Context: an optimization exercise on an open-source flow, tuned for small area. The choices shown serve that exercise and are no tape-out recipe.
Where RTL was checked, it was by simulation tests only, not by an equivalence proof against the original.
Some runs may be left out. An edit can pass the tests and still lose a function that they never use.
Function not checked in runs 3 to 5: the RTL went through the layout flow alone.

==> run_1/congestion.png <==
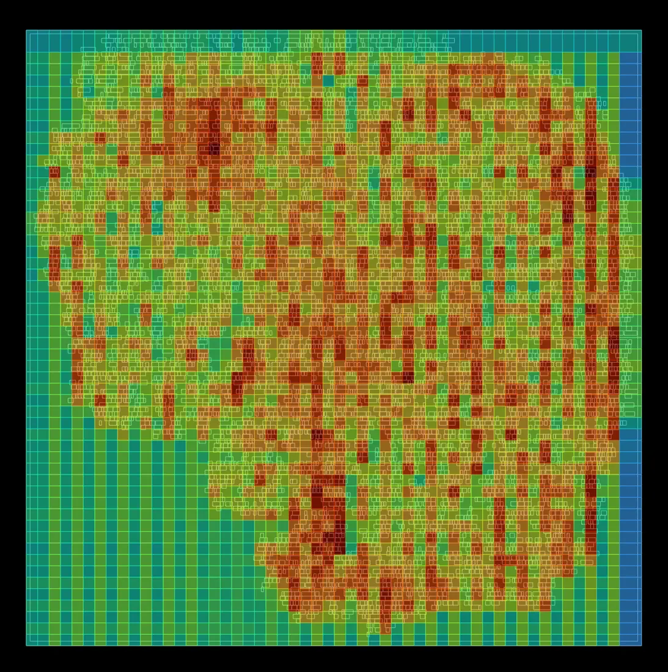
==> run_1/io_fan.png <==
The bar under the picture is 100 µm long.
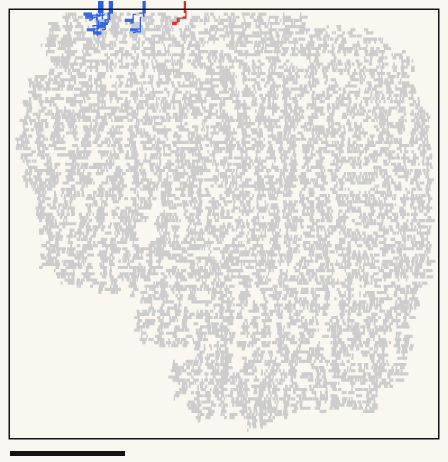
==> run_1/ir_drop.png <==
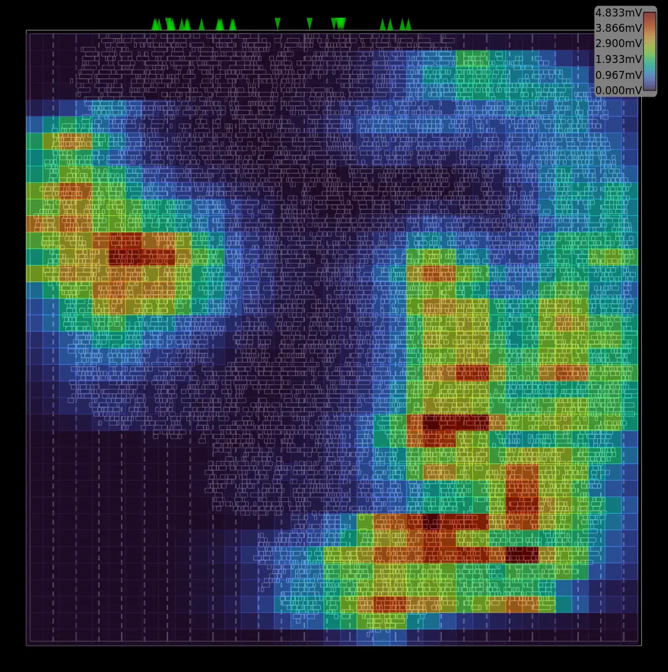
==> run_1/layer_met3.png <==
The bar under the picture is 100 µm long. Cells faint in the background.
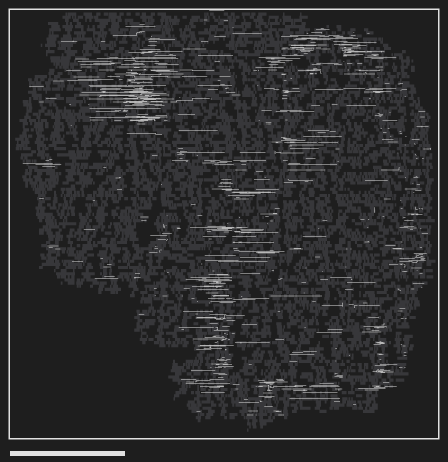
## constraint.sdc

```tcl
create_clock -name core_clock -period 110.0 [get_ports {clk}]
set_input_delay 22.0000 -clock core_clock [delete_from_list [all_inputs] [get_ports {clk}]]
set_output_delay 22.0000 -clock core_clock [all_outputs]
set_load 0.01 [all_outputs]
```

## config.mk

```make
export PLATFORM = sky130hd
export DESIGN_NAME = Calculator2_0
export DESIGN_NICKNAME = Calculator2_0
export VERILOG_FILES = /design/flow/design.v
export SDC_FILE = /design/flow/constraint.sdc
export NUM_CORES = 4
export LEC_CHECK = 0
export CAP_MARGIN = 20
export CORE_MARGIN = 2
export CORE_UTILIZATION = 40
export SLEW_MARGIN = 20
```

## design.v

```verilog
module divfreq(clk, rst, clk1kHz);
input clk;
input rst;
output clk1kHz;
reg [20:0]count;
reg clk1kHz_q;
assign clk1kHz = (count >= 21'd24) && !clk1kHz_q;
always @(posedge clk)begin
	if (rst) begin
		count <= 0;
		clk1kHz_q <= 0;
	end else if(count < 24)begin
		count <= count + 1'd1;
	end else begin
		clk1kHz_q <= !clk1kHz_q;
		count <= 0;
	end
end
endmodule
module divfreq20(clk, rst, clk20Hz);
input clk;
input rst;
output clk20Hz;
reg [20:0]count20;
reg clk20Hz_q;
assign clk20Hz = (count20 >= 21'd249) && !clk20Hz_q;
always @(posedge clk)begin
	if (rst) begin
		count20 <= 0;
		clk20Hz_q <= 0;
	end else if(count20 < 249)begin
		count20 <= count20 + 1'd1;
	end else begin
		clk20Hz_q <= !clk20Hz_q;
		count20 <= 0;
	end
end
endmodule
module Barrido_filas(clk, rst, clk20Hz, fil);
	input clk;
	input rst;
	input clk20Hz;
	output reg [3:0] fil;
	reg [1:0] contador;
	always @(posedge clk) begin
		if (rst) begin
			contador <= 'b0;
			fil <= 'b0000;
		end else if (clk20Hz) begin
			case(contador)
				'b00: fil <= 'b1000;
				'b01: fil <= 'b0100;
				'b10: fil <= 'b0010;
				'b11: fil <= 'b0001;
			endcase
			contador <= contador + 'b1;
		end
	end
endmodule
module Comparador_col(clk, rst, fil, col, tecla);
	input clk;
	input rst;
	input [3:0]fil;
	input [3:0]col;
	output reg [3:0] tecla;
	reg [3:0] tecla_q;
	always @(*) begin
		tecla = tecla_q;
		if(col == 'b1000)begin  
			case(fil)
				'b1000: tecla = 'd15;
				'b0100: tecla = 'd1;
				'b0010: tecla = 'd4;
				'b0001: tecla = 'd7;
			default: tecla = 'd15;
			endcase
		end if (col == 'b0100)begin  
			case(fil)
				'b1000: tecla = 'd0;
				'b0100: tecla = 'd2;
				'b0010: tecla = 'd5;
				'b0001: tecla = 'd8;
			default: tecla = 'd15;
			endcase
		end if (col == 'b0010)begin  
			case(fil)
				'b1000: tecla = 'd14;
				'b0100: tecla = 'd3;
				'b0010: tecla = 'd6;
				'b0001: tecla = 'd9;
			default: tecla = 'd15;
			endcase
		end if (col == 'b0001)begin  
			case(fil)
				'b1000: tecla = 'd13;
				'b0100: tecla = 'd10;
				'b0010: tecla = 'd11;
				'b0001: tecla = 'd12;
			default: tecla = 'd15;
			endcase
		end
	end
	always @(posedge clk) begin
		if (rst) tecla_q <= 'd15;
		else tecla_q <= tecla;
	end
endmodule
module Conversor(tecla, CSseg);
	input [3:0] tecla;
	output reg [6:0] CSseg;
	parameter segmin = 7'b1111110;  
	parameter segplus = 7'b1101100;  
	parameter segdiv = 7'b1011011;  
	parameter segmult = 7'b1001000;  
	parameter seg0 = 7'b0000001;  
	parameter seg1 = 7'b1001111;  
	parameter seg2 = 7'b0010010;  
	parameter seg3 = 7'b0000110;  
	parameter seg4 = 7'b1001100;  
	parameter seg5 = 7'b0100100;  
	parameter seg6 = 7'b0100000;  
	parameter seg7 = 7'b0001111;  
	parameter seg8 = 7'b0000000;  
	parameter seg9 = 7'b0000100;  
	parameter segA = 7'b0001000;  
	parameter segb = 7'b1100000;  
	parameter segC = 7'b0110001;  
	parameter segd = 7'b1000010;  
	parameter segE = 7'b0110000;  
	parameter segF = 7'b0111000;  
	parameter sego = 7'b1100010;  
	parameter segh = 7'b1101000;  
	parameter segeq = 7'b1110110;  
	parameter nul = 7'b1111111; 
	always @(*)begin
			case(tecla)
				4'b0000: CSseg = seg0;
				4'b0001: CSseg = seg1;
				4'b0010: CSseg = seg2;
				4'b0011: CSseg = seg3;
				4'b0100: CSseg = seg4;
				4'b0101: CSseg = seg5;
				4'b0110: CSseg = seg6;
				4'b0111: CSseg = seg7;
				4'b1000: CSseg = seg8;
				4'b1001: CSseg = seg9;
				4'b1010: CSseg = segplus;
				4'b1011: CSseg = segmin;
				4'b1100: CSseg = segmult;
				4'b1101: CSseg = segdiv;
				4'b1110: CSseg = segeq;
				4'b1111: CSseg = nul;
			endcase
	end
endmodule
module Barrido_displays(clk, rst, btn, btnres, CSseg, clk1kHz, dres, signo_resultado, Sseg, anodos, Ssegnum1, Ssegnum2, operador, signo1);
	input clk;
	input rst;
	input btn;
	input btnres;
	input [6:0] CSseg;
	input clk1kHz;
	input [23:0] dres;
	input [1:0] signo_resultado;
	output reg [6:0] Sseg;
	output reg [7:0] anodos;
	output reg [20:0] Ssegnum1;
	output reg [20:0] Ssegnum2;
	output reg [6:0] operador;
	output reg [6:0] signo1;	
	reg [6:0] Sseg0;
	reg [6:0] Sseg1;
	reg [6:0] Sseg2;
	reg [6:0] Sseg3;
	reg [6:0] Sseg4;
	reg [6:0] Sseg5;
	reg [6:0] Sseg6;
	reg [6:0] Sseg7;
	parameter segmin = 7'b1111110;  
	parameter segplus = 7'b1101100;  
	parameter segdiv = 7'b1011011;  
	parameter segmult = 7'b1001000;  
	parameter seg0 = 7'b0000001;  
	parameter seg1 = 7'b1001111;  
	parameter seg2 = 7'b0010010;  
	parameter seg3 = 7'b0000110;  
	parameter seg4 = 7'b1001100;  
	parameter seg5 = 7'b0100100;  
	parameter seg6 = 7'b0100000;  
	parameter seg7 = 7'b0001111;  
	parameter seg8 = 7'b0000000;  
	parameter seg9 = 7'b0000100;  
	parameter segeq = 7'b1110110;  
	parameter nul = 7'b1111111; 
	reg [2:0]contadorbar;
	reg btnON;
	reg btnresON;
	reg estado;
	reg [2:0]posdisplay;
	always @(posedge clk) begin
	if (rst) begin
		contadorbar = 3'b0;
		Sseg0 = nul;
		Sseg1 = nul;
		Sseg2 = nul;
		Sseg3 = nul;
		Sseg4 = nul;
		Sseg5 = nul;
		Sseg6 = nul;
		Sseg7 = nul;
		btnON = 1'b0;
		btnresON = 'b0;
		estado = 'b0;
		posdisplay = 'b0;
		anodos <= 8'b11111111;
		Sseg <= nul;
		Ssegnum1 <= {nul, nul, nul};
		Ssegnum2 <= {nul, nul, nul};
		signo1 <= nul;
		operador <= nul;
	end else if (clk1kHz) begin
		if (btnres == 'b0 && btnresON == 'b0)begin
			estado = ~estado;
			btnresON = 'b1;
		end
		if (btnres == 'b1) begin
			btnresON = 'b0;
		end
		contadorbar = contadorbar + 1'b1;
		case(contadorbar)
			3'b000: begin anodos <= 8'b11111110; Sseg <= Sseg0; end
			3'b001: begin anodos <= 8'b11111101; Sseg <= Sseg1; end
			3'b010: begin anodos <= 8'b11111011; Sseg <= Sseg2; end
			3'b011: begin anodos <= 8'b11110111; Sseg <= Sseg3; end
			3'b100: begin anodos <= 8'b11101111; Sseg <= Sseg4; end
			3'b101: begin anodos <= 8'b11011111; Sseg <= Sseg5; end
			3'b110: begin anodos <= 8'b10111111; Sseg <= Sseg6; end
			3'b111: begin anodos <= 8'b01111111; Sseg <= Sseg7; end
		endcase
		if (estado == 0)begin
		if (btn == 'b0 && btnON == 'b0)begin
			posdisplay = posdisplay + 'b1;
			btnON = 'b1;
		end
		if (btn == 'b1) begin
			btnON = 'b0;
		end
		case(posdisplay)
			3'b000: Sseg7 = CSseg;
			3'b001: Sseg6 = CSseg;
			3'b010: Sseg5 = CSseg;
			3'b011: Sseg4 = CSseg;
			3'b100: Sseg3 = CSseg;
			3'b101: Sseg2 = CSseg;
			3'b110: Sseg1 = CSseg;
			3'b111: Sseg0 = CSseg;
		endcase 
		Ssegnum1 <= {Sseg6, Sseg5, Sseg4};
		Ssegnum2 <= {Sseg2, Sseg1, Sseg0};
		signo1 <= Sseg7;
		operador <= Sseg3;
		end
		if (estado == 1) begin
			if(signo_resultado == 2)begin
			Sseg0 = 7'b0110001;  
			Sseg1 = seg0;	 
			Sseg2 = 7'b0110001;	 
			Sseg3 = 7'b0110001;	 
			Sseg4 = 7'b0110000;	 
			Sseg5 = nul;
			Sseg6 = nul;
			Sseg7 = nul;
			end else begin
			case(dres[3:0])
				4'b0000: Sseg0 = seg0;
				4'b0001: Sseg0 = seg1;
				4'b0010: Sseg0 = seg2;
				4'b0011: Sseg0 = seg3;
				4'b0100: Sseg0 = seg4;
				4'b0101: Sseg0 = seg5;
				4'b0110: Sseg0 = seg6;
				4'b0111: Sseg0 = seg7;
				4'b1000: Sseg0 = seg8;
				4'b1001: Sseg0 = seg9;
				default: Sseg0 = nul;
			endcase
			case(dres[7:4])
				4'b0000: Sseg1 = seg0;
				4'b0001: Sseg1 = seg1;
				4'b0010: Sseg1 = seg2;
				4'b0011: Sseg1 = seg3;
				4'b0100: Sseg1 = seg4;
				4'b0101: Sseg1 = seg5;
				4'b0110: Sseg1 = seg6;
				4'b0111: Sseg1 = seg7;
				4'b1000: Sseg1 = seg8;
				4'b1001: Sseg1 = seg9;
				default: Sseg1 = nul;
			endcase
			case(dres[11:8])
				4'b0000: Sseg2 = seg0;
				4'b0001: Sseg2 = seg1;
				4'b0010: Sseg2 = seg2;
				4'b0011: Sseg2 = seg3;
				4'b0100: Sseg2 = seg4;
				4'b0101: Sseg2 = seg5;
				4'b0110: Sseg2 = seg6;
				4'b0111: Sseg2 = seg7;
				4'b1000: Sseg2 = seg8;
				4'b1001: Sseg2 = seg9;
				default: Sseg2 = nul;
			endcase
			case(dres[15:12])
				4'b0000: Sseg3 = seg0;
				4'b0001: Sseg3 = seg1;
				4'b0010: Sseg3 = seg2;
				4'b0011: Sseg3 = seg3;
				4'b0100: Sseg3 = seg4;
				4'b0101: Sseg3 = seg5;
				4'b0110: Sseg3 = seg6;
				4'b0111: Sseg3 = seg7;
				4'b1000: Sseg3 = seg8;
				4'b1001: Sseg3 = seg9;
				default: Sseg3 = nul;
			endcase
			case(dres[19:16])
				4'b0000: Sseg4 = seg0;
				4'b0001: Sseg4 = seg1;
				4'b0010: Sseg4 = seg2;
				4'b0011: Sseg4 = seg3;
				4'b0100: Sseg4 = seg4;
				4'b0101: Sseg4 = seg5;
				4'b0110: Sseg4 = seg6;
				4'b0111: Sseg4 = seg7;
				4'b1000: Sseg4 = seg8;
				4'b1001: Sseg4 = seg9;
				default: Sseg4 = nul;
			endcase
			case(dres[23:20])
				4'b0000: Sseg5 = seg0;
				4'b0001: Sseg5 = seg1;
				4'b0010: Sseg5 = seg2;
				4'b0011: Sseg5 = seg3;
				4'b0100: Sseg5 = seg4;
				4'b0101: Sseg5 = seg5;
				4'b0110: Sseg5 = seg6;
				4'b0111: Sseg5 = seg7;
				4'b1000: Sseg5 = seg8;
				4'b1001: Sseg5 = seg9;
				default: Sseg5 = nul;
			endcase
			if(signo_resultado == 0) begin
				Sseg6 = nul;
				Sseg7 = nul;
			end else begin 
				Sseg6 = segmin;
				Sseg7 = nul;
			end
			end		
		end
	end
	end
endmodule
module Ssegtobin (clk, rst, Ssegnum1, Ssegnum2, signo1, operador, num1, num2, sig1, oper);
	input clk;
	input rst;
	input [20:0] Ssegnum1;
	input [20:0] Ssegnum2;
	input [6:0] signo1;
	input [6:0] operador;
	output reg [9:0] num1;
	output reg [9:0] num2;
	output reg sig1;
	output reg [1:0] oper;
	reg [3:0] digit11;
	reg [3:0] digit12;
	reg [3:0] digit13;
	reg [3:0] digit21;
	reg [3:0] digit22;
	reg [3:0] digit23;
	parameter [6:0] segmin = 7'b1111110;  
	parameter [6:0] segplus = 7'b1101100;  
	parameter [6:0] segdiv = 7'b1011011;  
	parameter [6:0] segmult = 7'b1001000;  
	parameter [6:0] seg0 = 7'b0000001;  
	parameter [6:0] seg1 = 7'b1001111;  
	parameter [6:0] seg2 = 7'b0010010;  
	parameter [6:0] seg3 = 7'b0000110;  
	parameter [6:0] seg4 = 7'b1001100;  
	parameter [6:0] seg5 = 7'b0100100;  
	parameter [6:0] seg6 = 7'b0100000;  
	parameter [6:0] seg7 = 7'b0001111;  
	parameter [6:0] seg8 = 7'b0000000;  
	parameter [6:0] seg9 = 7'b0000100;  
	parameter [6:0] nul = 7'b1111111; 
	reg [3:0] digit11_q;
	reg [3:0] digit12_q;
	reg [3:0] digit13_q;
	reg [3:0] digit21_q;
	reg [3:0] digit22_q;
	reg [3:0] digit23_q;
	reg [1:0] oper_q;
	always @(posedge clk) begin
		if (rst) begin
			digit11_q <= 'b0;
			digit12_q <= 'b0;
			digit13_q <= 'b0;
			digit21_q <= 'b0;
			digit22_q <= 'b0;
			digit23_q <= 'b0;
			oper_q <= 'b0;
		end else begin
			digit11_q <= digit11;
			digit12_q <= digit12;
			digit13_q <= digit13;
			digit21_q <= digit21;
			digit22_q <= digit22;
			digit23_q <= digit23;
			oper_q <= oper;
		end
	end
	always @(*)begin
		digit11 = digit11_q;
		digit12 = digit12_q;
		digit13 = digit13_q;
		digit21 = digit21_q;
		digit22 = digit22_q;
		digit23 = digit23_q;
		oper = oper_q;
		case(Ssegnum1[6:0])
			seg0: digit13 = 'd0;
			seg1: digit13 = 'd1;
			seg2: digit13 = 'd2;
			seg3: digit13 = 'd3;
			seg4: digit13 = 'd4;
			seg5: digit13 = 'd5;
			seg6: digit13 = 'd6;
			seg7: digit13 = 'd7;
			seg8: digit13 = 'd8;
			seg9: digit13 = 'd9;
			default: ;
		endcase
		case(Ssegnum1[13:7])
			seg0: digit12 = 'd0;
			seg1: digit12 = 'd1;
			seg2: digit12 = 'd2;
			seg3: digit12 = 'd3;
			seg4: digit12 = 'd4;
			seg5: digit12 = 'd5;
			seg6: digit12 = 'd6;
			seg7: digit12 = 'd7;
			seg8: digit12 = 'd8;
			seg9: digit12 = 'd9;
			default: ;
		endcase
		case(Ssegnum1[20:14])
			seg0: digit11 = 'd0;
			seg1: digit11 = 'd1;
			seg2: digit11 = 'd2;
			seg3: digit11 = 'd3;
			seg4: digit11 = 'd4;
			seg5: digit11 = 'd5;
			seg6: digit11 = 'd6;
			seg7: digit11 = 'd7;
			seg8: digit11 = 'd8;
			seg9: digit11 = 'd9;
			default: ;
		endcase
		case(Ssegnum2[6:0])
			seg0: digit23 = 'd0;
			seg1: digit23 = 'd1;
			seg2: digit23 = 'd2;
			seg3: digit23 = 'd3;
			seg4: digit23 = 'd4;
			seg5: digit23 = 'd5;
			seg6: digit23 = 'd6;
			seg7: digit23 = 'd7;
			seg8: digit23 = 'd8;
			seg9: digit23 = 'd9;
			default: ;
		endcase
		case(Ssegnum2[13:7])
			seg0: digit22 = 'd0;
			seg1: digit22 = 'd1;
			seg2: digit22 = 'd2;
			seg3: digit22 = 'd3;
			seg4: digit22 = 'd4;
			seg5: digit22 = 'd5;
			seg6: digit22 = 'd6;
			seg7: digit22 = 'd7;
			seg8: digit22 = 'd8;
			seg9: digit22 = 'd9;
			default: ;
		endcase
		case(Ssegnum2[20:14])
			seg0: digit21 = 'd0;
			seg1: digit21 = 'd1;
			seg2: digit21 = 'd2;
			seg3: digit21 = 'd3;
			seg4: digit21 = 'd4;
			seg5: digit21 = 'd5;
			seg6: digit21 = 'd6;
			seg7: digit21 = 'd7;
			seg8: digit21 = 'd8;
			seg9: digit21 = 'd9;
			default: ;
		endcase
		case(operador)
			segplus: oper = 'd0;
			segmin:  oper = 'd1;
			segmult: oper = 'd2;
			segdiv:  oper = 'd3;
			default: ;
		endcase
		sig1 = (signo1 == nul) ? 'd0:'d1;
		num1 = (digit11 * 'd100) + (digit12 * 'd10) + digit13;
		num2 = (digit21 * 'd100) + (digit22 * 'd10) + digit23;
	end
endmodule
module Operacion (num1, num2, sig1, oper, resultado, signo_resultado);
	input [9:0]num1;
	input [9:0]num2;
	input sig1;
	input [1:0]oper;
	output reg [19:0] resultado;
	output reg [1:0] signo_resultado;
	always @(*)begin
		resultado = 'd0;
		signo_resultado = 'd0;
		case(oper)
			'd0: begin	if (sig1 == 0) begin  
						resultado = num1 + num2;
						signo_resultado = 'd0;
					end else begin
						if (num1 > num2)begin
							resultado = num1 - num2;
							signo_resultado = 'd1;
						end else begin
							resultado = num2 - num1;
							signo_resultado = 'd0;
						end
					end
				end
			'd1: begin	if (sig1 == 1) begin  
						resultado = num1 + num2;
						signo_resultado = 'd1;
					end else begin
						if (num2 > num1)begin
							resultado = num2 - num1;
							signo_resultado = 'd1;
						end else begin
							resultado = num1 - num2;
							signo_resultado = 'd0;
						end
					end
				end
			'd2: begin resultado = num1*num2;
							if (sig1 == 0) begin  
								signo_resultado = 'd0;
							end else signo_resultado = 'd1;
			end
			'd3: begin if(num2 != 0 && num1 % num2 == 0) begin  
								resultado = num1/num2;
								if (sig1 == 0) begin  
									signo_resultado = 'd0;
								end else signo_resultado = 'd1;	
							end else signo_resultado = 'd2;
			end
		endcase
	end
endmodule
module Digitos_result (resultado, dres);
	input [19:0] resultado;
	output reg [23:0] dres;
	integer i;
	reg [43:0] sh;
	always @(*)begin
		sh = {24'd0, resultado};
		for (i = 0; i < 20; i = i + 1) begin
			if (sh[23:20] >= 5) sh[23:20] = sh[23:20] + 4'd3;
			if (sh[27:24] >= 5) sh[27:24] = sh[27:24] + 4'd3;
			if (sh[31:28] >= 5) sh[31:28] = sh[31:28] + 4'd3;
			if (sh[35:32] >= 5) sh[35:32] = sh[35:32] + 4'd3;
			if (sh[39:36] >= 5) sh[39:36] = sh[39:36] + 4'd3;
			if (sh[43:40] >= 5) sh[43:40] = sh[43:40] + 4'd3;
			sh = sh << 1;
		end
		dres = sh[43:20];
	end
endmodule
module Calculator2_0(clk, rst, col, btn, btnres, fil, Sseg, anodos);
	input clk;
	input rst;
	input [3:0] col;
	input btn;
	input btnres;
	output [3:0] fil;
	output [6:0] Sseg;
	output [7:0] anodos;
	wire clk1kHz;
	wire clk20Hz;
	wire [3:0]tecla;
	wire [20:0] Ssegnum1;
	wire [20:0] Ssegnum2;
	wire [6:0] signo1;
	wire [6:0] operador;
	wire [9:0] num1;
	wire [9:0] num2;
	wire sig1;
	wire [1:0] oper;
	wire [19:0] resultado;
	wire [1:0] signo_resultado;
	wire [23:0] dres;
	wire [6:0] CSseg;
	divfreq div(clk, rst, clk1kHz);
	divfreq20 div20(clk, rst, clk20Hz);
	Barrido_filas barfil(clk, rst, clk20Hz, fil);
	Comparador_col comp(clk, rst, fil, col, tecla);
	Conversor print(tecla, CSseg);
	Barrido_displays bardisp(clk, rst, btn, btnres, CSseg, clk1kHz, dres, signo_resultado, Sseg, anodos, Ssegnum1, Ssegnum2, operador, signo1);
	Ssegtobin convsegtobin(clk, rst, Ssegnum1, Ssegnum2, signo1, operador, num1, num2, sig1, oper);
	Operacion op(num1, num2, sig1, oper, resultado, signo_resultado);
	Digitos_result digres(resultado, dres);
endmodule
```

## run.sh

```bash
#!/bin/bash
# synth_recipe.tcl (not shown) runs the flow's synth.tcl, then flattens the netlist and writes it again
# the make line also repeats each setting of config.mk as NAME=value (left out here)
make -C /OpenROAD-flow-scripts/flow DESIGN_CONFIG=/design/flow/config.mk WORK_HOME=/design/flow/orfs CLKGATE_MAP_FILE= SYNTH_SCRIPT=/design/flow/synth_recipe.tcl finish
```

==> flow_metrics.env, run 1 <==
export IMPL_final_layout_size_suffix_gt1_frac=0.107
export IMPL_dieHeight_um=372
export IMPL_cp_data_arrival_time_ps=103620
export IMPL_drv_cap=0
export IMPL_start_util=0.402
export IMPL_syn_inst=7405
export IMPL_finalCritPeriodShare=0.938
export IMPL_slew_headroom=0.257
export IMPL_grt_antenna_before_repair=0
export IMPL_synth_compound_area_frac=0.312
export IMPL_finalCriticalPeriod_ps=103190
export IMPL_synth_distinct_cells=185
export IMPL_postCtsHoldBufs=0
export IMPL_firstDrtPassIters=7
export IMPL_cpPeakStageDelay_ps=750
export IMPL_tightest_slew_ps=1110
export IMPL_cts_buffer_depth=3
export IMPL_area_growth_pct=8.03
export IMPL_die_area_mm2=0.138
export IMPL_muxShareOfSynthArea=0.0491
export IMPL_post_synth_cell_area_avg_um2=7.32
export IMPL_use_met1=0.312
export IMPL_synth_edff_count=0
export IMPL_cts_made_buffers=24
export IMPL_synthArstFlopShare=0
export IMPL_synth_top_family_by_area="compound AO/OA/AOI/OAI gates"
export IMPL_grt_start_max_net_pins=107
export IMPL_worst_ep_required_time_ps=110420
export IMPL_drv_slew=0
export IMPL_crit_path_start_kind="flop"
export IMPL_synthDominantAreaCellType="ha_1"
export IMPL_critical_path_class="reg -> reg"
export IMPL_routabilityCongestion=0.940
export IMPL_placed_cell_area_mm2=0.0565
export IMPL_ant_nets=0
export IMPL_final_area_mm2=0.0586
export IMPL_grt_pass1_wl_mm=269
export IMPL_grt_pass1_vias=52000
export IMPL_synth_main_ff_cell="dfxtp_1"
export IMPL_synth_cell_area_mm2=0.0542
export IMPL_cts_sinks=216
export IMPL_route_detailed_drc=0
export IMPL_core_mm2=0.135
export IMPL_outcome="complete, no violations"
export IMPL_avgViaCountPerCell=6.07
## Picture notes: congestion.png
Layout Utilization: 0.434
gr usage total: 0.231
drt wl/cell: 18.3 µm
GR Util met2: 0.404
gr busiest metal: met2

## Picture notes: io_fan.png
- red: btn (direction input; edge top; end cells 3; buffers 1; wire 25.9 µm)
- blue: anodos (direction output; edge top; end cells 8; buffers 8; wire 168 µm)

## Picture notes: ir_drop.png

## Picture notes: layer_met3.png
- longest straight run: 77.7 µm
- share of all routed wire: 4.6%
via count: 56100
final wirelength: 169 mm
GR Util met3: 0.0129

-- run 1: layout make-up --
class | instances | area, µm²
Tap cell | 1781 | 2230
Inverter | 383 | 1450
Sequential cell | 216 | 4330
Timing Repair Buffer | 184 | 1470
Clock buffer | 33 | 694
Multi-Input combinational cell | 6634 | 48300
Fill cell | 13700 | 76400
Clock inverter | 10 | 98.8
-- run 1: stage by stage --
stage	setup slack (ps)	std cells	util
2_1_floorplan	4370	7465	-
3_3_place_gp	885	9133	0.419
5_1_grt	-403	9241	0.434
6_report	6810	9241	0.434
4_1_cts	99.3	9183	0.426
3_5_place_dp	-2130	9133	0.419
-- run 1: worst paths after layout --
kind                                startpoint                        endpoint  depth (start not counted)
min reg2reg     bardisp.signo1[2]$_SDFFE_PP1P_  bardisp.signo1[2]$_SDFFE_PP1P_                          2
max          bardisp.Ssegnum2[10]$_SDFFE_PP1P_   bardisp.Sseg5[3]$_SDFFE_PP1P_                        497
min             bardisp.signo1[2]$_SDFFE_PP1P_  bardisp.signo1[2]$_SDFFE_PP1P_                          2
max reg2reg  bardisp.Ssegnum2[10]$_SDFFE_PP1P_   bardisp.Sseg5[3]$_SDFFE_PP1P_                        497
-- run 1: what timing repair did --
action,4_1_cts,5_1_grt
buffers inserted,6,55
gates resized for setup,17,139
endpoints found under the setup margin,42,42
pin swaps,4,24
cloned,1,3
-- run 1: worst reg2reg max path: cells and delay by family, from the launching register on --
kind / cells / cell delay [ps]
mux: 13 / 3470
fa+ha+maj: 51 / 13870
buf+inv: 38 / 4470
xor+xnor: 8 / 2150
flops: 1 / 480
simple gates: 141 / 28930
compound gates: 246 / 49750
-- run 1: logic make-up after synthesis --
kind of cell    after synthesis
fa+ha+maj                   758
other cells                   1
xor+xnor                    364
simple gates               2833
buf+inv                     619
compound gates             2367
mux                         247
flops                       216
-- run 1: cells in the final DEF (no fill, tap or decap), drive strengths merged, types with 129 or more instances in the layout --
| master | n |
|---|---|
| nor2 | 781 |
| nand2 | 687 |
| ha | 680 |
| a21oi | 536 |
| nor3 | 397 |
| inv | 382 |
| o21ai | 347 |
| o21a | 301 |
| xnor2 | 231 |
| dfxtp | 216 |
| nand3 | 160 |
| buf | 159 |
| o31ai | 153 |
| mux2i | 133 |
| xor2 | 129 |
-- run 1: cells in the mapped netlist (100+ instances only) --
cell type,count
o21ai_0,249
dfxtp_1,216
mux2i_1,128
clkbuf_1,160
nor2_1,772
nand3_1,154
mux2_2,100
o31ai_1,144
nand2_1,681
nor3_1,378
o211ai_1,100
o21a_1,298
a21oi_1,521
ha_1,680
a21o_1,106
inv_1,362
xnor2_1,222
xor2_1,126
-- run 1: state kept, by name (all words and copies together) (netlist names), 8 cells and up --
register	count
bardisp.Ssegnum1	21
bardisp.Ssegnum2	21
bardisp.anodos	8
div.count	21
div20.count20	21
-- run 1: per-layer routing --
layer,part of all wire,up-vias,wire [µm]
met1,0.46,26700,77900
met4,0.020,0,3420
li1,-,27700,-
met5,0,-,0
met3,0.046,232,7690
met2,0.47,1463,80000
==> run 2: a larger rewrite; changed files in full <==
==> design.v <==
module Calculator2_0(clk, rst, col, btn, btnres, fil, Sseg, anodos);
	input clk;
	input rst;
	input [3:0] col;
	input btn;
	input btnres;
	output [3:0] fil;
	output reg [6:0] Sseg;
	output [7:0] anodos;
	reg [5:0] c50;       
	reg [2:0] m5;        
	reg [2:0] p;         
	reg [1:0] r;         
	reg       fs;        
	wire tick = (c50 == 6'd49);
	wire rtick = (c50 == 6'd24) && (m5 == 3'd0) && !p[0];
	always @(posedge clk) begin
		if (rst) begin
			c50 <= 6'd25;
			m5 <= 3'd7;
			p <= 3'd1;
			r <= 2'd3;
			fs <= 1'b0;
		end else begin
			c50 <= tick ? 6'd0 : c50 + 6'd1;
			if (tick) begin
				m5 <= (m5 == 3'd4) ? 3'd0 : (m5 == 3'd7) ? 3'd1 : m5 + 3'd1;
				p <= p + 3'd1;
			end
			if (rtick) begin
				r <= r + 2'd1;
				fs <= 1'b1;
			end
		end
	end
	assign fil = fs ? (4'b1000 >> r) : 4'b0000;
	wire [2:0] cb = p - 3'd1;
	assign anodos = (m5 == 3'd7) ? 8'hFF : ~(8'd1 << cb);
	reg [3:0] tecla_q;
	reg [3:0] tecla;
	always @(*) begin
		tecla = tecla_q;
		if (col == 4'b1000 || col == 4'b0100 || col == 4'b0010 || col == 4'b0001) begin
			if (!fs) tecla = 4'd15;
			else case ({r, col})
				6'b00_1000: tecla = 4'd15;
				6'b00_0100: tecla = 4'd0;
				6'b00_0010: tecla = 4'd14;
				6'b00_0001: tecla = 4'd13;
				6'b01_1000: tecla = 4'd1;
				6'b01_0100: tecla = 4'd2;
				6'b01_0010: tecla = 4'd3;
				6'b01_0001: tecla = 4'd10;
				6'b10_1000: tecla = 4'd4;
				6'b10_0100: tecla = 4'd5;
				6'b10_0010: tecla = 4'd6;
				6'b10_0001: tecla = 4'd11;
				6'b11_1000: tecla = 4'd7;
				6'b11_0100: tecla = 4'd8;
				6'b11_0010: tecla = 4'd9;
				default:    tecla = 4'd12;
			endcase
		end
	end
	always @(posedge clk) begin
		if (rst) tecla_q <= 4'd15;
		else tecla_q <= tecla;
	end
	reg [3:0] D0, D1, D2, D3, D4, D5, D6, D7;
	reg F0, F2, F3, F4;       
	reg estado, btnON, btnresON;
	reg [2:0] q;              
	reg [4:0] oc;             
	wire tog = tick && !btnres && !btnresON;
	wire est_n = estado ^ tog;
	wire adv = !btn && !btnON;
	wire [2:0] q_n = q - {2'b0, adv};
	wire ewr = tick && !est_n;    
	reg [3:0] a2, a1, a0, b2, b1, b0;
	reg [1:0] oper;
	reg sig1;
	wire run = estado && !tick;
	wire [1:0] g = c50[5:4];
	wire [3:0] k = c50[3:0];
	wire s_clr = run && (c50 == 6'd0);
	wire s_sh = run && (k == 4'd0) && (g == 2'd1 || g == 2'd2);
	wire s_slot = run && (k != 4'd0) && (k <= 4'd9) && (g != 2'd3);
	wire s_fin = run && (c50 == 6'd48);
	wire mul = (oper == 2'd2);
	wire dv = (oper == 2'd3);
	wire sub = !oper[1] && (oper[0] ^ sig1);
	wire add = !oper[1] && !(oper[0] ^ sig1);
	wire s_rot = run && dv && (g == 2'd2) && (k >= 4'd10) && (k <= 4'd13);
	wire s33 = run && (c50 == 6'd33);
	wire s34 = run && (c50 == 6'd34);
	reg [3:0] Y;
	always @(*) begin
		case (g)
			2'd0: Y = a2;
			2'd1: Y = a1;
			default: Y = a0;
		endcase
	end
	wire [3:0] ins = mul ? 4'd0 : Y;
	wire fail = !D6[2];           
	wire rev = sub && (s33 ? sig1 : !sig1);
	wire subt = dv || sub;        
	wire cmpb = subt && !rev;     
	wire en = (mul && s_slot && (k <= Y)) || (dv && s_slot) || (add && s33) ||
	          (sub && (s33 || (s34 && fail)));
	function [4:0] bcdadd;        
		input [3:0] x;
		input [3:0] y;
		input c;
		reg [4:0] t;
		begin
			t = x + y + c;
			bcdadd = (t >= 5'd10) ? {1'b1, t[3:0] + 4'd6} : {1'b0, t[3:0]};
		end
	endfunction
	function [3:0] c9;
		input [3:0] x;
		begin
			c9 = 4'd9 - x;
		end
	endfunction
	wire [3:0] U0 = rev ? c9(D0) : D0;
	wire [3:0] U1 = rev ? c9(D1) : D1;
	wire [3:0] U2 = rev ? c9(D2) : D2;
	wire [3:0] V0 = cmpb ? c9(b0) : b0;
	wire [3:0] V1 = cmpb ? c9(b1) : b1;
	wire [3:0] V2 = cmpb ? c9(b2) : b2;
	wire [4:0] S0 = bcdadd(U0, V0, subt);
	wire [4:0] S1 = bcdadd(U1, V1, S0[4]);
	wire [4:0] S2 = bcdadd(U2, V2, S1[4]);
	wire [4:0] S3 = bcdadd(D3, subt ? 4'd9 : 4'd0, S2[4]);
	wire c4 = S3[4] && !sub;
	wire [4:0] S4 = bcdadd(D4, 4'd0, c4);
	wire [4:0] S5 = bcdadd(D5, 4'd0, S4[4]);
	wire wr = en && (!subt || S3[4]);
	wire err = dv && ((D4 != 4'd0) || (D5 != 4'd0) || (D6 != 4'd0) || ({b2, b1, b0} == 12'd0));
	wire neg_fin = sig1 && !err;
	always @(posedge clk) begin
		if (rst) begin
			D0 <= 4'd15; D1 <= 4'd15; D2 <= 4'd15; D3 <= 4'd15;
			D4 <= 4'd15; D5 <= 4'd15; D6 <= 4'd15; D7 <= 4'd15;
			F0 <= 1'b0; F2 <= 1'b0; F3 <= 1'b0; F4 <= 1'b0;
			estado <= 1'b0; btnON <= 1'b0; btnresON <= 1'b0;
			q <= 3'd7;
			oc <= 5'd15;
		end else begin
			if (tick) begin
				btnresON <= !btnres;
				estado <= est_n;
				case (p)
					3'd0: oc <= {F0, D0};
					3'd1: oc <= {1'b0, D1};
					3'd2: oc <= {F2, D2};
					3'd3: oc <= {F3, D3};
					3'd4: oc <= {F4, D4};
					3'd5: oc <= {1'b0, D5};
					3'd6: oc <= {1'b0, D6};
					default: oc <= {1'b0, D7};
				endcase
			end
			if (ewr) begin
				btnON <= !btn;
				q <= q_n;
				case (q_n)
					3'd0: begin D0 <= tecla; F0 <= 1'b0; end
					3'd1: D1 <= tecla;
					3'd2: begin D2 <= tecla; F2 <= 1'b0; end
					3'd3: begin D3 <= tecla; F3 <= 1'b0; end
					3'd4: begin D4 <= tecla; F4 <= 1'b0; end
					3'd5: D5 <= tecla;
					3'd6: D6 <= tecla;
					default: D7 <= tecla;
				endcase
			end
			if (s_clr) begin
				D0 <= ins; D1 <= 4'd0; D2 <= 4'd0; D3 <= 4'd0;
				D4 <= 4'd0; D5 <= 4'd0; D6 <= 4'd0; D7 <= 4'd0;
			end
			if (s_sh || s_rot) begin
				D0 <= s_rot ? D7 : ins;
				D1 <= D0; D2 <= D1; D3 <= D2; D4 <= D3; D5 <= D4; D6 <= D5; D7 <= D6;
			end
			if (wr) begin
				D0 <= S0[3:0]; D1 <= S1[3:0]; D2 <= S2[3:0]; D3 <= S3[3:0];
				D4 <= S4[3:0]; D5 <= S5[3:0];
			end
			if (sub && s33)
				D6 <= {1'b1, S3[4], 2'b11};
			if (s_fin) begin
				F0 <= err; F2 <= err; F3 <= err; F4 <= err;
				if (err) begin
					D0 <= 4'd15; D1 <= 4'd0; D2 <= 4'd15; D3 <= 4'd15;
					D4 <= 4'd14; D5 <= 4'd15;
				end
				if (!sub) D6 <= {1'b1, !neg_fin, 2'b11};
				D7 <= 4'd15;
			end
		end
	end
	always @(posedge clk) begin
		if (rst) begin
			a2 <= 4'd0; a1 <= 4'd0; a0 <= 4'd0;
			b2 <= 4'd0; b1 <= 4'd0; b0 <= 4'd0;
			oper <= 2'd0; sig1 <= 1'b0;
		end else if (!estado) begin
			if (D6 <= 4'd9) a2 <= D6;
			if (D5 <= 4'd9) a1 <= D5;
			if (D4 <= 4'd9) a0 <= D4;
			if (D2 <= 4'd9) b2 <= D2;
			if (D1 <= 4'd9) b1 <= D1;
			if (D0 <= 4'd9) b0 <= D0;
			if (D3 >= 4'd10 && D3 <= 4'd13) oper <= D3[1:0] + 2'd2;
			sig1 <= (D7 != 4'd15);
		end
	end
	always @(*) begin
		case (oc)
			5'd0:  Sseg = 7'b0000001;
			5'd1:  Sseg = 7'b1001111;
			5'd2:  Sseg = 7'b0010010;
			5'd3:  Sseg = 7'b0000110;
			5'd4:  Sseg = 7'b1001100;
			5'd5:  Sseg = 7'b0100100;
			5'd6:  Sseg = 7'b0100000;
			5'd7:  Sseg = 7'b0001111;
			5'd8:  Sseg = 7'b0000000;
			5'd9:  Sseg = 7'b0000100;
			5'd10: Sseg = 7'b1101100;
			5'd11: Sseg = 7'b1111110;
			5'd12: Sseg = 7'b1001000;
			5'd13: Sseg = 7'b1011011;
			5'd14: Sseg = 7'b1110110;
			5'd30: Sseg = 7'b0110000;
			5'd31: Sseg = 7'b0110001;
			default: Sseg = 7'b1111111;
		endcase
	end
endmodule
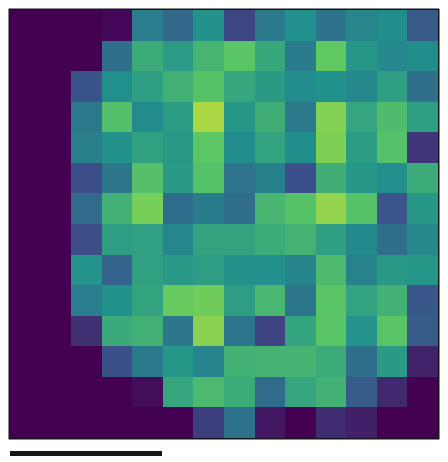
(run_2/cell_density.png)
The bar under the picture is 50 µm long. The die is cut into 14 by 14 equal tiles; dark purple is low, yellow is high, 0 to 100% covered.
- tiles over 75% full: 4.6%
- fullest tile: 87%
- emptiest ninth of the die: lower left
- mean over tiles: 40%
- nearly empty tiles: 21%
Layout Utilization: 0.440
Core Area: 0.0186 mm²

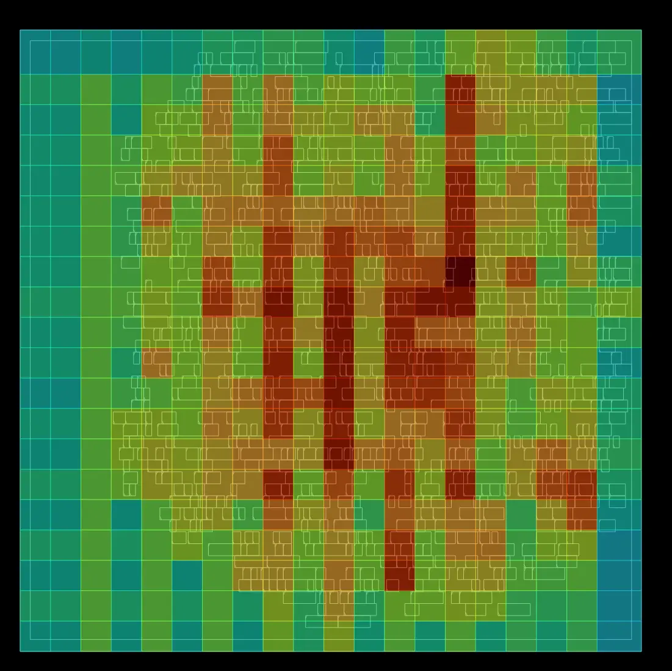
(run_2/congestion.png)
GR Util met3: 0.0306
drt wl/cell: 17.7 µm
GR Util met1: 0.283
gr usage total: 0.205

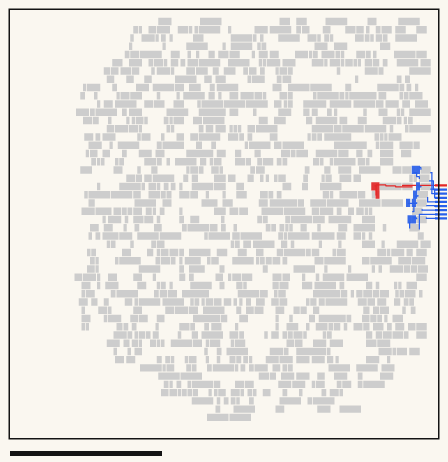
(run_2/io_fan.png)
The bar under the picture is 50 µm long.
- red: btn (direction input; edge right; end cells 2; buffers 1; wire 27.9 µm)
- blue: anodos (direction output; edge right; end cells 8; buffers 8; wire 63.3 µm)
IO Port Bufs: 26
IO Pins: 27

==> flow_metrics.env, run 2 <==
export IMPL_postCtsHoldBufs=0
export IMPL_mostFrequentLayoutCells="dfxtp_1, nand2_1, nor2_1, ha_1, a21oi_1"
export IMPL_cpPeakStageDelay_ps=770
export IMPL_synthArstFlopShare=0
export IMPL_start_util=0.405
export IMPL_reg2reg_from="c50[1]$_SDFF_PP0_"
export IMPL_via_count=6690
export IMPL_grt_pass1_vias=6233
export IMPL_routabilityCongestion=0.853
export IMPL_hold_end="a2[2]$_SDFFE_PP0P_"
export IMPL_crit_path_start_kind="input port"
export IMPL_synth_commonest_cells="dfxtp_1, nand2_1, nor2_1"
export IMPL_layout_setup_ws_ps=85320
export IMPL_synth_main_ff_cell="dfxtp_1"
export IMPL_cts_buffer_depth=2
export IMPL_outcome="complete, no violations"
export IMPL_synth_edff_count=0
export IMPL_yosysMostFrequentCell="dfxtp_1"
export IMPL_dieHeight_um=141
export IMPL_stdcell_count=1152
export IMPL_grt_start_max_net_pins=51
export IMPL_cts_made_buffers=9
export IMPL_cts_setup_buffers=0
-- run 2: worst max-delay path by stage --
stage / startpoint / endpoint / slack (ps) / depth (start not counted)
detailed placement: col[3] / D1[1]$_SDFF_PP1_ / 85000 / 8
CTS: col[3] / D1[1]$_SDFF_PP1_ / 85370 / 8
global placement: col[3] / D1[1]$_SDFF_PP1_ / 85160 / 8
global route: col[3] / D1[1]$_SDFF_PP1_ / 85060 / 8
floorplan: col[0] / D1[1]$_SDFF_PP1_ / 86120 / 9
finish: col[3] / D1[1]$_SDFF_PP1_ / 85320 / 8
-- run 2: through the flow --
stage / cell area (µm²) / hold WS [ps] / util
2_1_floorplan: 7520 / 441 / -
5_1_grt: 8180 / 502 / 0.440
4_1_cts: 8180 / 473 / 0.440
3_5_place_dp: 7880 / 464 / 0.424
3_3_place_gp: 7880 / 461 / 0.424
6_report: 8180 / 467 / 0.440
-- run 2: routing by layer --
metal  wire, µm  up-vias
met5          0        -
met4        312        0
met3       1040       34
met2       9400      181
met1       9620     3150
li1           -     3325
-- run 2: layout make-up --
type / count / area [µm²]
Clock buffer: 9 / 225
Clock inverter: 7 / 80.1
Fill cell: 1869 / 10400
Inverter: 57 / 214
Multi-Input combinational cell: 714 / 5080
Sequential cell: 100 / 2000
Tap cell: 234 / 293
Timing Repair Buffer: 31 / 293
-- run 2: worst register-to-register path, delay by kind of cell (launching register included) --
kind	cells	cell delay, ps
flip-flops	1	370
buffers and inverters	6	450
AND/OR/NAND/NOR	8	1540
adder cells (fa/ha/maj)	19	5430
XOR/XNOR	7	1710
AO/OA/AOI/OAI	16	4150
-- run 2: cells by family (layout without fill, tap and decap cells) --
group / count (synthesis) / in the layout / synth area share
XOR/XNOR: 45 / 45 / 0.0524
AND/OR/NAND/NOR: 284 / 284 / 0.191
adder cells (fa/ha/maj): 73 / 73 / 0.128
buffers and inverters: 105 / 104 / 0.0597
flip-flops: 100 / 100 / 0.266
multiplexers: 36 / 36 / 0.0502
AO/OA/AOI/OAI: 276 / 276 / 0.252
==> run_2/ir_drop.png <==
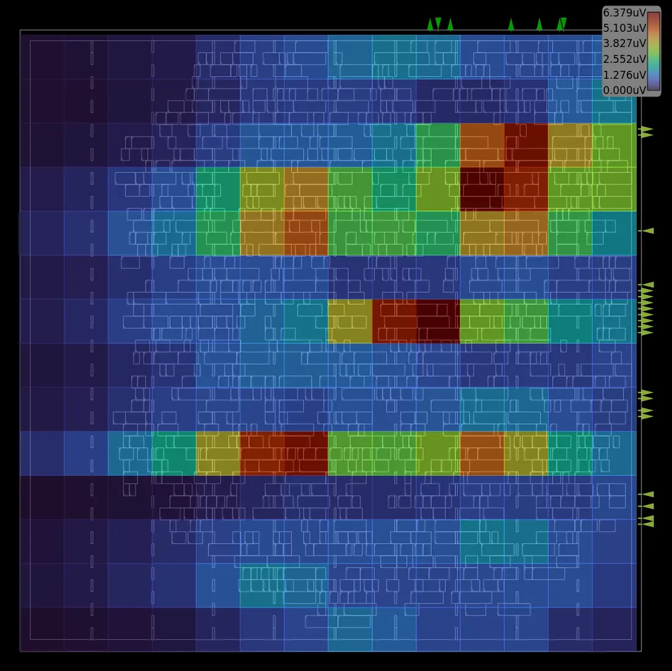

## Run 3: files that changed since run 2, shown whole
==> design.v <==
module Calculator2_0(clk, rst, col, btn, btnres, fil, Sseg, anodos);
	input clk;
	input rst;
	input [3:0] col;
	input btn;
	input btnres;
	output [3:0] fil;
	output reg [6:0] Sseg;
	output [7:0] anodos;
	reg [5:0] c50;       
	reg [2:0] m5;        
	reg [2:0] p;         
	reg [1:0] r;         
	reg       fs;        
	wire tick = (c50 == 6'd49);
	wire rtick = (c50 == 6'd24) && (m5 == 3'd0) && !p[0];
	always @(posedge clk) begin
		if (rst) begin
			c50 <= 6'd25;
			m5 <= 3'd7;
			p <= 3'd1;
			r <= 2'd3;
			fs <= 1'b0;
		end else begin
			c50 <= tick ? 6'd0 : c50 + 6'd1;
			if (tick) begin
				m5 <= (m5 == 3'd4) ? 3'd0 : (m5 == 3'd7) ? 3'd1 : m5 + 3'd1;
				p <= p + 3'd1;
			end
			if (rtick) begin
				r <= r + 2'd1;
				fs <= 1'b1;
			end
		end
	end
	assign fil = fs ? (4'b1000 >> r) : 4'b0000;
	wire [2:0] cb = p - 3'd1;
	assign anodos = (m5 == 3'd7) ? 8'hFF : ~(8'd1 << cb);
	reg [3:0] tecla_q;
	reg [3:0] tecla;
	always @(*) begin
		tecla = tecla_q;
		if (col == 4'b1000 || col == 4'b0100 || col == 4'b0010 || col == 4'b0001) begin
			if (!fs) tecla = 4'd15;
			else case ({r, col})
				6'b00_1000: tecla = 4'd15;
				6'b00_0100: tecla = 4'd0;
				6'b00_0010: tecla = 4'd14;
				6'b00_0001: tecla = 4'd13;
				6'b01_1000: tecla = 4'd1;
				6'b01_0100: tecla = 4'd2;
				6'b01_0010: tecla = 4'd3;
				6'b01_0001: tecla = 4'd10;
				6'b10_1000: tecla = 4'd4;
				6'b10_0100: tecla = 4'd5;
				6'b10_0010: tecla = 4'd6;
				6'b10_0001: tecla = 4'd11;
				6'b11_1000: tecla = 4'd7;
				6'b11_0100: tecla = 4'd8;
				6'b11_0010: tecla = 4'd9;
				default:    tecla = 4'd12;
			endcase
		end
	end
	always @(posedge clk) begin
		if (rst) tecla_q <= 4'd15;
		else tecla_q <= tecla;
	end
	reg [3:0] D0, D1, D2, D3, D4, D5, D6, D7;
	reg F0, F2, F3, F4;       
	reg estado, btnON, btnresON;
	reg [2:0] q;              
	reg [4:0] oc;             
	wire tog = tick && !btnres && !btnresON;
	wire est_n = estado ^ tog;
	wire adv = !btn && !btnON;
	wire [2:0] q_n = q - {2'b0, adv};
	wire ewr = tick && !est_n;    
	reg [3:0] a2, a1, a0, b2, b1, b0;
	reg [1:0] oper;
	reg sig1;
	wire run = estado && !tick;
	wire [1:0] g = c50[5:4];
	wire [3:0] k = c50[3:0];
	wire s_clr = run && (c50 == 6'd0);
	wire s_sh = run && (k == 4'd0) && (g == 2'd1 || g == 2'd2);
	wire s_slot = run && (k != 4'd0) && (k <= 4'd9) && (g != 2'd3);
	wire s_fin = run && (c50 == 6'd48);
	wire mul = (oper == 2'd2);
	wire dv = (oper == 2'd3);
	wire sub = !oper[1] && (oper[0] ^ sig1);
	wire add = !oper[1] && !(oper[0] ^ sig1);
	wire s_rot = run && dv && (g == 2'd2) && (k >= 4'd10) && (k <= 4'd13);
	wire s33 = run && (c50 == 6'd33);
	wire s34 = run && (c50 == 6'd34);
	reg [3:0] Y;
	always @(*) begin
		case (g)
			2'd0: Y = a2;
			2'd1: Y = a1;
			default: Y = a0;
		endcase
	end
	wire [3:0] ins = mul ? 4'd0 : Y;
	wire fail = !D6[2];           
	wire rev = sub && (s33 ? sig1 : !sig1);
	wire subt = dv || sub;        
	wire cmpb = subt && !rev;     
	wire en = (mul && s_slot && (k <= Y)) || (dv && s_slot) || (add && s33) ||
	          (sub && (s33 || (s34 && fail)));
	function [4:0] bcdadd;
		input [3:0] x;
		input [3:0] y;
		input c;
		reg [4:0] k;
		reg [3:0] t;
		reg co;
		integer j;
		begin
			k[0] = c;
			for (j = 0; j < 4; j = j + 1) begin
				t[j] = x[j] ^ y[j] ^ k[j];
				k[j+1] = (x[j] & y[j]) | (x[j] & k[j]) | (y[j] & k[j]);
			end
			co = k[4] | (t[3] & (t[2] | t[1]));
			bcdadd = {co, t[3] ^ (co & (t[2] | t[1])), t[2] ^ (co & ~t[1]), t[1] ^ co, t[0]};
		end
	endfunction
	function [4:0] bcdinc;
		input [3:0] x;
		input c;
		begin
			if (!c) bcdinc = {1'b0, x};
			else if (x == 4'd9) bcdinc = 5'b10000;
			else bcdinc = {1'b0, x + 4'd1};
		end
	endfunction
	function [3:0] c9;
		input [3:0] x;
		begin
			c9 = {~(x[3] | x[2] | x[1]), x[2] ^ x[1], x[1], ~x[0]};
		end
	endfunction
	wire [3:0] U0 = rev ? c9(D0) : D0;
	wire [3:0] U1 = rev ? c9(D1) : D1;
	wire [3:0] U2 = rev ? c9(D2) : D2;
	wire [3:0] V0 = cmpb ? c9(b0) : b0;
	wire [3:0] V1 = cmpb ? c9(b1) : b1;
	wire [3:0] V2 = cmpb ? c9(b2) : b2;
	wire [4:0] S0 = bcdadd(U0, V0, subt);
	wire [4:0] S1 = bcdadd(U1, V1, S0[4]);
	wire [4:0] S2 = bcdadd(U2, V2, S1[4]);
	wire c3 = S2[4];
	wire [3:0] D3m = (D3 == 4'd0) ? 4'd9 : D3 - 4'd1;
	wire [4:0] S3 = subt ? {c3 | (D3 != 4'd0), c3 ? D3 : D3m} : bcdinc(D3, c3);
	wire c4 = S3[4] && !sub;
	wire [4:0] S4 = bcdinc(D4, c4);
	wire [4:0] S5 = bcdinc(D5, S4[4]);
	wire wr = en && (!subt || S3[4]);
	wire err = dv && ((D4 != 4'd0) || (D5 != 4'd0) || (D6 != 4'd0) || ({b2, b1, b0} == 12'd0));
	wire neg_fin = sig1 && !err;
	wire ld = !rst && (s_clr || s_sh || s_rot);      
	wire sh = !rst && (s_sh || s_rot);
	wire w = !rst && wr;
	wire fin = !rst && s_fin;
	wire s6 = !rst && sub && s33;
	wire [7:0] e = {8{ewr && !rst}} & (8'd1 << q_n);
	wire [3:0] din0 = s_rot ? D7 : ins;
	wire [7:0] hold;
	assign hold[0] = !(rst || e[0] || ld || w || (fin && err));
	assign hold[1] = !(rst || e[1] || ld || w || (fin && err));
	assign hold[2] = !(rst || e[2] || ld || w || (fin && err));
	assign hold[3] = !(rst || e[3] || ld || w || (fin && err));
	assign hold[4] = !(rst || e[4] || ld || w || (fin && err));
	assign hold[5] = !(rst || e[5] || ld || w || (fin && err));
	assign hold[6] = !(rst || e[6] || ld || s6 || (fin && !sub));
	assign hold[7] = !(rst || e[7] || ld || fin);
	wire ferr = fin && err;
	wire [3:0] D0n = ({4{hold[0]}} & D0) | ({4{e[0]}} & tecla) | ({4{ld && !rst}} & din0) | ({4{w}} & S0[3:0]) | {4{rst || ferr}};
	wire [3:0] D1n = ({4{hold[1]}} & D1) | ({4{e[1]}} & tecla) | ({4{sh}} & D0) | ({4{w}} & S1[3:0]) | {4{rst}};
	wire [3:0] D2n = ({4{hold[2]}} & D2) | ({4{e[2]}} & tecla) | ({4{sh}} & D1) | ({4{w}} & S2[3:0]) | {4{rst || ferr}};
	wire [3:0] D3n = ({4{hold[3]}} & D3) | ({4{e[3]}} & tecla) | ({4{sh}} & D2) | ({4{w}} & S3[3:0]) | {4{rst || ferr}};
	wire [3:0] D4n = ({4{hold[4]}} & D4) | ({4{e[4]}} & tecla) | ({4{sh}} & D3) | ({4{w}} & S4[3:0]) | {{3{rst || ferr}}, rst};
	wire [3:0] D5n = ({4{hold[5]}} & D5) | ({4{e[5]}} & tecla) | ({4{sh}} & D4) | ({4{w}} & S5[3:0]) | {4{rst || ferr}};
	wire [3:0] D6n = ({4{hold[6]}} & D6) | ({4{e[6]}} & tecla) | ({4{sh}} & D5) |
	                 {3'b000, rst || s6 || (fin && !sub)} | {rst || s6 || (fin && !sub), (rst || (s6 && S3[4]) || (fin && !sub && !neg_fin)), 2'b00} |
	                 {2'b00, rst || s6 || (fin && !sub), 1'b0};
	wire [3:0] D7n = ({4{hold[7]}} & D7) | ({4{e[7]}} & tecla) | ({4{sh}} & D6) | {4{rst || fin}};
	always @(posedge clk) begin
		D0 <= D0n; D1 <= D1n; D2 <= D2n; D3 <= D3n;
		D4 <= D4n; D5 <= D5n; D6 <= D6n; D7 <= D7n;
		if (rst) begin
			F0 <= 1'b0; F2 <= 1'b0; F3 <= 1'b0; F4 <= 1'b0;
			estado <= 1'b0; btnON <= 1'b0; btnresON <= 1'b0;
			q <= 3'd7;
			oc <= 5'd15;
		end else begin
			if (tick) begin
				btnresON <= !btnres;
				estado <= est_n;
				case (p)
					3'd0: oc <= {F0, D0};
					3'd1: oc <= {1'b0, D1};
					3'd2: oc <= {F2, D2};
					3'd3: oc <= {F3, D3};
					3'd4: oc <= {F4, D4};
					3'd5: oc <= {1'b0, D5};
					3'd6: oc <= {1'b0, D6};
					default: oc <= {1'b0, D7};
				endcase
			end
			if (ewr) begin
				btnON <= !btn;
				q <= q_n;
			end
			if (e[0]) F0 <= 1'b0;
			if (e[2]) F2 <= 1'b0;
			if (e[3]) F3 <= 1'b0;
			if (e[4]) F4 <= 1'b0;
			if (s_fin) begin
				F0 <= err; F2 <= err; F3 <= err; F4 <= err;
			end
		end
	end
	always @(posedge clk) begin
		if (rst) begin
			a2 <= 4'd0; a1 <= 4'd0; a0 <= 4'd0;
			b2 <= 4'd0; b1 <= 4'd0; b0 <= 4'd0;
			oper <= 2'd0; sig1 <= 1'b0;
		end else if (!estado) begin
			if (D6 <= 4'd9) a2 <= D6;
			if (D5 <= 4'd9) a1 <= D5;
			if (D4 <= 4'd9) a0 <= D4;
			if (D2 <= 4'd9) b2 <= D2;
			if (D1 <= 4'd9) b1 <= D1;
			if (D0 <= 4'd9) b0 <= D0;
			if (D3 >= 4'd10 && D3 <= 4'd13) oper <= D3[1:0] + 2'd2;
			sig1 <= (D7 != 4'd15);
		end
	end
	wire [223:0] SEGTAB = 224'b01100010110000111111111111111111111111111111111111111111111111111111111111111111111111111111111111111111111111111111111111011010110111001000111111011011000000100000000000011110100000010010010011000000110001001010011110000001;
	always @(*) Sseg = SEGTAB[oc*7 +: 7];
endmodule
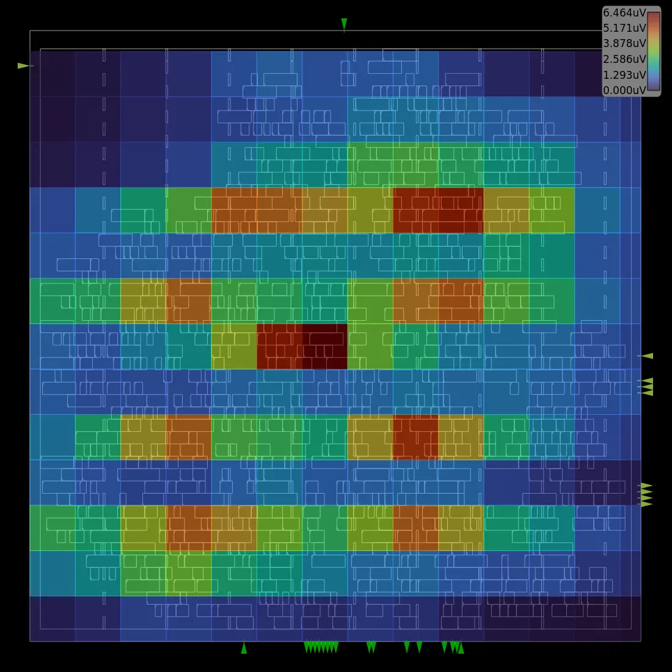
(run_3/ir_drop.png)

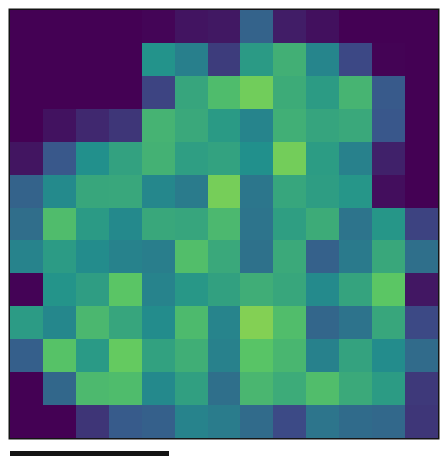
(run_3/cell_density.png)
The bar under the picture is 50 µm long. The die is cut into 13 by 13 equal tiles; dark purple is low, yellow is high, 0 to 100% covered.
- mean over tiles: 40%
- tiles over 75% full: 3.0%
- fullest tile: 81%
- emptiest ninth of the die: upper left
- nearly empty tiles: 16%

==> flow_metrics.env, run 3 <==
export IMPL_worst_ep_required_time_ps=110250
export IMPL_layout_commonest_cell="dfxtp_1"
export IMPL_dp_cells=1048
export IMPL_post_synth_cell_area_avg_um2=7.98
export IMPL_cp_data_arrival_time_ps=24820
export IMPL_drv_cap=0
export IMPL_wl_per_cell_um=18.1
export IMPL_placed_cell_area_mm2=0.00716
export IMPL_muxShareOfSynthArea=0.0427
export IMPL_io_buffers=26
export IMPL_grt_antenna_before_repair=0
export IMPL_synthXorXnorAreaFrac=0.0448
export IMPL_postCtsHoldBufs=0
export IMPL_core_mm2=0.0166
export IMPL_synth_top_family_by_area="compound AO/OA/AOI/OAI gates"
export IMPL_synth_simple_gate_area_frac=0.213
export IMPL_routed_wl_mm=19.3
export IMPL_outcome="complete, no violations"
export IMPL_synthAdderAreaFrac=0.109
export IMPL_synth_main_ff_cell="dfxtp_1"
export IMPL_critical_path_class="in -> reg"
export IMPL_cts_buffer_depth=2
export IMPL_synthDominantAreaCellType="dfxtp_1"
export IMPL_cts_resized=0
export IMPL_yosysMostFrequentCell="dfxtp_1"
export IMPL_whs_ps=473
export IMPL_start_util=0.410
export IMPL_cts_setup_buffers=0
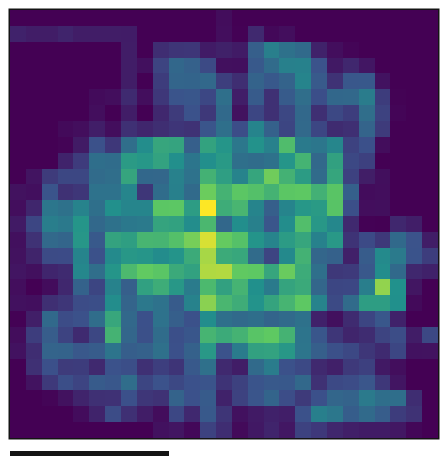
(run_3/metal_density.png)
The bar under the picture is 50 µm long. The die is cut into 27 by 27 equal tiles; dark purple is low, yellow is high, scaled to the fullest tile. Values are wire area over tile area, all layers added.
- mean over tiles: 0.17
- nearly empty tiles: 22%
- emptiest ninth of the die: upper left

run 3: worst min-delay path: stages (launching register included):
cell     delay [ps]
dfxtp_1         320
nand2_1          50
a21oi_1          50
run 3: cell type report:
class,count,area (µm²),share of cell area
clock buffers,9,225,0.0302
flip-flops and latches,93,1860,0.249
repair buffers,33,308,0.0412
well taps,220,275,0.0369
multi-input cells,660,4560,0.611
inverters,42,158,0.0211
clock inverters,7,81.3,0.0109
run 3: path summary, 6_finish.rpt:
path,from,to,slack [ps],cells after the start
max,col[0],D5[3]$_DFF_P_,85430,9
min,a1[1]$_SDFFE_PP0P_,a1[1]$_SDFFE_PP0P_,470,2
max reg2reg,c50[4]$_SDFF_PP1_,D3[0]$_DFF_P_,100380,35
min reg2reg,a1[1]$_SDFFE_PP0P_,a1[1]$_SDFFE_PP0P_,470,2
run 3: logic make-up (layout without fill, tap and decap cells):
| group | count (synthesis) | count (layout) |
|---|---|---|
| flip-flops | 93 | 93 |
| AO/OA/AOI/OAI | 251 | 251 |
| multiplexers | 28 | 28 |
| AND/OR/NAND/NOR | 294 | 294 |
| adder cells (fa/ha/maj) | 53 | 53 |
| buffers and inverters | 102 | 91 |
| XOR/XNOR | 34 | 34 |
run 3: per-stage QoR:
step            util  worst slack, ps
6_report       0.449            85430
5_1_grt        0.449            85260
4_1_cts        0.449            85450
3_5_place_dp   0.430            85060
3_3_place_gp   0.430            85120
2_1_floorplan      -            85900
run 3: metal layers:
layer  global-route usage  up-vias  wire, µm
met4               0.0801        0       490
met3               0.0274       34      1110
met2                0.323      201      8530
met5                    0        -         0
li1                     -     3075         -
met1                0.306     3007      9150
## Run 4: what changed since run 3
--- a/design.v
+++ b/design.v
@@ -6,5 +6,5 @@
 	input btnres;
 	output [3:0] fil;
-	output reg [6:0] Sseg;
+	output [6:0] Sseg;
 	output [7:0] anodos;
 	reg [5:0] c50;       
@@ -239,5 +239,10 @@
 		end
 	end
-	wire [223:0] SEGTAB = 224'b01100010110000111111111111111111111111111111111111111111111111111111111111111111111111111111111111111111111111111111111111011010110111001000111111011011000000100000000000011110100000010010010011000000110001001010011110000001;
-	always @(*) Sseg = SEGTAB[oc*7 +: 7];
+	assign Sseg[6] = !(oc == 5'd0 || oc == 5'd2 || oc == 5'd3 || oc == 5'd5 || oc == 5'd6 || oc == 5'd7 || oc == 5'd8 || oc == 5'd9 || oc == 5'd30 || oc == 5'd31);
+	assign Sseg[5] = !(oc == 5'd0 || oc == 5'd1 || oc == 5'd2 || oc == 5'd3 || oc == 5'd4 || oc == 5'd7 || oc == 5'd8 || oc == 5'd9 || oc == 5'd12 || oc == 5'd13);
+	assign Sseg[4] = !(oc == 5'd0 || oc == 5'd1 || oc == 5'd3 || oc == 5'd4 || oc == 5'd5 || oc == 5'd6 || oc == 5'd7 || oc == 5'd8 || oc == 5'd9 || oc == 5'd10 || oc == 5'd12);
+	assign Sseg[3] = !(oc == 5'd0 || oc == 5'd2 || oc == 5'd3 || oc == 5'd5 || oc == 5'd6 || oc == 5'd8 || oc == 5'd9 || oc == 5'd14 || oc == 5'd30 || oc == 5'd31);
+	assign Sseg[2] = !(oc == 5'd0 || oc == 5'd2 || oc == 5'd6 || oc == 5'd8 || oc == 5'd12 || oc == 5'd13 || oc == 5'd30 || oc == 5'd31);
+	assign Sseg[1] = !(oc == 5'd0 || oc == 5'd4 || oc == 5'd5 || oc == 5'd6 || oc == 5'd8 || oc == 5'd9 || oc == 5'd10 || oc == 5'd12 || oc == 5'd30 || oc == 5'd31);
+	assign Sseg[0] = !(oc == 5'd2 || oc == 5'd3 || oc == 5'd4 || oc == 5'd5 || oc == 5'd6 || oc == 5'd8 || oc == 5'd9 || oc == 5'd10 || oc == 5'd11 || oc == 5'd12 || oc == 5'd14 || oc == 5'd30);
 endmodule
--- a/config.mk
+++ b/config.mk
@@ -9,3 +9,4 @@
 export CORE_MARGIN = 2
 export CORE_UTILIZATION = 40
+export CTS_BUF_LIST = sky130_fd_sc_hd__clkbuf_8
 export SLEW_MARGIN = 20
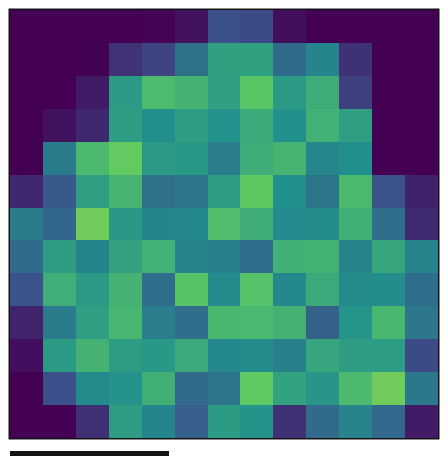
(run_4/cell_density.png)
The bar under the picture is 50 µm long. The die is cut into 13 by 13 equal tiles; dark purple is low, yellow is high, 0 to 100% covered.
- tiles over 75% full: 2.4%
- nearly empty tiles: 16%
- emptiest ninth of the die: upper left
- fullest tile: 78%
- mean over tiles: 39%

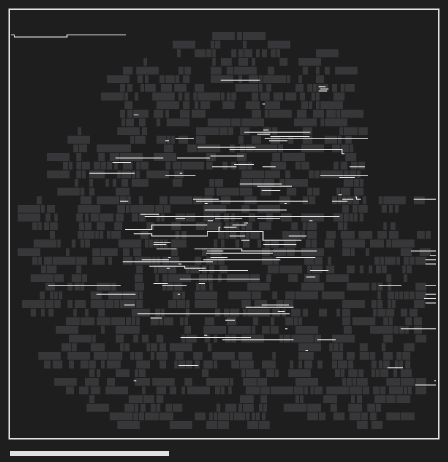
(run_4/layer_met3.png)
The bar under the picture is 50 µm long. Cells faint in the background.
- main direction: horizontal
- nets with wire on the layer: 80
GR Util met3: 0.0349
via count: 6334
final wirelength: 19.3 mm

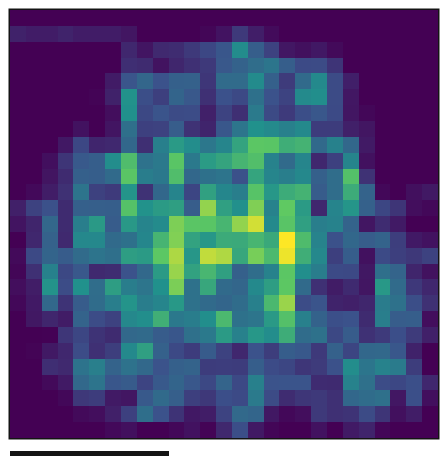
(run_4/metal_density.png)
The bar under the picture is 50 µm long. The die is cut into 27 by 27 equal tiles; dark purple is low, yellow is high, scaled to the fullest tile. Values are wire area over tile area, all layers added.
- densest ninth of the die: center
- mean over tiles: 0.17
- tiles over half the peak: 13%
- fullest tile: 0.72

==> flow_metrics.env, run 4 <==
export IMPL_grt_antenna_before_repair=0
export IMPL_cts_resized=0
export IMPL_wl_per_cell_um=18.0
export IMPL_mostFrequentLayoutCells="dfxtp_1, nand2_1, nor2_1, a21oi_1, inv_1"
export IMPL_synthDominantAreaCellType="dfxtp_1"
export IMPL_cts_made_buffers=9
export IMPL_worst_ep_required_time_ps=110290
export IMPL_fill_cells=1717
export IMPL_io_buffers=26
export IMPL_critical_path_class="in -> reg"
export IMPL_ant_nets=0
export IMPL_synth_main_ff_cell="dfxtp_1"
export IMPL_globalRouteTotalUtil=0.218
export IMPL_outcome="complete, no violations"
export IMPL_layout_commonest_cell="dfxtp_1"
export IMPL_route_detailed_drc=0
export IMPL_die_area_mm2=0.0181
export IMPL_yosysMostFrequentCell="dfxtp_1"
export IMPL_avgViaCountPerCell=5.91
export IMPL_postCtsHoldBufs=0
export IMPL_grt_start_max_net_pins=64
export IMPL_synth_commonest_cells="dfxtp_1, nand2_1, nor2_1"
export IMPL_cp_data_arrival_time_ps=24980
export IMPL_drv_cap=0
export IMPL_synth_edff_count=0
export IMPL_firstDrtPassIters=7
export IMPL_synth_cell_area_mm2=0.00683
export IMPL_start_util=0.410
export IMPL_cts_setup_buffers=0
export IMPL_num_io_pins=27
export IMPL_dp_cells=1056
export IMPL_cts_buffer_depth=2
export IMPL_tightest_slew_ps=931
export IMPL_dieHeight_um=135
export IMPL_stdcell_count=1072
export IMPL_core_mm2=0.0166
export IMPL_finalCritPeriodShare=0.224
export IMPL_area_growth_pct=8.01
export IMPL_routabilityCongestion=0.879
export IMPL_cts_sinks=93
export IMPL_synth_distinct_cells=78
[run 4: cell families (layout without fill, tap and decap cells)]
| group | count (synthesis) | in the layout | synth area share |
|---|---|---|---|
| AO/OA/AOI/OAI | 253 | 253 | 0.260 |
| XOR/XNOR | 28 | 28 | 0.0359 |
| adder cells (fa/ha/maj) | 48 | 48 | 0.100 |
| buffers and inverters | 101 | 93 | 0.0597 |
| flip-flops | 93 | 93 | 0.273 |
| multiplexers | 31 | 31 | 0.0473 |
| AND/OR/NAND/NOR | 306 | 306 | 0.224 |
[run 4: path summary, 6_finish.rpt]
path                                    startpoint                  to  slack (ps)  depth (start not counted)
worst max-delay path                        col[1]       D5[3]$_DFF_P_       85320                         10
worst min-delay path            a2[1]$_SDFFE_PP0P_  a2[1]$_SDFFE_PP0P_         480                          2
worst max register to register   c50[1]$_SDFF_PP0_       D5[1]$_DFF_P_      101220                         35
worst min register to register  a2[1]$_SDFFE_PP0P_  a2[1]$_SDFFE_PP0P_         480                          2
[run 4: metal layers]
metal	part of all wire	vias up	track usage
met4	0.022	0	0.0778
met1	0.49	2993	0.317
met3	0.056	34	0.0349
met2	0.43	199	0.327
li1	-	3108	-
met5	0	-	0
[run 4: worst max-delay path, delay by kind of cell]
kind                       cells  cell delay [ps]
and+or+nand+nor                2              300
adders and majority gates      1              300
buffers and inverters          2              580
AOI/OAI and AO/OA              5             1800
[run 4: per-stage QoR]
step                      setup WS, ps  hold WS, ps  area (µm²)
after floorplan                  86040          441        6830
after CTS                        85340          476        7370
after global placement           84980          459        7170
final                            85320          476        7370
after detailed placement         84910          462        7170
after global routing             85010          498        7370
[run 4: layout make-up]
type	count	area (µm²)	share of cell area
Multi-Input combinational cell	666	4570	0.620
Inverter	46	173	0.0234
Sequential cell	93	1860	0.252
Timing Repair Buffer	31	293	0.0397
Clock buffer	11	151	0.0205
Tap cell	220	275	0.0373
Clock inverter	5	51.3	0.00696
## Run 5: what changed since run 4
==> flow/run.sh (new file) <==
#!/bin/bash
# Standard ORFS layout (standard.sh) with three changes:
#  - no adder extraction in synthesis (ADDER_MAP_FILE empty): abc maps the adders as plain gates;
#  - abc's area script;
#  - the port buffers are sky130_fd_sc_hd__buf_1.
# Registers, their names and cell types are those of the standard synthesis.
set -euo pipefail
export ADDER_MAP_FILE=
export ABC_AREA=1
export BUFFER_PORTS_ARGS="-buffer_cell sky130_fd_sc_hd__buf_1"
bash standard.sh ADDER_MAP_FILE= ABC_AREA=1 "BUFFER_PORTS_ARGS=-buffer_cell sky130_fd_sc_hd__buf_1" finish > standard_flow.log 2>&1
==> standard.sh (new file) <==
#!/bin/bash
# synth_recipe.tcl (not shown) runs the flow's synth.tcl, then flattens the netlist and writes it again
# the make line also repeats each setting of config.mk as NAME=value (left out here)
make -C /OpenROAD-flow-scripts/flow DESIGN_CONFIG=/design/flow/config.mk WORK_HOME=/design/flow/orfs CLKGATE_MAP_FILE= SYNTH_SCRIPT=/design/flow/synth_recipe.tcl "${@:-finish}"
--- a/config.mk
+++ b/config.mk
@@ -6,7 +6,7 @@
 export NUM_CORES = 4
 export LEC_CHECK = 0
+export ABC_AREA = 1
 export CAP_MARGIN = 20
 export CORE_MARGIN = 2
 export CORE_UTILIZATION = 40
-export CTS_BUF_LIST = sky130_fd_sc_hd__clkbuf_8
 export SLEW_MARGIN = 20
removed: run.sh
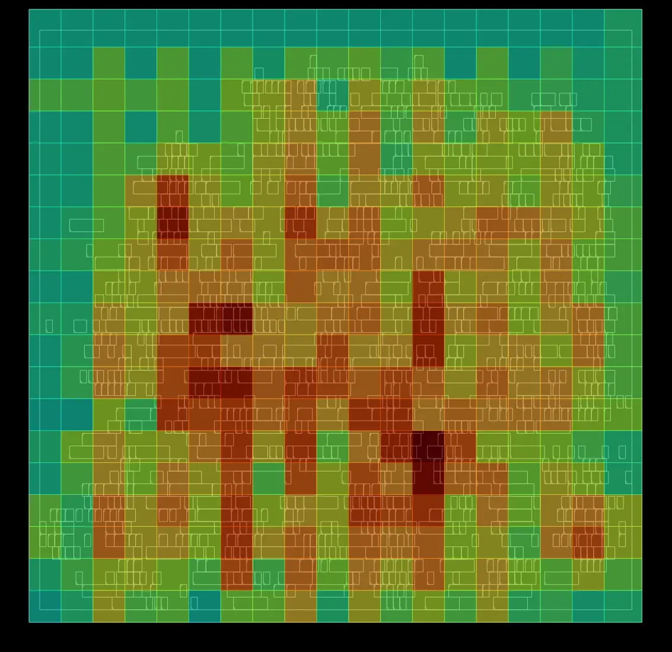
(run_5/congestion.png)
GR Util met2: 0.380
Layout Utilization: 0.446

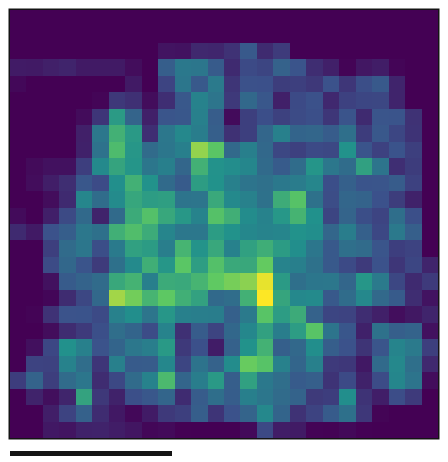
(run_5/metal_density.png)
The bar under the picture is 50 µm long. The die is cut into 26 by 26 equal tiles; dark purple is low, yellow is high, scaled to the fullest tile. Values are wire area over tile area, all layers added.
- fullest tile: 0.76
- mean over tiles: 0.19
- nearly empty tiles: 23%
- emptiest ninth of the die: upper left
- tiles over half the peak: 14%
- densest ninth of the die: center

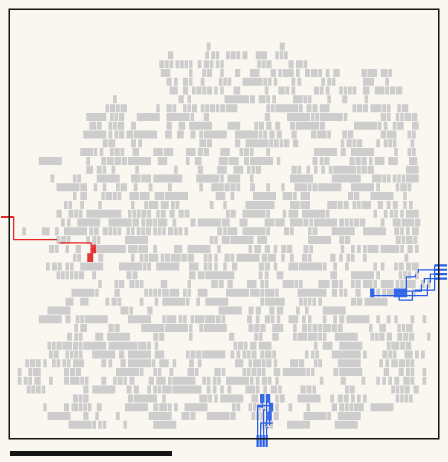
(run_5/io_fan.png)
The bar under the picture is 50 µm long.
- red: btn (direction input; edge left; end cells 2; buffers 1; wire 34.9 µm)
- blue: anodos (direction output; edge 4 right, 4 bottom; end cells 8; buffers 8; wire 124 µm)

==> flow_metrics.env, run 5 <==
export IMPL_outcome="complete, no violations"
export IMPL_drv_slew=0
export IMPL_multi_input_area_mm2=0.00391
export IMPL_layout_commonest_cell="nand2_1"
export IMPL_synth_distinct_cells=51
export IMPL_synth_cell_area_mm2=0.00659
export IMPL_core_mm2=0.0160
export IMPL_reg2reg_slack_ps=105100
export IMPL_cts_made_buffers=9
export IMPL_stdcell_count=1289
export IMPL_synthArstFlopShare=0
export IMPL_reg2reg_from="estado$_SDFFE_PP0P_"
export IMPL_avgViaCountPerCell=5.49
export IMPL_tightest_slew_ps=977
export IMPL_route_detailed_drc=0
export IMPL_routed_wl_mm=20.6
export IMPL_die_area_mm2=0.0175
export IMPL_via_count=7082
export IMPL_critical_path_class="in -> reg"
export IMPL_grt_pass1_wl_mm=33.7
export IMPL_globalRouteTotalUtil=0.238
export IMPL_grt_antenna_before_repair=0
export IMPL_reg2reg_depth=34
export IMPL_postCtsHoldBufs=0
export IMPL_area_growth_pct=8.41
export IMPL_synth_main_ff_cell="dfxtp_1"
run 5: cell types whose count changed after synthesis, sizes merged, moves of 14 or more:
cell / previous run / this run
nand2: 87 / 240
inv: 46 / 185
nand3: 28 / 96
nor2: 80 / 127
o21ai: 44 / 83
ha: 37 / 0
mux2i: 21 / 0
o211ai: 26 / 6
buf: 26 / 7
xnor2: 18 / 3
a21o: 14 / 0
o22ai: 1 / 15
run 5: how the worst max path moves through the flow:
stage,start,endpoint,slack (ps),cells after the start
after CTS,rst,D2[0]$_DFF_P_,85180,11
after global placement,rst,D1[1]$_DFF_P_,84890,11
after detailed placement,rst,D1[1]$_DFF_P_,84790,11
final,rst,D1[1]$_DFF_P_,85170,11
after global routing,rst,D2[0]$_DFF_P_,84900,11
after floorplan,btnres,D6[2]$_DFF_P_,86110,12
run 5: layout make-up:
cell class                      instances  share of cell area
Inverter                              186              0.0981
Timing Repair Buffer                   28              0.0158
Multi-Input combinational cell        750               0.547
Tap cell                              216              0.0378
Sequential cell                        93               0.261
Clock buffer                           11              0.0326
Clock inverter                          5             0.00841
run 5: cells by family (layout without fill, tap and decap cells):
kind of cell / after synthesis / after routing / synth area share
simple gates: 517 / 517 / 0.365
flops: 93 / 93 / 0.283
xor+xnor: 11 / 11 / 0.0158
compound gates: 222 / 222 / 0.212
buf+inv: 209 / 230 / 0.125
run 5: routing by layer:
layer / global-route usage / vias to the layer above / part of all wire
li1: - / 3566 / -
met1: 0.322 / 3220 / 0.45
met2: 0.380 / 254 / 0.46
met3: 0.0469 / 42 / 0.067
met4: 0.0789 / 0 / 0.024
met5: 0 / - / 0
run 5: worst max-delay path, stage by stage:
cell and delay (ps):
buf_1 70, buf_4 350, clkinv_1 550, buf_4 420
nand3b_1 120, nand2_1 280, nor2_1 850, nand2_4 180
nor2_4 160, nand2_1 70, nand3_1 70
run 5: stage by stage:
stage / utilization / setup slack [ps] / hold WS (ps) / area [µm²]
6_report: 0.446 / 85170 / 454 / 7140
5_1_grt: 0.446 / 84900 / 481 / 7140
4_1_cts: 0.446 / 85180 / 455 / 7140
3_5_place_dp: 0.428 / 84790 / 440 / 6850
3_3_place_gp: 0.428 / 84890 / 435 / 6850
2_1_floorplan: - / 86110 / 405 / 6590
## Run 6: what changed since run 5
--- a/design.v
+++ b/design.v
@@ -10,15 +10,15 @@
 	reg [5:0] c50;       
 	reg [2:0] m5;        
-	reg [2:0] p;         
+	reg [2:0] cb;        
 	reg [1:0] r;         
 	reg       fs;        
 	wire tick = (c50 == 6'd49);
-	wire rtick = (c50 == 6'd24) && (m5 == 3'd0) && !p[0];
+	wire rtick = (c50 == 6'd24) && (m5 == 3'd0) && cb[0];
 	always @(posedge clk) begin
 		if (rst) begin
 			c50 <= 6'd25;
 			m5 <= 3'd7;
-			p <= 3'd1;
-			r <= 2'd3;
+			cb <= 3'd0;
+			r <= 2'b10;
 			fs <= 1'b0;
 		end else begin
@@ -26,14 +26,13 @@
 			if (tick) begin
 				m5 <= (m5 == 3'd4) ? 3'd0 : (m5 == 3'd7) ? 3'd1 : m5 + 3'd1;
-				p <= p + 3'd1;
+				cb <= cb + 3'd1;
 			end
 			if (rtick) begin
-				r <= r + 2'd1;
+				r <= {r[0], !r[1]};
 				fs <= 1'b1;
 			end
 		end
 	end
-	assign fil = fs ? (4'b1000 >> r) : 4'b0000;
-	wire [2:0] cb = p - 3'd1;
+	assign fil = {fs && r == 2'b00, fs && r == 2'b01, fs && r == 2'b11, fs && r == 2'b10};
 	assign anodos = (m5 == 3'd7) ? 8'hFF : ~(8'd1 << cb);
 	reg [3:0] tecla_q;
@@ -52,11 +51,11 @@
 				6'b01_0010: tecla = 4'd3;
 				6'b01_0001: tecla = 4'd10;
-				6'b10_1000: tecla = 4'd4;
-				6'b10_0100: tecla = 4'd5;
-				6'b10_0010: tecla = 4'd6;
-				6'b10_0001: tecla = 4'd11;
-				6'b11_1000: tecla = 4'd7;
-				6'b11_0100: tecla = 4'd8;
-				6'b11_0010: tecla = 4'd9;
+				6'b11_1000: tecla = 4'd4;
+				6'b11_0100: tecla = 4'd5;
+				6'b11_0010: tecla = 4'd6;
+				6'b11_0001: tecla = 4'd11;
+				6'b10_1000: tecla = 4'd7;
+				6'b10_0100: tecla = 4'd8;
+				6'b10_0010: tecla = 4'd9;
 				default:    tecla = 4'd12;
 			endcase
@@ -91,5 +90,5 @@
 	wire sub = !oper[1] && (oper[0] ^ sig1);
 	wire add = !oper[1] && !(oper[0] ^ sig1);
-	wire s_rot = run && dv && (g == 2'd2) && (k >= 4'd10) && (k <= 4'd13);
+	wire s_rot = run && dv && (g == 2'd2) && (k >= 4'd10) && (k <= 4'd12);
 	wire s33 = run && (c50 == 6'd33);
 	wire s34 = run && (c50 == 6'd34);
@@ -158,5 +157,5 @@
 	wire [4:0] S5 = bcdinc(D5, S4[4]);
 	wire wr = en && (!subt || S3[4]);
-	wire err = dv && ((D4 != 4'd0) || (D5 != 4'd0) || (D6 != 4'd0) || ({b2, b1, b0} == 12'd0));
+	wire err = dv && ((D3 != 4'd0) || (D4 != 4'd0) || (D5 != 4'd0) || ({b2, b1, b0} == 12'd0));
 	wire neg_fin = sig1 && !err;
 	wire ld = !rst && (s_clr || s_sh || s_rot);      
@@ -166,5 +165,5 @@
 	wire s6 = !rst && sub && s33;
 	wire [7:0] e = {8{ewr && !rst}} & (8'd1 << q_n);
-	wire [3:0] din0 = s_rot ? D7 : ins;
+	wire [3:0] din0 = s_rot ? D6 : ins;
 	wire [7:0] hold;
 	assign hold[0] = !(rst || e[0] || ld || w || (fin && err));
@@ -175,5 +174,5 @@
 	assign hold[5] = !(rst || e[5] || ld || w || (fin && err));
 	assign hold[6] = !(rst || e[6] || ld || s6 || (fin && !sub));
-	assign hold[7] = !(rst || e[7] || ld || fin);
+	assign hold[7] = !(rst || e[7] || fin);
 	wire ferr = fin && err;
 	wire [3:0] D0n = ({4{hold[0]}} & D0) | ({4{e[0]}} & tecla) | ({4{ld && !rst}} & din0) | ({4{w}} & S0[3:0]) | {4{rst || ferr}};
@@ -186,5 +185,5 @@
 	                 {3'b000, rst || s6 || (fin && !sub)} | {rst || s6 || (fin && !sub), (rst || (s6 && S3[4]) || (fin && !sub && !neg_fin)), 2'b00} |
 	                 {2'b00, rst || s6 || (fin && !sub), 1'b0};
-	wire [3:0] D7n = ({4{hold[7]}} & D7) | ({4{e[7]}} & tecla) | ({4{sh}} & D6) | {4{rst || fin}};
+	wire [3:0] D7n = ({4{hold[7]}} & D7) | ({4{e[7]}} & tecla) | {4{rst || fin}};
 	always @(posedge clk) begin
 		D0 <= D0n; D1 <= D1n; D2 <= D2n; D3 <= D3n;
@@ -199,12 +198,12 @@
 				btnresON <= !btnres;
 				estado <= est_n;
-				case (p)
-					3'd0: oc <= {F0, D0};
-					3'd1: oc <= {1'b0, D1};
-					3'd2: oc <= {F2, D2};
-					3'd3: oc <= {F3, D3};
-					3'd4: oc <= {F4, D4};
-					3'd5: oc <= {1'b0, D5};
-					3'd6: oc <= {1'b0, D6};
+				case (cb)
+					3'd7: oc <= {F0, D0};
+					3'd0: oc <= {1'b0, D1};
+					3'd1: oc <= {F2, D2};
+					3'd2: oc <= {F3, D3};
+					3'd3: oc <= {F4, D4};
+					3'd4: oc <= {1'b0, D5};
+					3'd5: oc <= {1'b0, D6};
 					default: oc <= {1'b0, D7};
 				endcase
==> flow/run.sh (replaced) <==
#!/bin/bash
# Standard ORFS layout (standard.sh) with these changes:
#  - no adder extraction in synthesis (ADDER_MAP_FILE empty): abc maps the adders as plain gates;
#  - abc's area script;
#  - the port buffers are sky130_fd_sc_hd__buf_1;
#  - clock tree from sky130_fd_sc_hd__clkbuf_8 only, without dummy loads.
# Registers, their names and cell types are those of the standard synthesis.
set -euo pipefail
CTS="-sink_clustering_enable -repair_clock_nets -dont_use_dummy_load -buf_list sky130_fd_sc_hd__clkbuf_8"
export ADDER_MAP_FILE=
export ABC_AREA=1
export BUFFER_PORTS_ARGS="-buffer_cell sky130_fd_sc_hd__buf_1"
export CTS_ARGS="$CTS"
bash standard.sh ADDER_MAP_FILE= ABC_AREA=1 "BUFFER_PORTS_ARGS=$BUFFER_PORTS_ARGS" "CTS_ARGS=$CTS" finish > standard_flow.log 2>&1
==> flow_metrics.env, run 6 <==
export IMPL_cts_buffer_depth=2
export IMPL_holdCritStartpoint="a2[0]$_SDFFE_PP0P_"
export IMPL_critical_path_class="in -> reg"
export IMPL_synth_edff_count=0
export IMPL_reg2reg_from="estado$_SDFFE_PP0P_"
export IMPL_tightest_slew_ps=909
export IMPL_final_area_mm2=0.00693
export IMPL_syn_inst=1038
export IMPL_grt_start_max_net_pins=31
export IMPL_mostFrequentLayoutCells="nand2_1, inv_1, nor2_1, dfxtp_1, nand3_1"
export IMPL_drv_cap=0
export IMPL_routabilityCongestion=1.01
export IMPL_hold_end="a2[0]$_SDFFE_PP0P_"
export IMPL_largest_register_ffs=6
export IMPL_outcome="complete, no violations"
export IMPL_worst_ep_required_time_ps=110270
export IMPL_crit_path_start_kind="input port"
export IMPL_placed_cell_area_mm2=0.00680
export IMPL_synth_main_ff_cell="dfxtp_1"
export IMPL_postCtsHoldBufs=0
export IMPL_globalRouteTotalUtil=0.230
export IMPL_core_mm2=0.0159
export IMPL_rr_endpoint="D0[3]$_DFF_P_"
export IMPL_routed_wl_mm=19.7
export IMPL_grt_pass1_vias=6166
export IMPL_grt_antenna_before_repair=0
export IMPL_slew_headroom=0.378
export IMPL_post_synth_cell_area_avg_um2=6.31
export IMPL_cts_setup_buffers=0
export IMPL_avgViaCountPerCell=5.45
-- run 6: cell count changes after synthesis, moves of 4 or more --
cell       before  now
inv_1         176  155
nor2_1        121  136
o2111ai_1       9    5
o21ai_2         2    6
o221ai_1       11    4
a211oi_1        6   12
a31oi_1         1   11
nand2_1       215  198
o21ai_0        78   61
-- run 6: kinds of logic (layout without fill, tap and decap cells) --
| kind of cell | count (synthesis) | after routing | synth area share |
|---|---|---|---|
| flip-flops | 93 | 93 | 0.284 |
| XOR/XNOR | 15 | 15 | 0.0212 |
| AND/OR/NAND/NOR | 522 | 522 | 0.371 |
| AO/OA/AOI/OAI | 214 | 214 | 0.206 |
| buffers and inverters | 194 | 205 | 0.117 |
-- run 6: final cells by class --
class / instances / area, µm²
fill: 1728 / 9010
multi-input combinational: 751 / 3920
sequential: 93 / 1860
inverter: 167 / 629
tap: 216 / 270
clock buffer: 9 / 124
timing repair buffer: 29 / 120
-- run 6: worst max path at each step --
stage | endpoint | slack (ps) | cells past startpoint
floorplan | D6[2]$_DFF_P_ | 86040 | 12
global route | D0[2]$_DFF_P_ | 85480 | 11
CTS | D0[1]$_DFF_P_ | 85770 | 11
detailed placement | D2[2]$_DFF_P_ | 85350 | 11
finish | D0[2]$_DFF_P_ | 85730 | 11
global placement | D2[2]$_DFF_P_ | 85450 | 11
-- run 6: worst max-delay path, cell delays in order --
cell and delay [ps]:
buf_1 70, buf_4 360, clkinv_1 480, buf_4 400, nand2_1 430, nor2_1 190
buf_4 240, nand2_4 140, nor2_4 50, nand2_1 90, nand3_1 60
-- run 6: layer usage --
metal | global-route usage | part of all wire | vias to the layer above | wire [µm]
li1 | - | - | 3506 | -
met1 | 0.328 | 0.47 | 3103 | 9320
met2 | 0.344 | 0.43 | 238 | 8510
met3 | 0.0281 | 0.059 | 41 | 1160
met4 | 0.107 | 0.036 | 0 | 716
met5 | 0 | 0 | - | 0
-- run 6: stage by stage --
| step | std cells | worst slack (ps) | hold slack, ps | util |
|---|---|---|---|---|
| after floorplan | 1038 | 86040 | 417 | - |
| after global placement | 1256 | 85450 | 447 | 0.427 |
| after detailed placement | 1256 | 85350 | 450 | 0.427 |
| after CTS | 1265 | 85770 | 461 | 0.434 |
| after global routing | 1265 | 85480 | 474 | 0.435 |
| final | 1265 | 85730 | 460 | 0.435 |
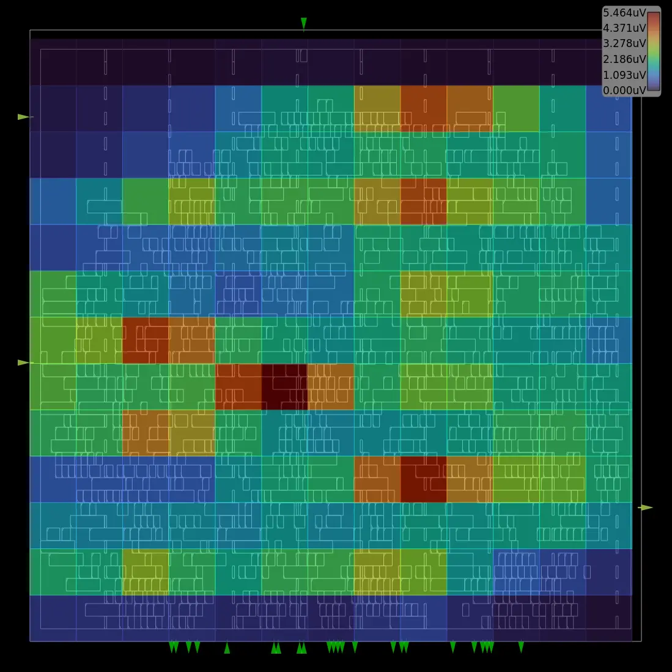
(run_6/ir_drop.png)

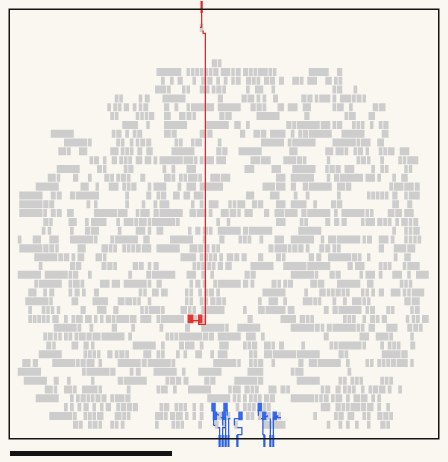
(run_6/io_fan.png)
The bar under the picture is 50 µm long.
- blue: anodos (direction output; edge bottom; end cells 8; buffers 8; wire 65.7 µm)
- red: btn (direction input; edge top; end cells 2; buffers 1; wire 103 µm)

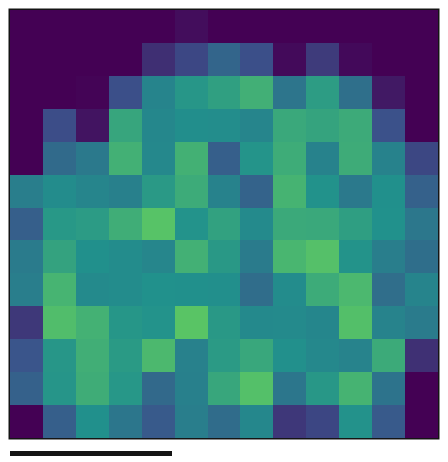
(run_6/cell_density.png)
The bar under the picture is 50 µm long. The die is cut into 13 by 13 equal tiles; dark purple is low, yellow is high, 0 to 100% covered.
- nearly empty tiles: 17%
- emptiest ninth of the die: upper left
- mean over tiles: 38%
Layout Utilization: 0.435
starting density of the core: 0.411

## Run 7: what changed since run 6
--- a/design.v
+++ b/design.v
@@ -83,5 +83,4 @@
 	wire [3:0] k = c50[3:0];
 	wire s_clr = run && (c50 == 6'd0);
-	wire s_sh = run && (k == 4'd0) && (g == 2'd1 || g == 2'd2);
 	wire s_slot = run && (k != 4'd0) && (k <= 4'd9) && (g != 2'd3);
 	wire s_fin = run && (c50 == 6'd48);
@@ -90,10 +89,13 @@
 	wire sub = !oper[1] && (oper[0] ^ sig1);
 	wire add = !oper[1] && !(oper[0] ^ sig1);
+	wire fail = !D7[2];           
+	wire ph2 = run && sub && fail && (g == 2'd2) && (k >= 4'd4) && (k <= 4'd6);   
+	wire s_sh = run && (((k == 4'd0) && (g == 2'd1 || g == 2'd2)) || ph2);
 	wire s_rot = run && dv && (g == 2'd2) && (k >= 4'd10) && (k <= 4'd12);
 	wire s33 = run && (c50 == 6'd33);
-	wire s34 = run && (c50 == 6'd34);
+	wire s39 = run && (c50 == 6'd39);
 	reg [3:0] Y;
 	always @(*) begin
-		case (g)
+		case (ph2 ? c50[1:0] : g)
 			2'd0: Y = a2;
 			2'd1: Y = a1;
@@ -101,11 +103,9 @@
 		endcase
 	end
-	wire [3:0] ins = mul ? 4'd0 : Y;
-	wire fail = !D6[2];           
-	wire rev = sub && (s33 ? sig1 : !sig1);
+	wire [3:0] ins = mul ? 4'd0 : (sub && (sig1 ^ ph2)) ? c9(Y) : Y;
 	wire subt = dv || sub;        
-	wire cmpb = subt && !rev;     
+	wire cmpb = dv || (sub && (s33 ^ sig1));     
 	wire en = (mul && s_slot && (k <= Y)) || (dv && s_slot) || (add && s33) ||
-	          (sub && (s33 || (s34 && fail)));
+	          (sub && (s33 || (s39 && fail)));
 	function [4:0] bcdadd;
 		input [3:0] x;
@@ -141,7 +141,7 @@
 		end
 	endfunction
-	wire [3:0] U0 = rev ? c9(D0) : D0;
-	wire [3:0] U1 = rev ? c9(D1) : D1;
-	wire [3:0] U2 = rev ? c9(D2) : D2;
+	wire [3:0] U0 = D0;
+	wire [3:0] U1 = D1;
+	wire [3:0] U2 = D2;
 	wire [3:0] V0 = cmpb ? c9(b0) : b0;
 	wire [3:0] V1 = cmpb ? c9(b1) : b1;
@@ -156,12 +156,12 @@
 	wire [4:0] S4 = bcdinc(D4, c4);
 	wire [4:0] S5 = bcdinc(D5, S4[4]);
-	wire wr = en && (!subt || S3[4]);
+	wire wr = en && (!subt || S3[4] || (sub && s39));
 	wire err = dv && ((D3 != 4'd0) || (D4 != 4'd0) || (D5 != 4'd0) || ({b2, b1, b0} == 12'd0));
-	wire neg_fin = sig1 && !err;
+	wire neg_fin = sub ? fail : (sig1 && !err);
 	wire ld = !rst && (s_clr || s_sh || s_rot);      
 	wire sh = !rst && (s_sh || s_rot);
 	wire w = !rst && wr;
 	wire fin = !rst && s_fin;
-	wire s6 = !rst && sub && s33;
+	wire s7 = !rst && sub && s33;
 	wire [7:0] e = {8{ewr && !rst}} & (8'd1 << q_n);
 	wire [3:0] din0 = s_rot ? D6 : ins;
@@ -170,9 +170,9 @@
 	assign hold[1] = !(rst || e[1] || ld || w || (fin && err));
 	assign hold[2] = !(rst || e[2] || ld || w || (fin && err));
-	assign hold[3] = !(rst || e[3] || ld || w || (fin && err));
-	assign hold[4] = !(rst || e[4] || ld || w || (fin && err));
-	assign hold[5] = !(rst || e[5] || ld || w || (fin && err));
-	assign hold[6] = !(rst || e[6] || ld || s6 || (fin && !sub));
-	assign hold[7] = !(rst || e[7] || fin);
+	assign hold[3] = !(rst || e[3] || ld || w || (fin && (err || sub)));
+	assign hold[4] = !(rst || e[4] || ld || w || (fin && (err || sub)));
+	assign hold[5] = !(rst || e[5] || ld || w || (fin && (err || sub)));
+	assign hold[6] = !(rst || e[6] || ld || fin);
+	assign hold[7] = !(rst || e[7] || s7 || fin);
 	wire ferr = fin && err;
 	wire [3:0] D0n = ({4{hold[0]}} & D0) | ({4{e[0]}} & tecla) | ({4{ld && !rst}} & din0) | ({4{w}} & S0[3:0]) | {4{rst || ferr}};
@@ -183,7 +183,7 @@
 	wire [3:0] D5n = ({4{hold[5]}} & D5) | ({4{e[5]}} & tecla) | ({4{sh}} & D4) | ({4{w}} & S5[3:0]) | {4{rst || ferr}};
 	wire [3:0] D6n = ({4{hold[6]}} & D6) | ({4{e[6]}} & tecla) | ({4{sh}} & D5) |
-	                 {3'b000, rst || s6 || (fin && !sub)} | {rst || s6 || (fin && !sub), (rst || (s6 && S3[4]) || (fin && !sub && !neg_fin)), 2'b00} |
-	                 {2'b00, rst || s6 || (fin && !sub), 1'b0};
-	wire [3:0] D7n = ({4{hold[7]}} & D7) | ({4{e[7]}} & tecla) | {4{rst || fin}};
+	                 {rst || fin, rst || (fin && !neg_fin), rst || fin, rst || fin};
+	wire [3:0] D7n = ({4{hold[7]}} & D7) | ({4{e[7]}} & tecla) |
+	                 {rst || fin || s7, rst || fin || (s7 && S3[4]), rst || fin || s7, rst || fin || s7};
 	always @(posedge clk) begin
 		D0 <= D0n; D1 <= D1n; D2 <= D2n; D3 <= D3n;
==> flow/run.sh (replaced) <==
#!/bin/bash
# Standard ORFS layout (standard.sh) with these changes:
#  - synthesis: no adder extraction (ADDER_MAP_FILE empty), no Kogge-Stone carry map
#    (SYNTH_OPERATIONS_ARGS), and abc's area script replaced by flow/abc_area.script
#    (deepsyn, then area-only standard-cell mapping); the registers, their names and
#    cell types are those of the standard synthesis;
#  - the port buffers are sky130_fd_sc_hd__buf_1;
#  - clock tree from sky130_fd_sc_hd__clkbuf_8 only, without dummy loads.
# SCRIPTS_DIR points to a folder of links to ORFS's scripts, with abc_area.script replaced.
set -euo pipefail
HERE=$(pwd)
S=$HERE/scripts
rm -rf "$S"; mkdir -p "$S"
for f in "$FLOW_HOME"/scripts/*; do ln -s "$f" "$S/"; done
rm "$S/abc_area.script"; cp "$HERE/flow/abc_area.script" "$S/abc_area.script"
CTS="-sink_clustering_enable -repair_clock_nets -dont_use_dummy_load -buf_list sky130_fd_sc_hd__clkbuf_8 -sink_clustering_size 25 -sink_clustering_max_diameter 100"
BP="-buffer_cell sky130_fd_sc_hd__buf_1"
export SCRIPTS_DIR="$S" ADDER_MAP_FILE= ABC_AREA=1 SYNTH_OPERATIONS_ARGS=-noshare BUFFER_PORTS_ARGS="$BP" CTS_ARGS="$CTS"
bash standard.sh "SCRIPTS_DIR=$S" ADDER_MAP_FILE= ABC_AREA=1 SYNTH_OPERATIONS_ARGS=-noshare \
  "BUFFER_PORTS_ARGS=$BP" "CTS_ARGS=$CTS" finish > standard_flow.log 2>&1
==> flow/abc_area.script (new file) <==
strash
&get -n
&deepsyn -T 400
&put
dch
amap
topo
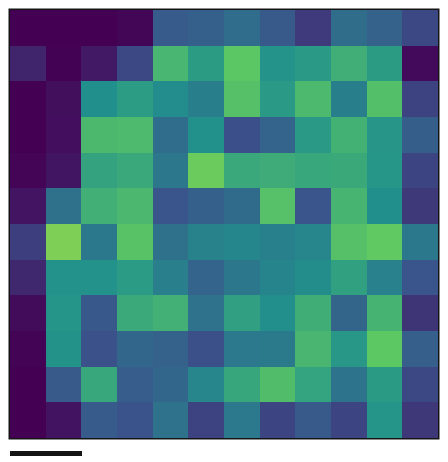
(run_7/cell_density.png)
The bar under the picture is 20 µm long. The die is cut into 12 by 12 equal tiles; dark purple is low, yellow is high, 0 to 100% covered.
- mean over tiles: 39%
- emptiest ninth of the die: upper left
- fullest tile: 80%
- nearly empty tiles: 7.6%
- tiles over 75% full: 2.1%

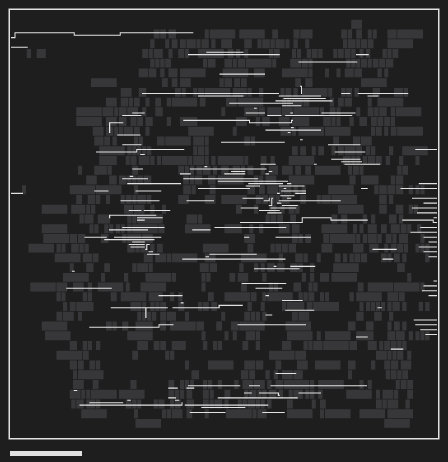
(run_7/layer_met3.png)
The bar under the picture is 20 µm long. Cells faint in the background.
- share of all routed wire: 7.2%
- longest straight run: 38.0 µm
- main direction: horizontal
via count: 6036
GR Util met3: 0.0509
final wirelength: 19.1 mm

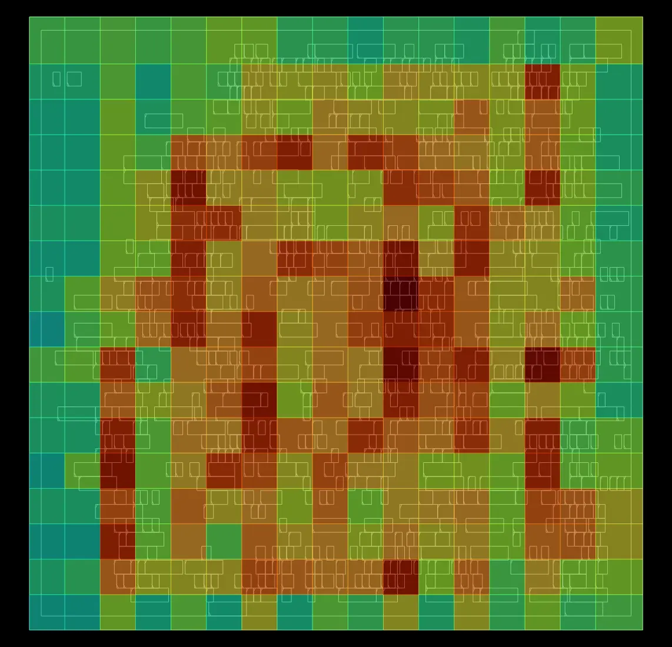
(run_7/congestion.png)
GR Util met1: 0.363
Layout Utilization: 0.444
gr usage total: 0.269
GR Util met2: 0.425
drt wl/cell: 19.2 µm

==> flow_metrics.env, run 7 <==
export IMPL_outcome="complete, no violations"
export IMPL_synth_distinct_cells=44
export IMPL_reg2reg_slack_ps=99320
export IMPL_crit_path_start_kind="input port"
export IMPL_finalCriticalPeriod_ps=24330
export IMPL_dieHeight_um=120
export IMPL_core_mm2=0.0131
export IMPL_reg2reg_from="sig1$_SDFFE_PP0N_"
export IMPL_cts_resized=0
export IMPL_rr_endpoint="D4[3]$_DFF_P_"
export IMPL_crit_end="D4[3]$_DFF_P_"
export IMPL_tightest_slew_ps=1230
export IMPL_drv_cap=0
export IMPL_yosysMostFrequentCell="nor2_1"
export IMPL_layout_commonest_cell="nor2_1"
export IMPL_largest_register_ffs=6
export IMPL_num_io_pins=27
export IMPL_synthDominantAreaCellType="dfxtp_1"
export IMPL_fill_cells=1411
export IMPL_reg2reg_depth=44
export IMPL_start_util=0.407
export IMPL_postCtsHoldBufs=0
export IMPL_ff_latch_area_mm2=0.00186
export IMPL_cts_sinks=93
export IMPL_cts_made_buffers=9
export IMPL_cts_buffer_depth=2
export IMPL_avgViaCountPerCell=6.05
export IMPL_synthArstFlopShare=0
export IMPL_synth_edff_count=0
run 7: area by class of cell:
class / count / share of cell area
multi-input combinational: 577 / 0.526
inverter: 110 / 0.0707
timing repair buffer: 33 / 0.0257
tap: 176 / 0.0377
sequential: 93 / 0.319
clock buffer: 9 / 0.0212
run 7: cells by family after synthesis:
logic type | count (synthesis) | share of synthesized area
buffers and inverters | 110 | 0.0773
DFF | 93 | 0.348
and+or+nand+nor | 329 | 0.268
AOI/OAI and AO/OA | 248 | 0.306
run 7: how the worst min path moves through the flow:
stage / startpoint / end / cells past startpoint
floorplan: c50[0]$_SDFF_PP1_ / c50[0]$_SDFF_PP1_ / 1
global placement: c50[0]$_SDFF_PP1_ / c50[0]$_SDFF_PP1_ / 1
detailed placement: a2[0]$_SDFFE_PP0P_ / a2[0]$_SDFFE_PP0P_ / 2
CTS: a2[0]$_SDFFE_PP0P_ / a2[0]$_SDFFE_PP0P_ / 2
global route: a2[0]$_SDFFE_PP0P_ / a2[0]$_SDFFE_PP0P_ / 2
finish: a2[0]$_SDFFE_PP0P_ / a2[0]$_SDFFE_PP0P_ / 2
run 7: routing by layer:
| layer | share of wire | global-route usage | vias to the layer above |
|---|---|---|---|
| li1 | - | - | 2896 |
| met1 | 0.45 | 0.363 | 2791 |
| met2 | 0.44 | 0.425 | 302 |
| met3 | 0.072 | 0.0509 | 47 |
| met4 | 0.034 | 0.107 | 0 |
| met5 | 0 | 0 | - |
run 7: critical path, stage by stage:
cell	delay [ps]
buf_1	80
nor2_1	200
o211ai_1	190
or3_1	450
o21ai_0	320
nor2_1	120
nand3_1	220
clkinv_1	90
o21ai_0	380
nor2_1	120
a311oi_1	290
o21ai_0	120
run 7: metrics by stage:
step                instances  worst slack [ps]  utilization
floorplan                 780             85930            -
global placement          989             85550        0.435
detailed placement        989             85370        0.435
CTS                       998             85760        0.444
global route              998             85370        0.444
finish                    998             85670        0.444
==> run_7/ir_drop.png <==
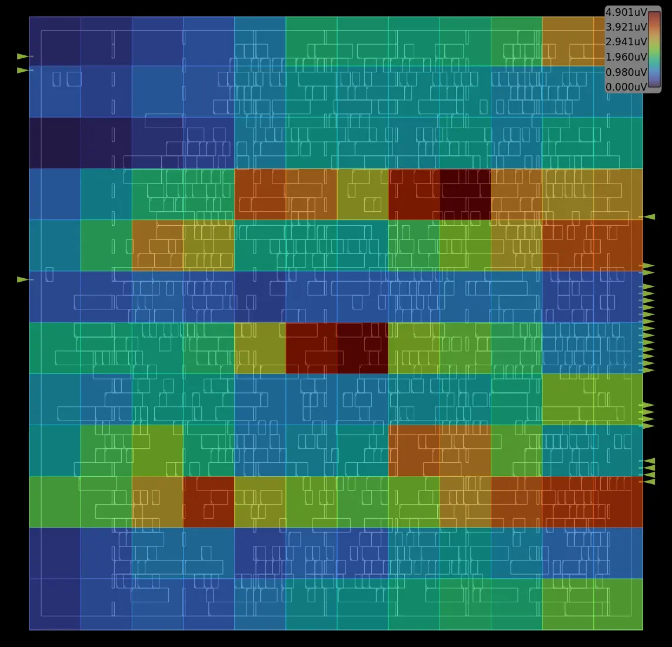

## Run 8: what changed since run 7
--- a/flow/run.sh
+++ b/flow/run.sh
@@ -14,5 +14,5 @@
 for f in "$FLOW_HOME"/scripts/*; do ln -s "$f" "$S/"; done
 rm "$S/abc_area.script"; cp "$HERE/flow/abc_area.script" "$S/abc_area.script"
-CTS="-sink_clustering_enable -repair_clock_nets -dont_use_dummy_load -buf_list sky130_fd_sc_hd__clkbuf_8 -sink_clustering_size 25 -sink_clustering_max_diameter 100"
+CTS="-sink_clustering_enable -repair_clock_nets -dont_use_dummy_load -buf_list sky130_fd_sc_hd__clkbuf_8"
 BP="-buffer_cell sky130_fd_sc_hd__buf_1"
 export SCRIPTS_DIR="$S" ADDER_MAP_FILE= ABC_AREA=1 SYNTH_OPERATIONS_ARGS=-noshare BUFFER_PORTS_ARGS="$BP" CTS_ARGS="$CTS"
==> flow/abc_area.script (replaced) <==
strash
&get -n
&deepsyn -T 120
&put
dch
amap
topo
--- a/config.mk
+++ b/config.mk
@@ -9,4 +9,4 @@
 export CAP_MARGIN = 20
 export CORE_MARGIN = 2
-export CORE_UTILIZATION = 40
+export CORE_UTILIZATION = 65
 export SLEW_MARGIN = 20
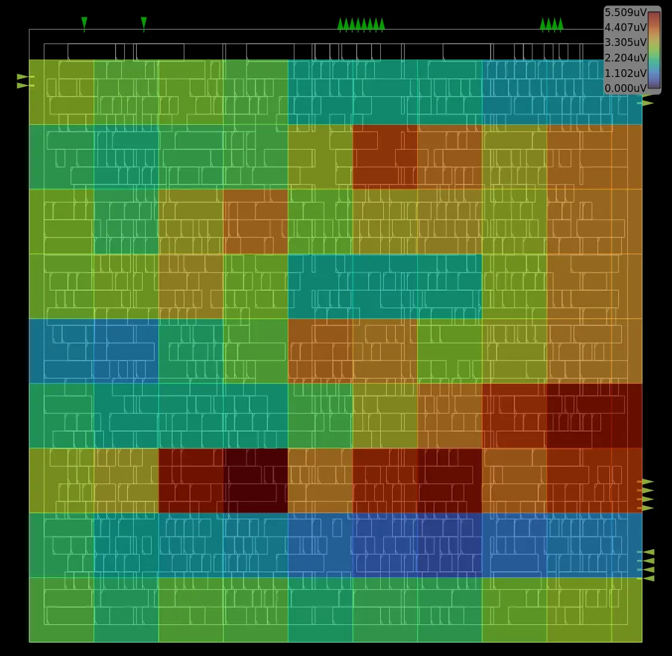
(run_8/ir_drop.png)

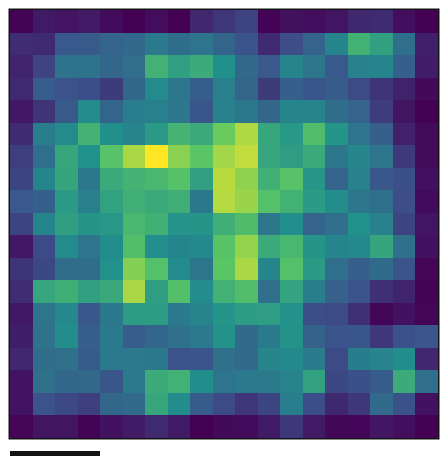
(run_8/metal_density.png)
The bar under the picture is 20 µm long. The die is cut into 19 by 19 equal tiles; dark purple is low, yellow is high, scaled to the fullest tile. Values are wire area over tile area, all layers added.
- fullest tile: 0.94
- emptiest ninth of the die: lower right
- densest ninth of the die: center
- tiles over half the peak: 26%
- nearly empty tiles: 4.4%
- mean over tiles: 0.35

==> flow_metrics.env, run 8 <==
export IMPL_firstDrtPassIters=7
export IMPL_io_buffers=26
export IMPL_num_io_pins=27
export IMPL_yosysMostFrequentCell="clkinv_1"
export IMPL_critical_path_class="in -> reg"
export IMPL_routabilityCongestion=1.04
export IMPL_via_count=6200
export IMPL_avgViaCountPerCell=6.86
export IMPL_synth_main_ff_cell="dfxtp_1"
export IMPL_dieHeight_um=94.7
export IMPL_syn_inst=760
export IMPL_area_growth_pct=7.16
export IMPL_cts_made_buffers=9
export IMPL_core_mm2=0.00809
export IMPL_outcome="complete, no violations"
export IMPL_post_synth_cell_area_avg_um2=7.04
export IMPL_slew_headroom=0.353
export IMPL_cts_setup_buffers=0
export IMPL_cts_resized=0
export IMPL_synth_cell_area_mm2=0.00535
export IMPL_crit_slowest_cell="or2_0"
export IMPL_cp_top_family="compound AO/OA/AOI/OAI gates"
export IMPL_globalRouteTotalUtil=0.399
export IMPL_synth_commonest_cells="clkinv_1, nor2_1, dfxtp_1"
export IMPL_wl_per_cell_um=19.6
export IMPL_cts_buffer_depth=2
export IMPL_crit_chain="buf_1 > nor2_1 > nand2_1 > o211ai_1 > or2_0 > nor2_1 > nand2_1 > o21ai_0 > nand2_1 > nor3_1 > o22ai_1 > clkinv_1 > nor2_1 > a21oi_1 > o21a_1 > a222oi_1 > a2111o_1"
export IMPL_grt_pass1_vias=5539
export IMPL_tightest_slew_ps=946
export IMPL_worst_ep_required_time_ps=110240
export IMPL_whs_ps=432
export IMPL_grt_pass1_wl_mm=27.4
export IMPL_mostFrequentLayoutCells="clkinv_1, nor2_1, dfxtp_1, o21ai_0, o22ai_1"
export IMPL_crit_path_start_kind="input port"
export IMPL_grt_antenna_before_repair=0
export IMPL_layout_setup_ws_ps=85580
export IMPL_route_detailed_drc=0
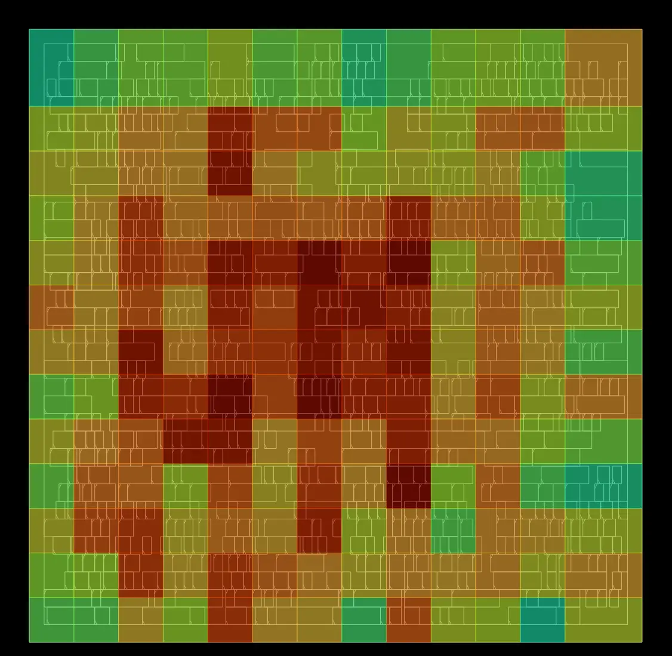
(run_8/congestion.png)
GR Util met1: 0.528
Layout Utilization: 0.708

## run 8: cell count changes in the layout (fill, tap and decap cells not counted), moves of 6 or more
| cell | before | now |
|---|---|---|
| clkinv_1 | 110 | 132 |
| nor3_1 | 39 | 23 |
| nand2_1 | 65 | 52 |
| o21a_1 | 2 | 8 |
| a21oi_1 | 38 | 49 |
| o21ai_0 | 71 | 56 |
| nor2_1 | 162 | 124 |
| o22ai_1 | 36 | 53 |
## run 8: logic make-up after synthesis
family,Yosys count,synth area share
compound gates,278,0.348
simple gates,257,0.211
flops,93,0.348
buf+inv,132,0.0927
## run 8: per-layer routing
| layer | GRT usage | up-vias | share of wire |
|---|---|---|---|
| li1 | - | 2887 | - |
| met5 | 0 | - | 0 |
| met4 | 0.176 | 0 | 0.040 |
| met2 | 0.616 | 432 | 0.43 |
| met1 | 0.528 | 2808 | 0.41 |
| met3 | 0.0966 | 73 | 0.12 |
## run 8: cell type report
type	count	area, µm²
tap	105	131
multi-input combinational	535	2990
fill	697	2360
timing repair buffer	30	128
sequential	93	1860
inverter	132	495
clock buffer	9	124
## run 8: worst reg2reg max path: cells and delay by family, from the launching register on
| kind | cells | cell delay [ps] |
|---|---|---|
| buffers and inverters | 10 | 1840 |
| AND/OR/NAND/NOR | 13 | 3190 |
| flip-flops | 1 | 330 |
| AO/OA/AOI/OAI | 22 | 4850 |
## run 8: through the flow
stage	utilization	std cells	area (µm²)
6_report	0.708	904	5730
5_1_grt	0.708	904	5730
4_1_cts	0.708	904	5730
3_5_place_dp	0.693	895	5610
3_3_place_gp	0.693	895	5610
2_1_floorplan	-	760	5350
## run 8: final timing paths
check                    start           endpoint  slack, ps  cells past startpoint
max                     btnres      D3[2]$_DFF_P_      85580                     17
min          c50[0]$_SDFF_PP1_  c50[0]$_SDFF_PP1_        430                      1
max reg2reg  sig1$_SDFFE_PP0N_      D4[3]$_DFF_P_      99680                     45
min reg2reg  c50[0]$_SDFF_PP1_  c50[0]$_SDFF_PP1_        430                      1
## Run 9: what changed since run 8
--- a/config.mk
+++ b/config.mk
@@ -9,4 +9,4 @@
 export CAP_MARGIN = 20
 export CORE_MARGIN = 2
-export CORE_UTILIZATION = 65
+export CORE_UTILIZATION = 40
 export SLEW_MARGIN = 20
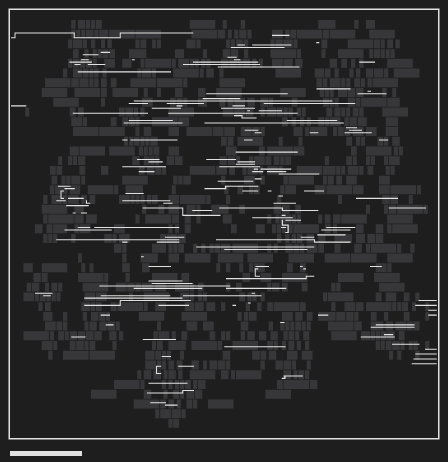
(run_9/layer_met3.png)
The bar under the picture is 20 µm long. Cells faint in the background.
- nets with wire on the layer: 111
- share of all routed wire: 7.9%

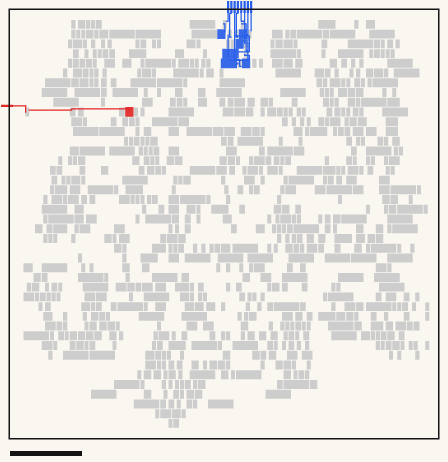
(run_9/io_fan.png)
The bar under the picture is 20 µm long.
- blue: anodos (direction output; edge top; end cells 8; buffers 8; wire 111 µm)
- red: btn (direction input; edge left; end cells 1; buffers 1; wire 34.9 µm)

==> flow_metrics.env, run 9 <==
export IMPL_synthArstFlopShare=0
export IMPL_dieHeight_um=120
export IMPL_layout_commonest_cell="clkinv_1"
export IMPL_grtUsageMet3=0.0452
export IMPL_mostFrequentLayoutCells="clkinv_1, nor2_1, dfxtp_1, o21ai_0, o22ai_1"
export IMPL_syn_inst=760
export IMPL_ff_latch_area_mm2=0.00186
export IMPL_final_layout_size_suffix_gt1_frac=0.0163
export IMPL_outcome="complete, no violations"
export IMPL_post_synth_cell_area_avg_um2=7.04
export IMPL_multi_input_area_mm2=0.00299
export IMPL_routabilityCongestion=1.00
export IMPL_fill_cells=1374
export IMPL_top_usage_layer="met2"
export IMPL_synth_main_ff_cell="dfxtp_1"
export IMPL_route_detailed_drc=0
export IMPL_drv_slew=0
export IMPL_crit_chain="clkinv_1 > nor2_1 > clkinv_1 > or3_1 > buf_1"
export IMPL_synth_cell_area_mm2=0.00535
export IMPL_crit_path_start_kind="flop"
export IMPL_ant_nets=0
export IMPL_cts_resized=0
export IMPL_avgViaCountPerCell=6.18
export IMPL_tightest_slew_ps=1110
export IMPL_synth_distinct_cells=44
export IMPL_path_common_cell="clkinv_1"
export IMPL_finalCritPeriodShare=0.222
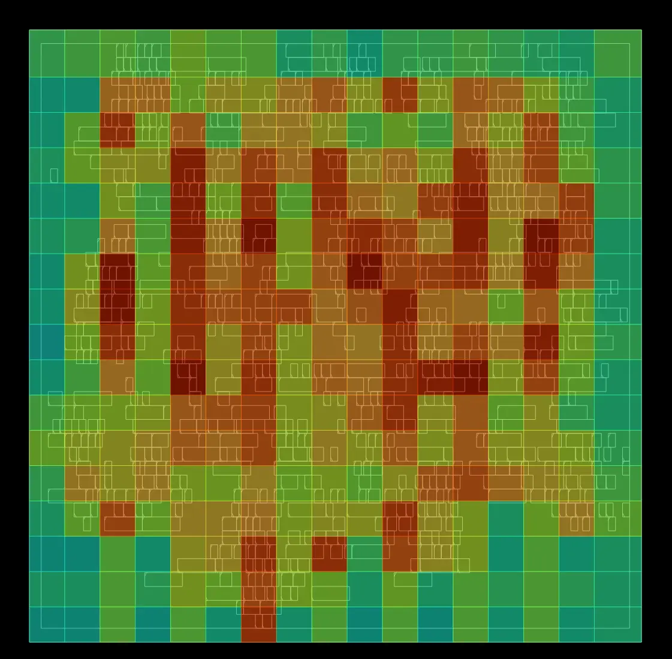
(run_9/congestion.png)
drt wl/cell: 19.0 µm
GR Util met2: 0.395
Layout Utilization: 0.443
gr usage total: 0.261

[run 9: cell families after synthesis]
logic type | after synthesis | share of synthesized area
AOI/OAI and AO/OA | 278 | 0.348
buffers and inverters | 132 | 0.0927
DFF | 93 | 0.348
and+or+nand+nor | 257 | 0.211
[run 9: per-stage QoR]
step	worst slack, ps	util	instances	area [µm²]
2_1_floorplan	85850	-	760	5350
3_3_place_gp	85500	0.434	966	5700
3_5_place_dp	85370	0.434	966	5700
4_1_cts	85640	0.443	975	5820
5_1_grt	85310	0.443	975	5820
6_report	85590	0.443	975	5820
[run 9: worst paths after layout]
kind	endpoint	depth (start not counted)	from	slack, ps
setup / recovery	anodos[3]	5	cb[0]$_SDFFE_PP0P_	85590
hold / removal	btnresON$_SDFFE_PP0P_	2	btnresON$_SDFFE_PP0P_	460
setup reg to reg	D4[3]$_DFF_P_	45	sig1$_SDFFE_PP0N_	99620
hold reg to reg	btnresON$_SDFFE_PP0P_	2	btnresON$_SDFFE_PP0P_	460
[run 9: critical path: cells and delay by family, from the launching register on]
| kind | cells | cell delay, ps |
|---|---|---|
| flip-flops | 1 | 410 |
| buffers and inverters | 3 | 640 |
| AND/OR/NAND/NOR | 2 | 970 |
[run 9: routing by layer]
metal | up-vias | share of wire
met4 | 0 | 0.034
met5 | - | 0
met2 | 293 | 0.44
met3 | 44 | 0.079
met1 | 2812 | 0.45
li1 | 2872 | -
[run 9: area by class of cell]
cell class	instances	area share
tap	176	0.0378
sequential	93	0.320
multi-input combinational	535	0.514
timing repair buffer	30	0.0219
inverter	132	0.0851
clock buffer	9	0.0213
==> run_9/cell_density.png <==
The bar under the picture is 20 µm long. The die is cut into 12 by 12 equal tiles; dark purple is low, yellow is high, 0 to 100% covered.
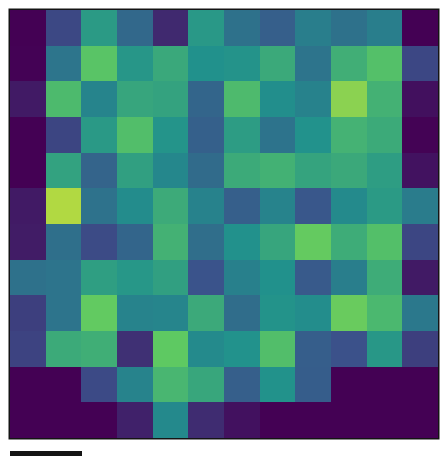

## Run 10: what changed since run 9
--- a/config.mk
+++ b/config.mk
@@ -7,6 +7,7 @@
 export LEC_CHECK = 0
 export ABC_AREA = 1
-export CAP_MARGIN = 20
+export CAP_MARGIN = 0
 export CORE_MARGIN = 2
 export CORE_UTILIZATION = 40
-export SLEW_MARGIN = 20
+export GPL_TIMING_DRIVEN = 0
+export SLEW_MARGIN = 0
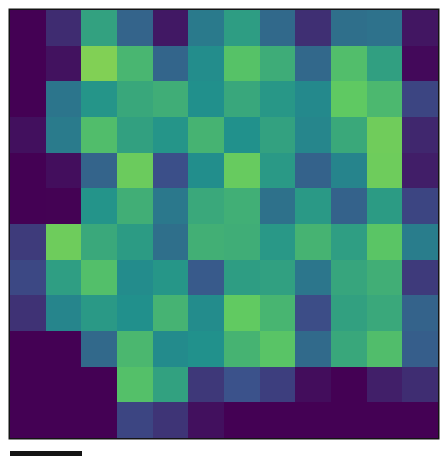
(run_10/cell_density.png)
The bar under the picture is 20 µm long. The die is cut into 12 by 12 equal tiles; dark purple is low, yellow is high, 0 to 100% covered.
- tiles over 75% full: 5.6%
- nearly empty tiles: 15%
- mean over tiles: 39%
- fullest tile: 80%
Core Area: 0.0131 mm²
Layout Utilization: 0.441
starting density of the core: 0.407

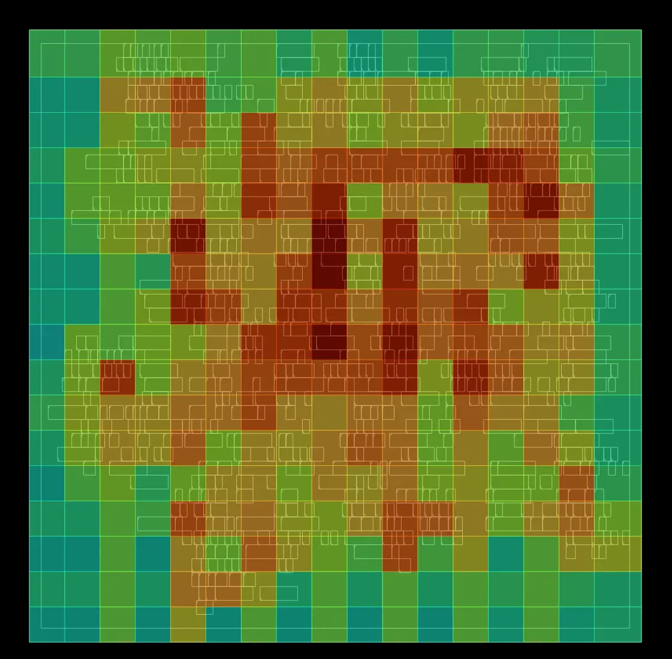
(run_10/congestion.png)
GR Util met3: 0.0627
GR Util met1: 0.327
GR Util met2: 0.385
gr usage total: 0.248
drt wl/cell: 18.0 µm

==> flow_metrics.env, run 10 <==
export IMPL_routabilityCongestion=0.993
export IMPL_cts_setup_buffers=0
export IMPL_synth_commonest_cells="clkinv_1, nor2_1, dfxtp_1"
export IMPL_cts_sinks=93
export IMPL_mostFrequentLayoutCells="clkinv_1, nor2_1, dfxtp_1, o21ai_0, o22ai_1"
export IMPL_grt_start_max_net_pins=26
export IMPL_synth_main_ff_cell="dfxtp_1"
export IMPL_synth_cell_area_mm2=0.00535
export IMPL_drv_cap=0
export IMPL_holdPathStages=2
export IMPL_die_area_mm2=0.0143
export IMPL_crit_path_start_kind="input port"
export IMPL_synth_distinct_cells=44
export IMPL_cp_num_buf_inv=2
export IMPL_crit_slowest_cell="nor2_1"
export IMPL_cpPeakStageDelay_ps=1170
export IMPL_route_detailed_drc=0
export IMPL_firstDrtPassIters=5
export IMPL_dieHeight_um=120
export IMPL_area_growth_pct=8.26
export IMPL_cp_data_arrival_time_ps=25430
export IMPL_cp_top_family="simple AND/OR/NAND/NOR gates"
export IMPL_placed_cell_area_mm2=0.00567
export IMPL_ant_nets=0
export IMPL_io_buffers=26
export IMPL_tightest_slew_ps=1420
export IMPL_reg2reg_depth=47
export IMPL_synth_edff_count=0
export IMPL_outcome="complete, no violations"
export IMPL_grt_antenna_before_repair=0
export IMPL_hold_end="btnON$_SDFFE_PP0P_"
export IMPL_reg2reg_slack_ps=99570
export IMPL_grt_pass1_vias=5442
export IMPL_finalCritPeriodShare=0.229
export IMPL_rr_endpoint="D5[3]$_DFF_P_"
export IMPL_final_area_mm2=0.00579
export IMPL_num_io_pins=27
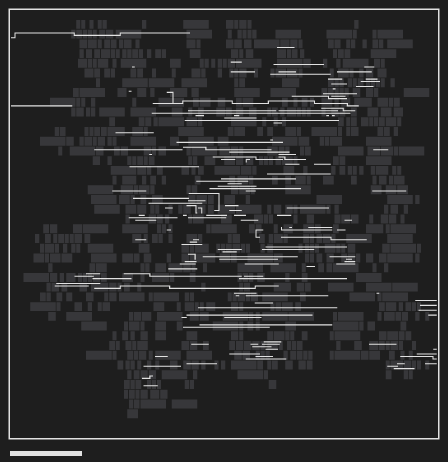
(run_10/layer_met3.png)
The bar under the picture is 20 µm long. Cells faint in the background.
- longest straight run: 55.2 µm
- wire length on this layer: 1490 µm
final wirelength: 17.5 mm
via count: 5938

run 10: cell counts after synthesis:
Identical to the previous run, type by type.
run 10: layout make-up:
cell class,instances,area (µm²)
clock buffers,9,124
fillers,1398,7350
inverters,132,495
multi-input cells,535,2990
flip-flops and latches,93,1860
well taps,176,220
repair buffers,26,97.6
run 10: logic make-up (layout without fill, tap and decap cells):
family | after synthesis | in the layout | synth area share
AO/OA/AOI/OAI | 278 | 278 | 0.348
flip-flops | 93 | 93 | 0.348
buffers and inverters | 132 | 167 | 0.0927
AND/OR/NAND/NOR | 257 | 257 | 0.211
run 10: per-stage QoR:
stage / instances / hold WS (ps) / worst slack, ps
floorplan: 760 / 399 / 85850
global placement: 962 / 426 / 84670
detailed placement: 962 / 437 / 84590
CTS: 971 / 457 / 84970
global route: 971 / 482 / 84800
finish: 971 / 458 / 84790
run 10: worst max-delay path by stage:
stage           start             to  slack [ps]  cells after the start
2_1_floorplan  btnres  D3[2]$_DFF_P_       85850                     15
3_3_place_gp      rst  D0[3]$_DFF_P_       84670                      5
3_5_place_dp      rst  D0[3]$_DFF_P_       84590                      5
4_1_cts           rst  D0[3]$_DFF_P_       84970                      5
5_1_grt           rst  D7[0]$_DFF_P_       84800                      6
6_report          rst  D0[3]$_DFF_P_       84790                      5
run 10: worst register-to-register path, delay by kind of cell (launching register included):
kind                   cells  cell delay [ps]
buffers and inverters     10             1870
AOI/OAI and AO/OA         20             4510
and+or+nand+nor           17             3470
DFF                        1              430
run 10: layer usage:
layer  routed length (µm)  up-vias  part of all wire  global-route usage
met5                    0        -                 0                   0
li1                     -     2868                 -                   -
met4                  646        0             0.037               0.102
met2                 7610      267              0.44               0.385
met3                 1490       45             0.085              0.0627
met1                 7730     2758              0.44               0.327

==> re-timing with driven ports <==
In the flow no input, the clock included, has a driving cell. The finished layouts below were timed again as built, in two steps.
Step 1 (the two cells are an assumption about what drives the block):
set clk [get_ports {clk}]
set_driving_cell -lib_cell sky130_fd_sc_hd__clkbuf_16 $clk
set_driving_cell -lib_cell sky130_fd_sc_hd__buf_2 [delete_from_list [all_inputs] $clk]
Step 2 adds t to the input delays and takes it off the output delays; t is the mean of the earliest and latest rising clock arrival at the registers after step 1. Input paths then give back, and output paths get back, about the clock's delay inside the block.
Slacks: ideal / step 1 / step 2; pairs: ideal / step 1.
run | t, ns | slack for setup (ns) | clock arrival spread, ns | slew at the worst register clock pin (ns) | pins driven straight from the clock port
run 1 | 0.579 | 6.805 / 6.805 / 6.805 | 0.037 / 0.037 | 0.07 / 0.07 | 1
run 2 | 0.392 | 85.317 / 85.333 / 84.941 | 0.012 / 0.012 | 0.08 / 0.08 | 1
run 3 | 0.394 | 85.427 / 85.424 / 85.052 | 0.010 / 0.010 | 0.07 / 0.07 | 1
run 4 | 0.424 | 85.317 / 85.333 / 84.909 | 0.017 / 0.018 | 0.10 / 0.10 | 1
run 5 | 0.396 | 85.172 / 85.195 / 84.799 | 0.007 / 0.008 | 0.07 / 0.07 | 1
run 6 | 0.416 | 85.732 / 85.747 / 85.330 | 0.019 / 0.019 | 0.09 / 0.09 | 1
run 7 | 0.422 | 85.669 / 85.684 / 85.262 | 0.027 / 0.028 | 0.10 / 0.10 | 1
run 8 | 0.389 | 85.576 / 85.574 / 85.196 | 0.025 / 0.026 | 0.10 / 0.10 | 1
run 9 | 0.415 | 85.593 / 85.557 / 85.297 | 0.017 / 0.016 | 0.09 / 0.09 | 1
run 10 | 0.412 | 84.789 / 84.809 / 84.397 | 0.015 / 0.015 | 0.09 / 0.09 | 1
After both steps setup and hold are still met in every run listed. For run 4, which loses most, drivers alone change the setup slack by +0.016 ns; drivers and shift together by -0.408 ns.
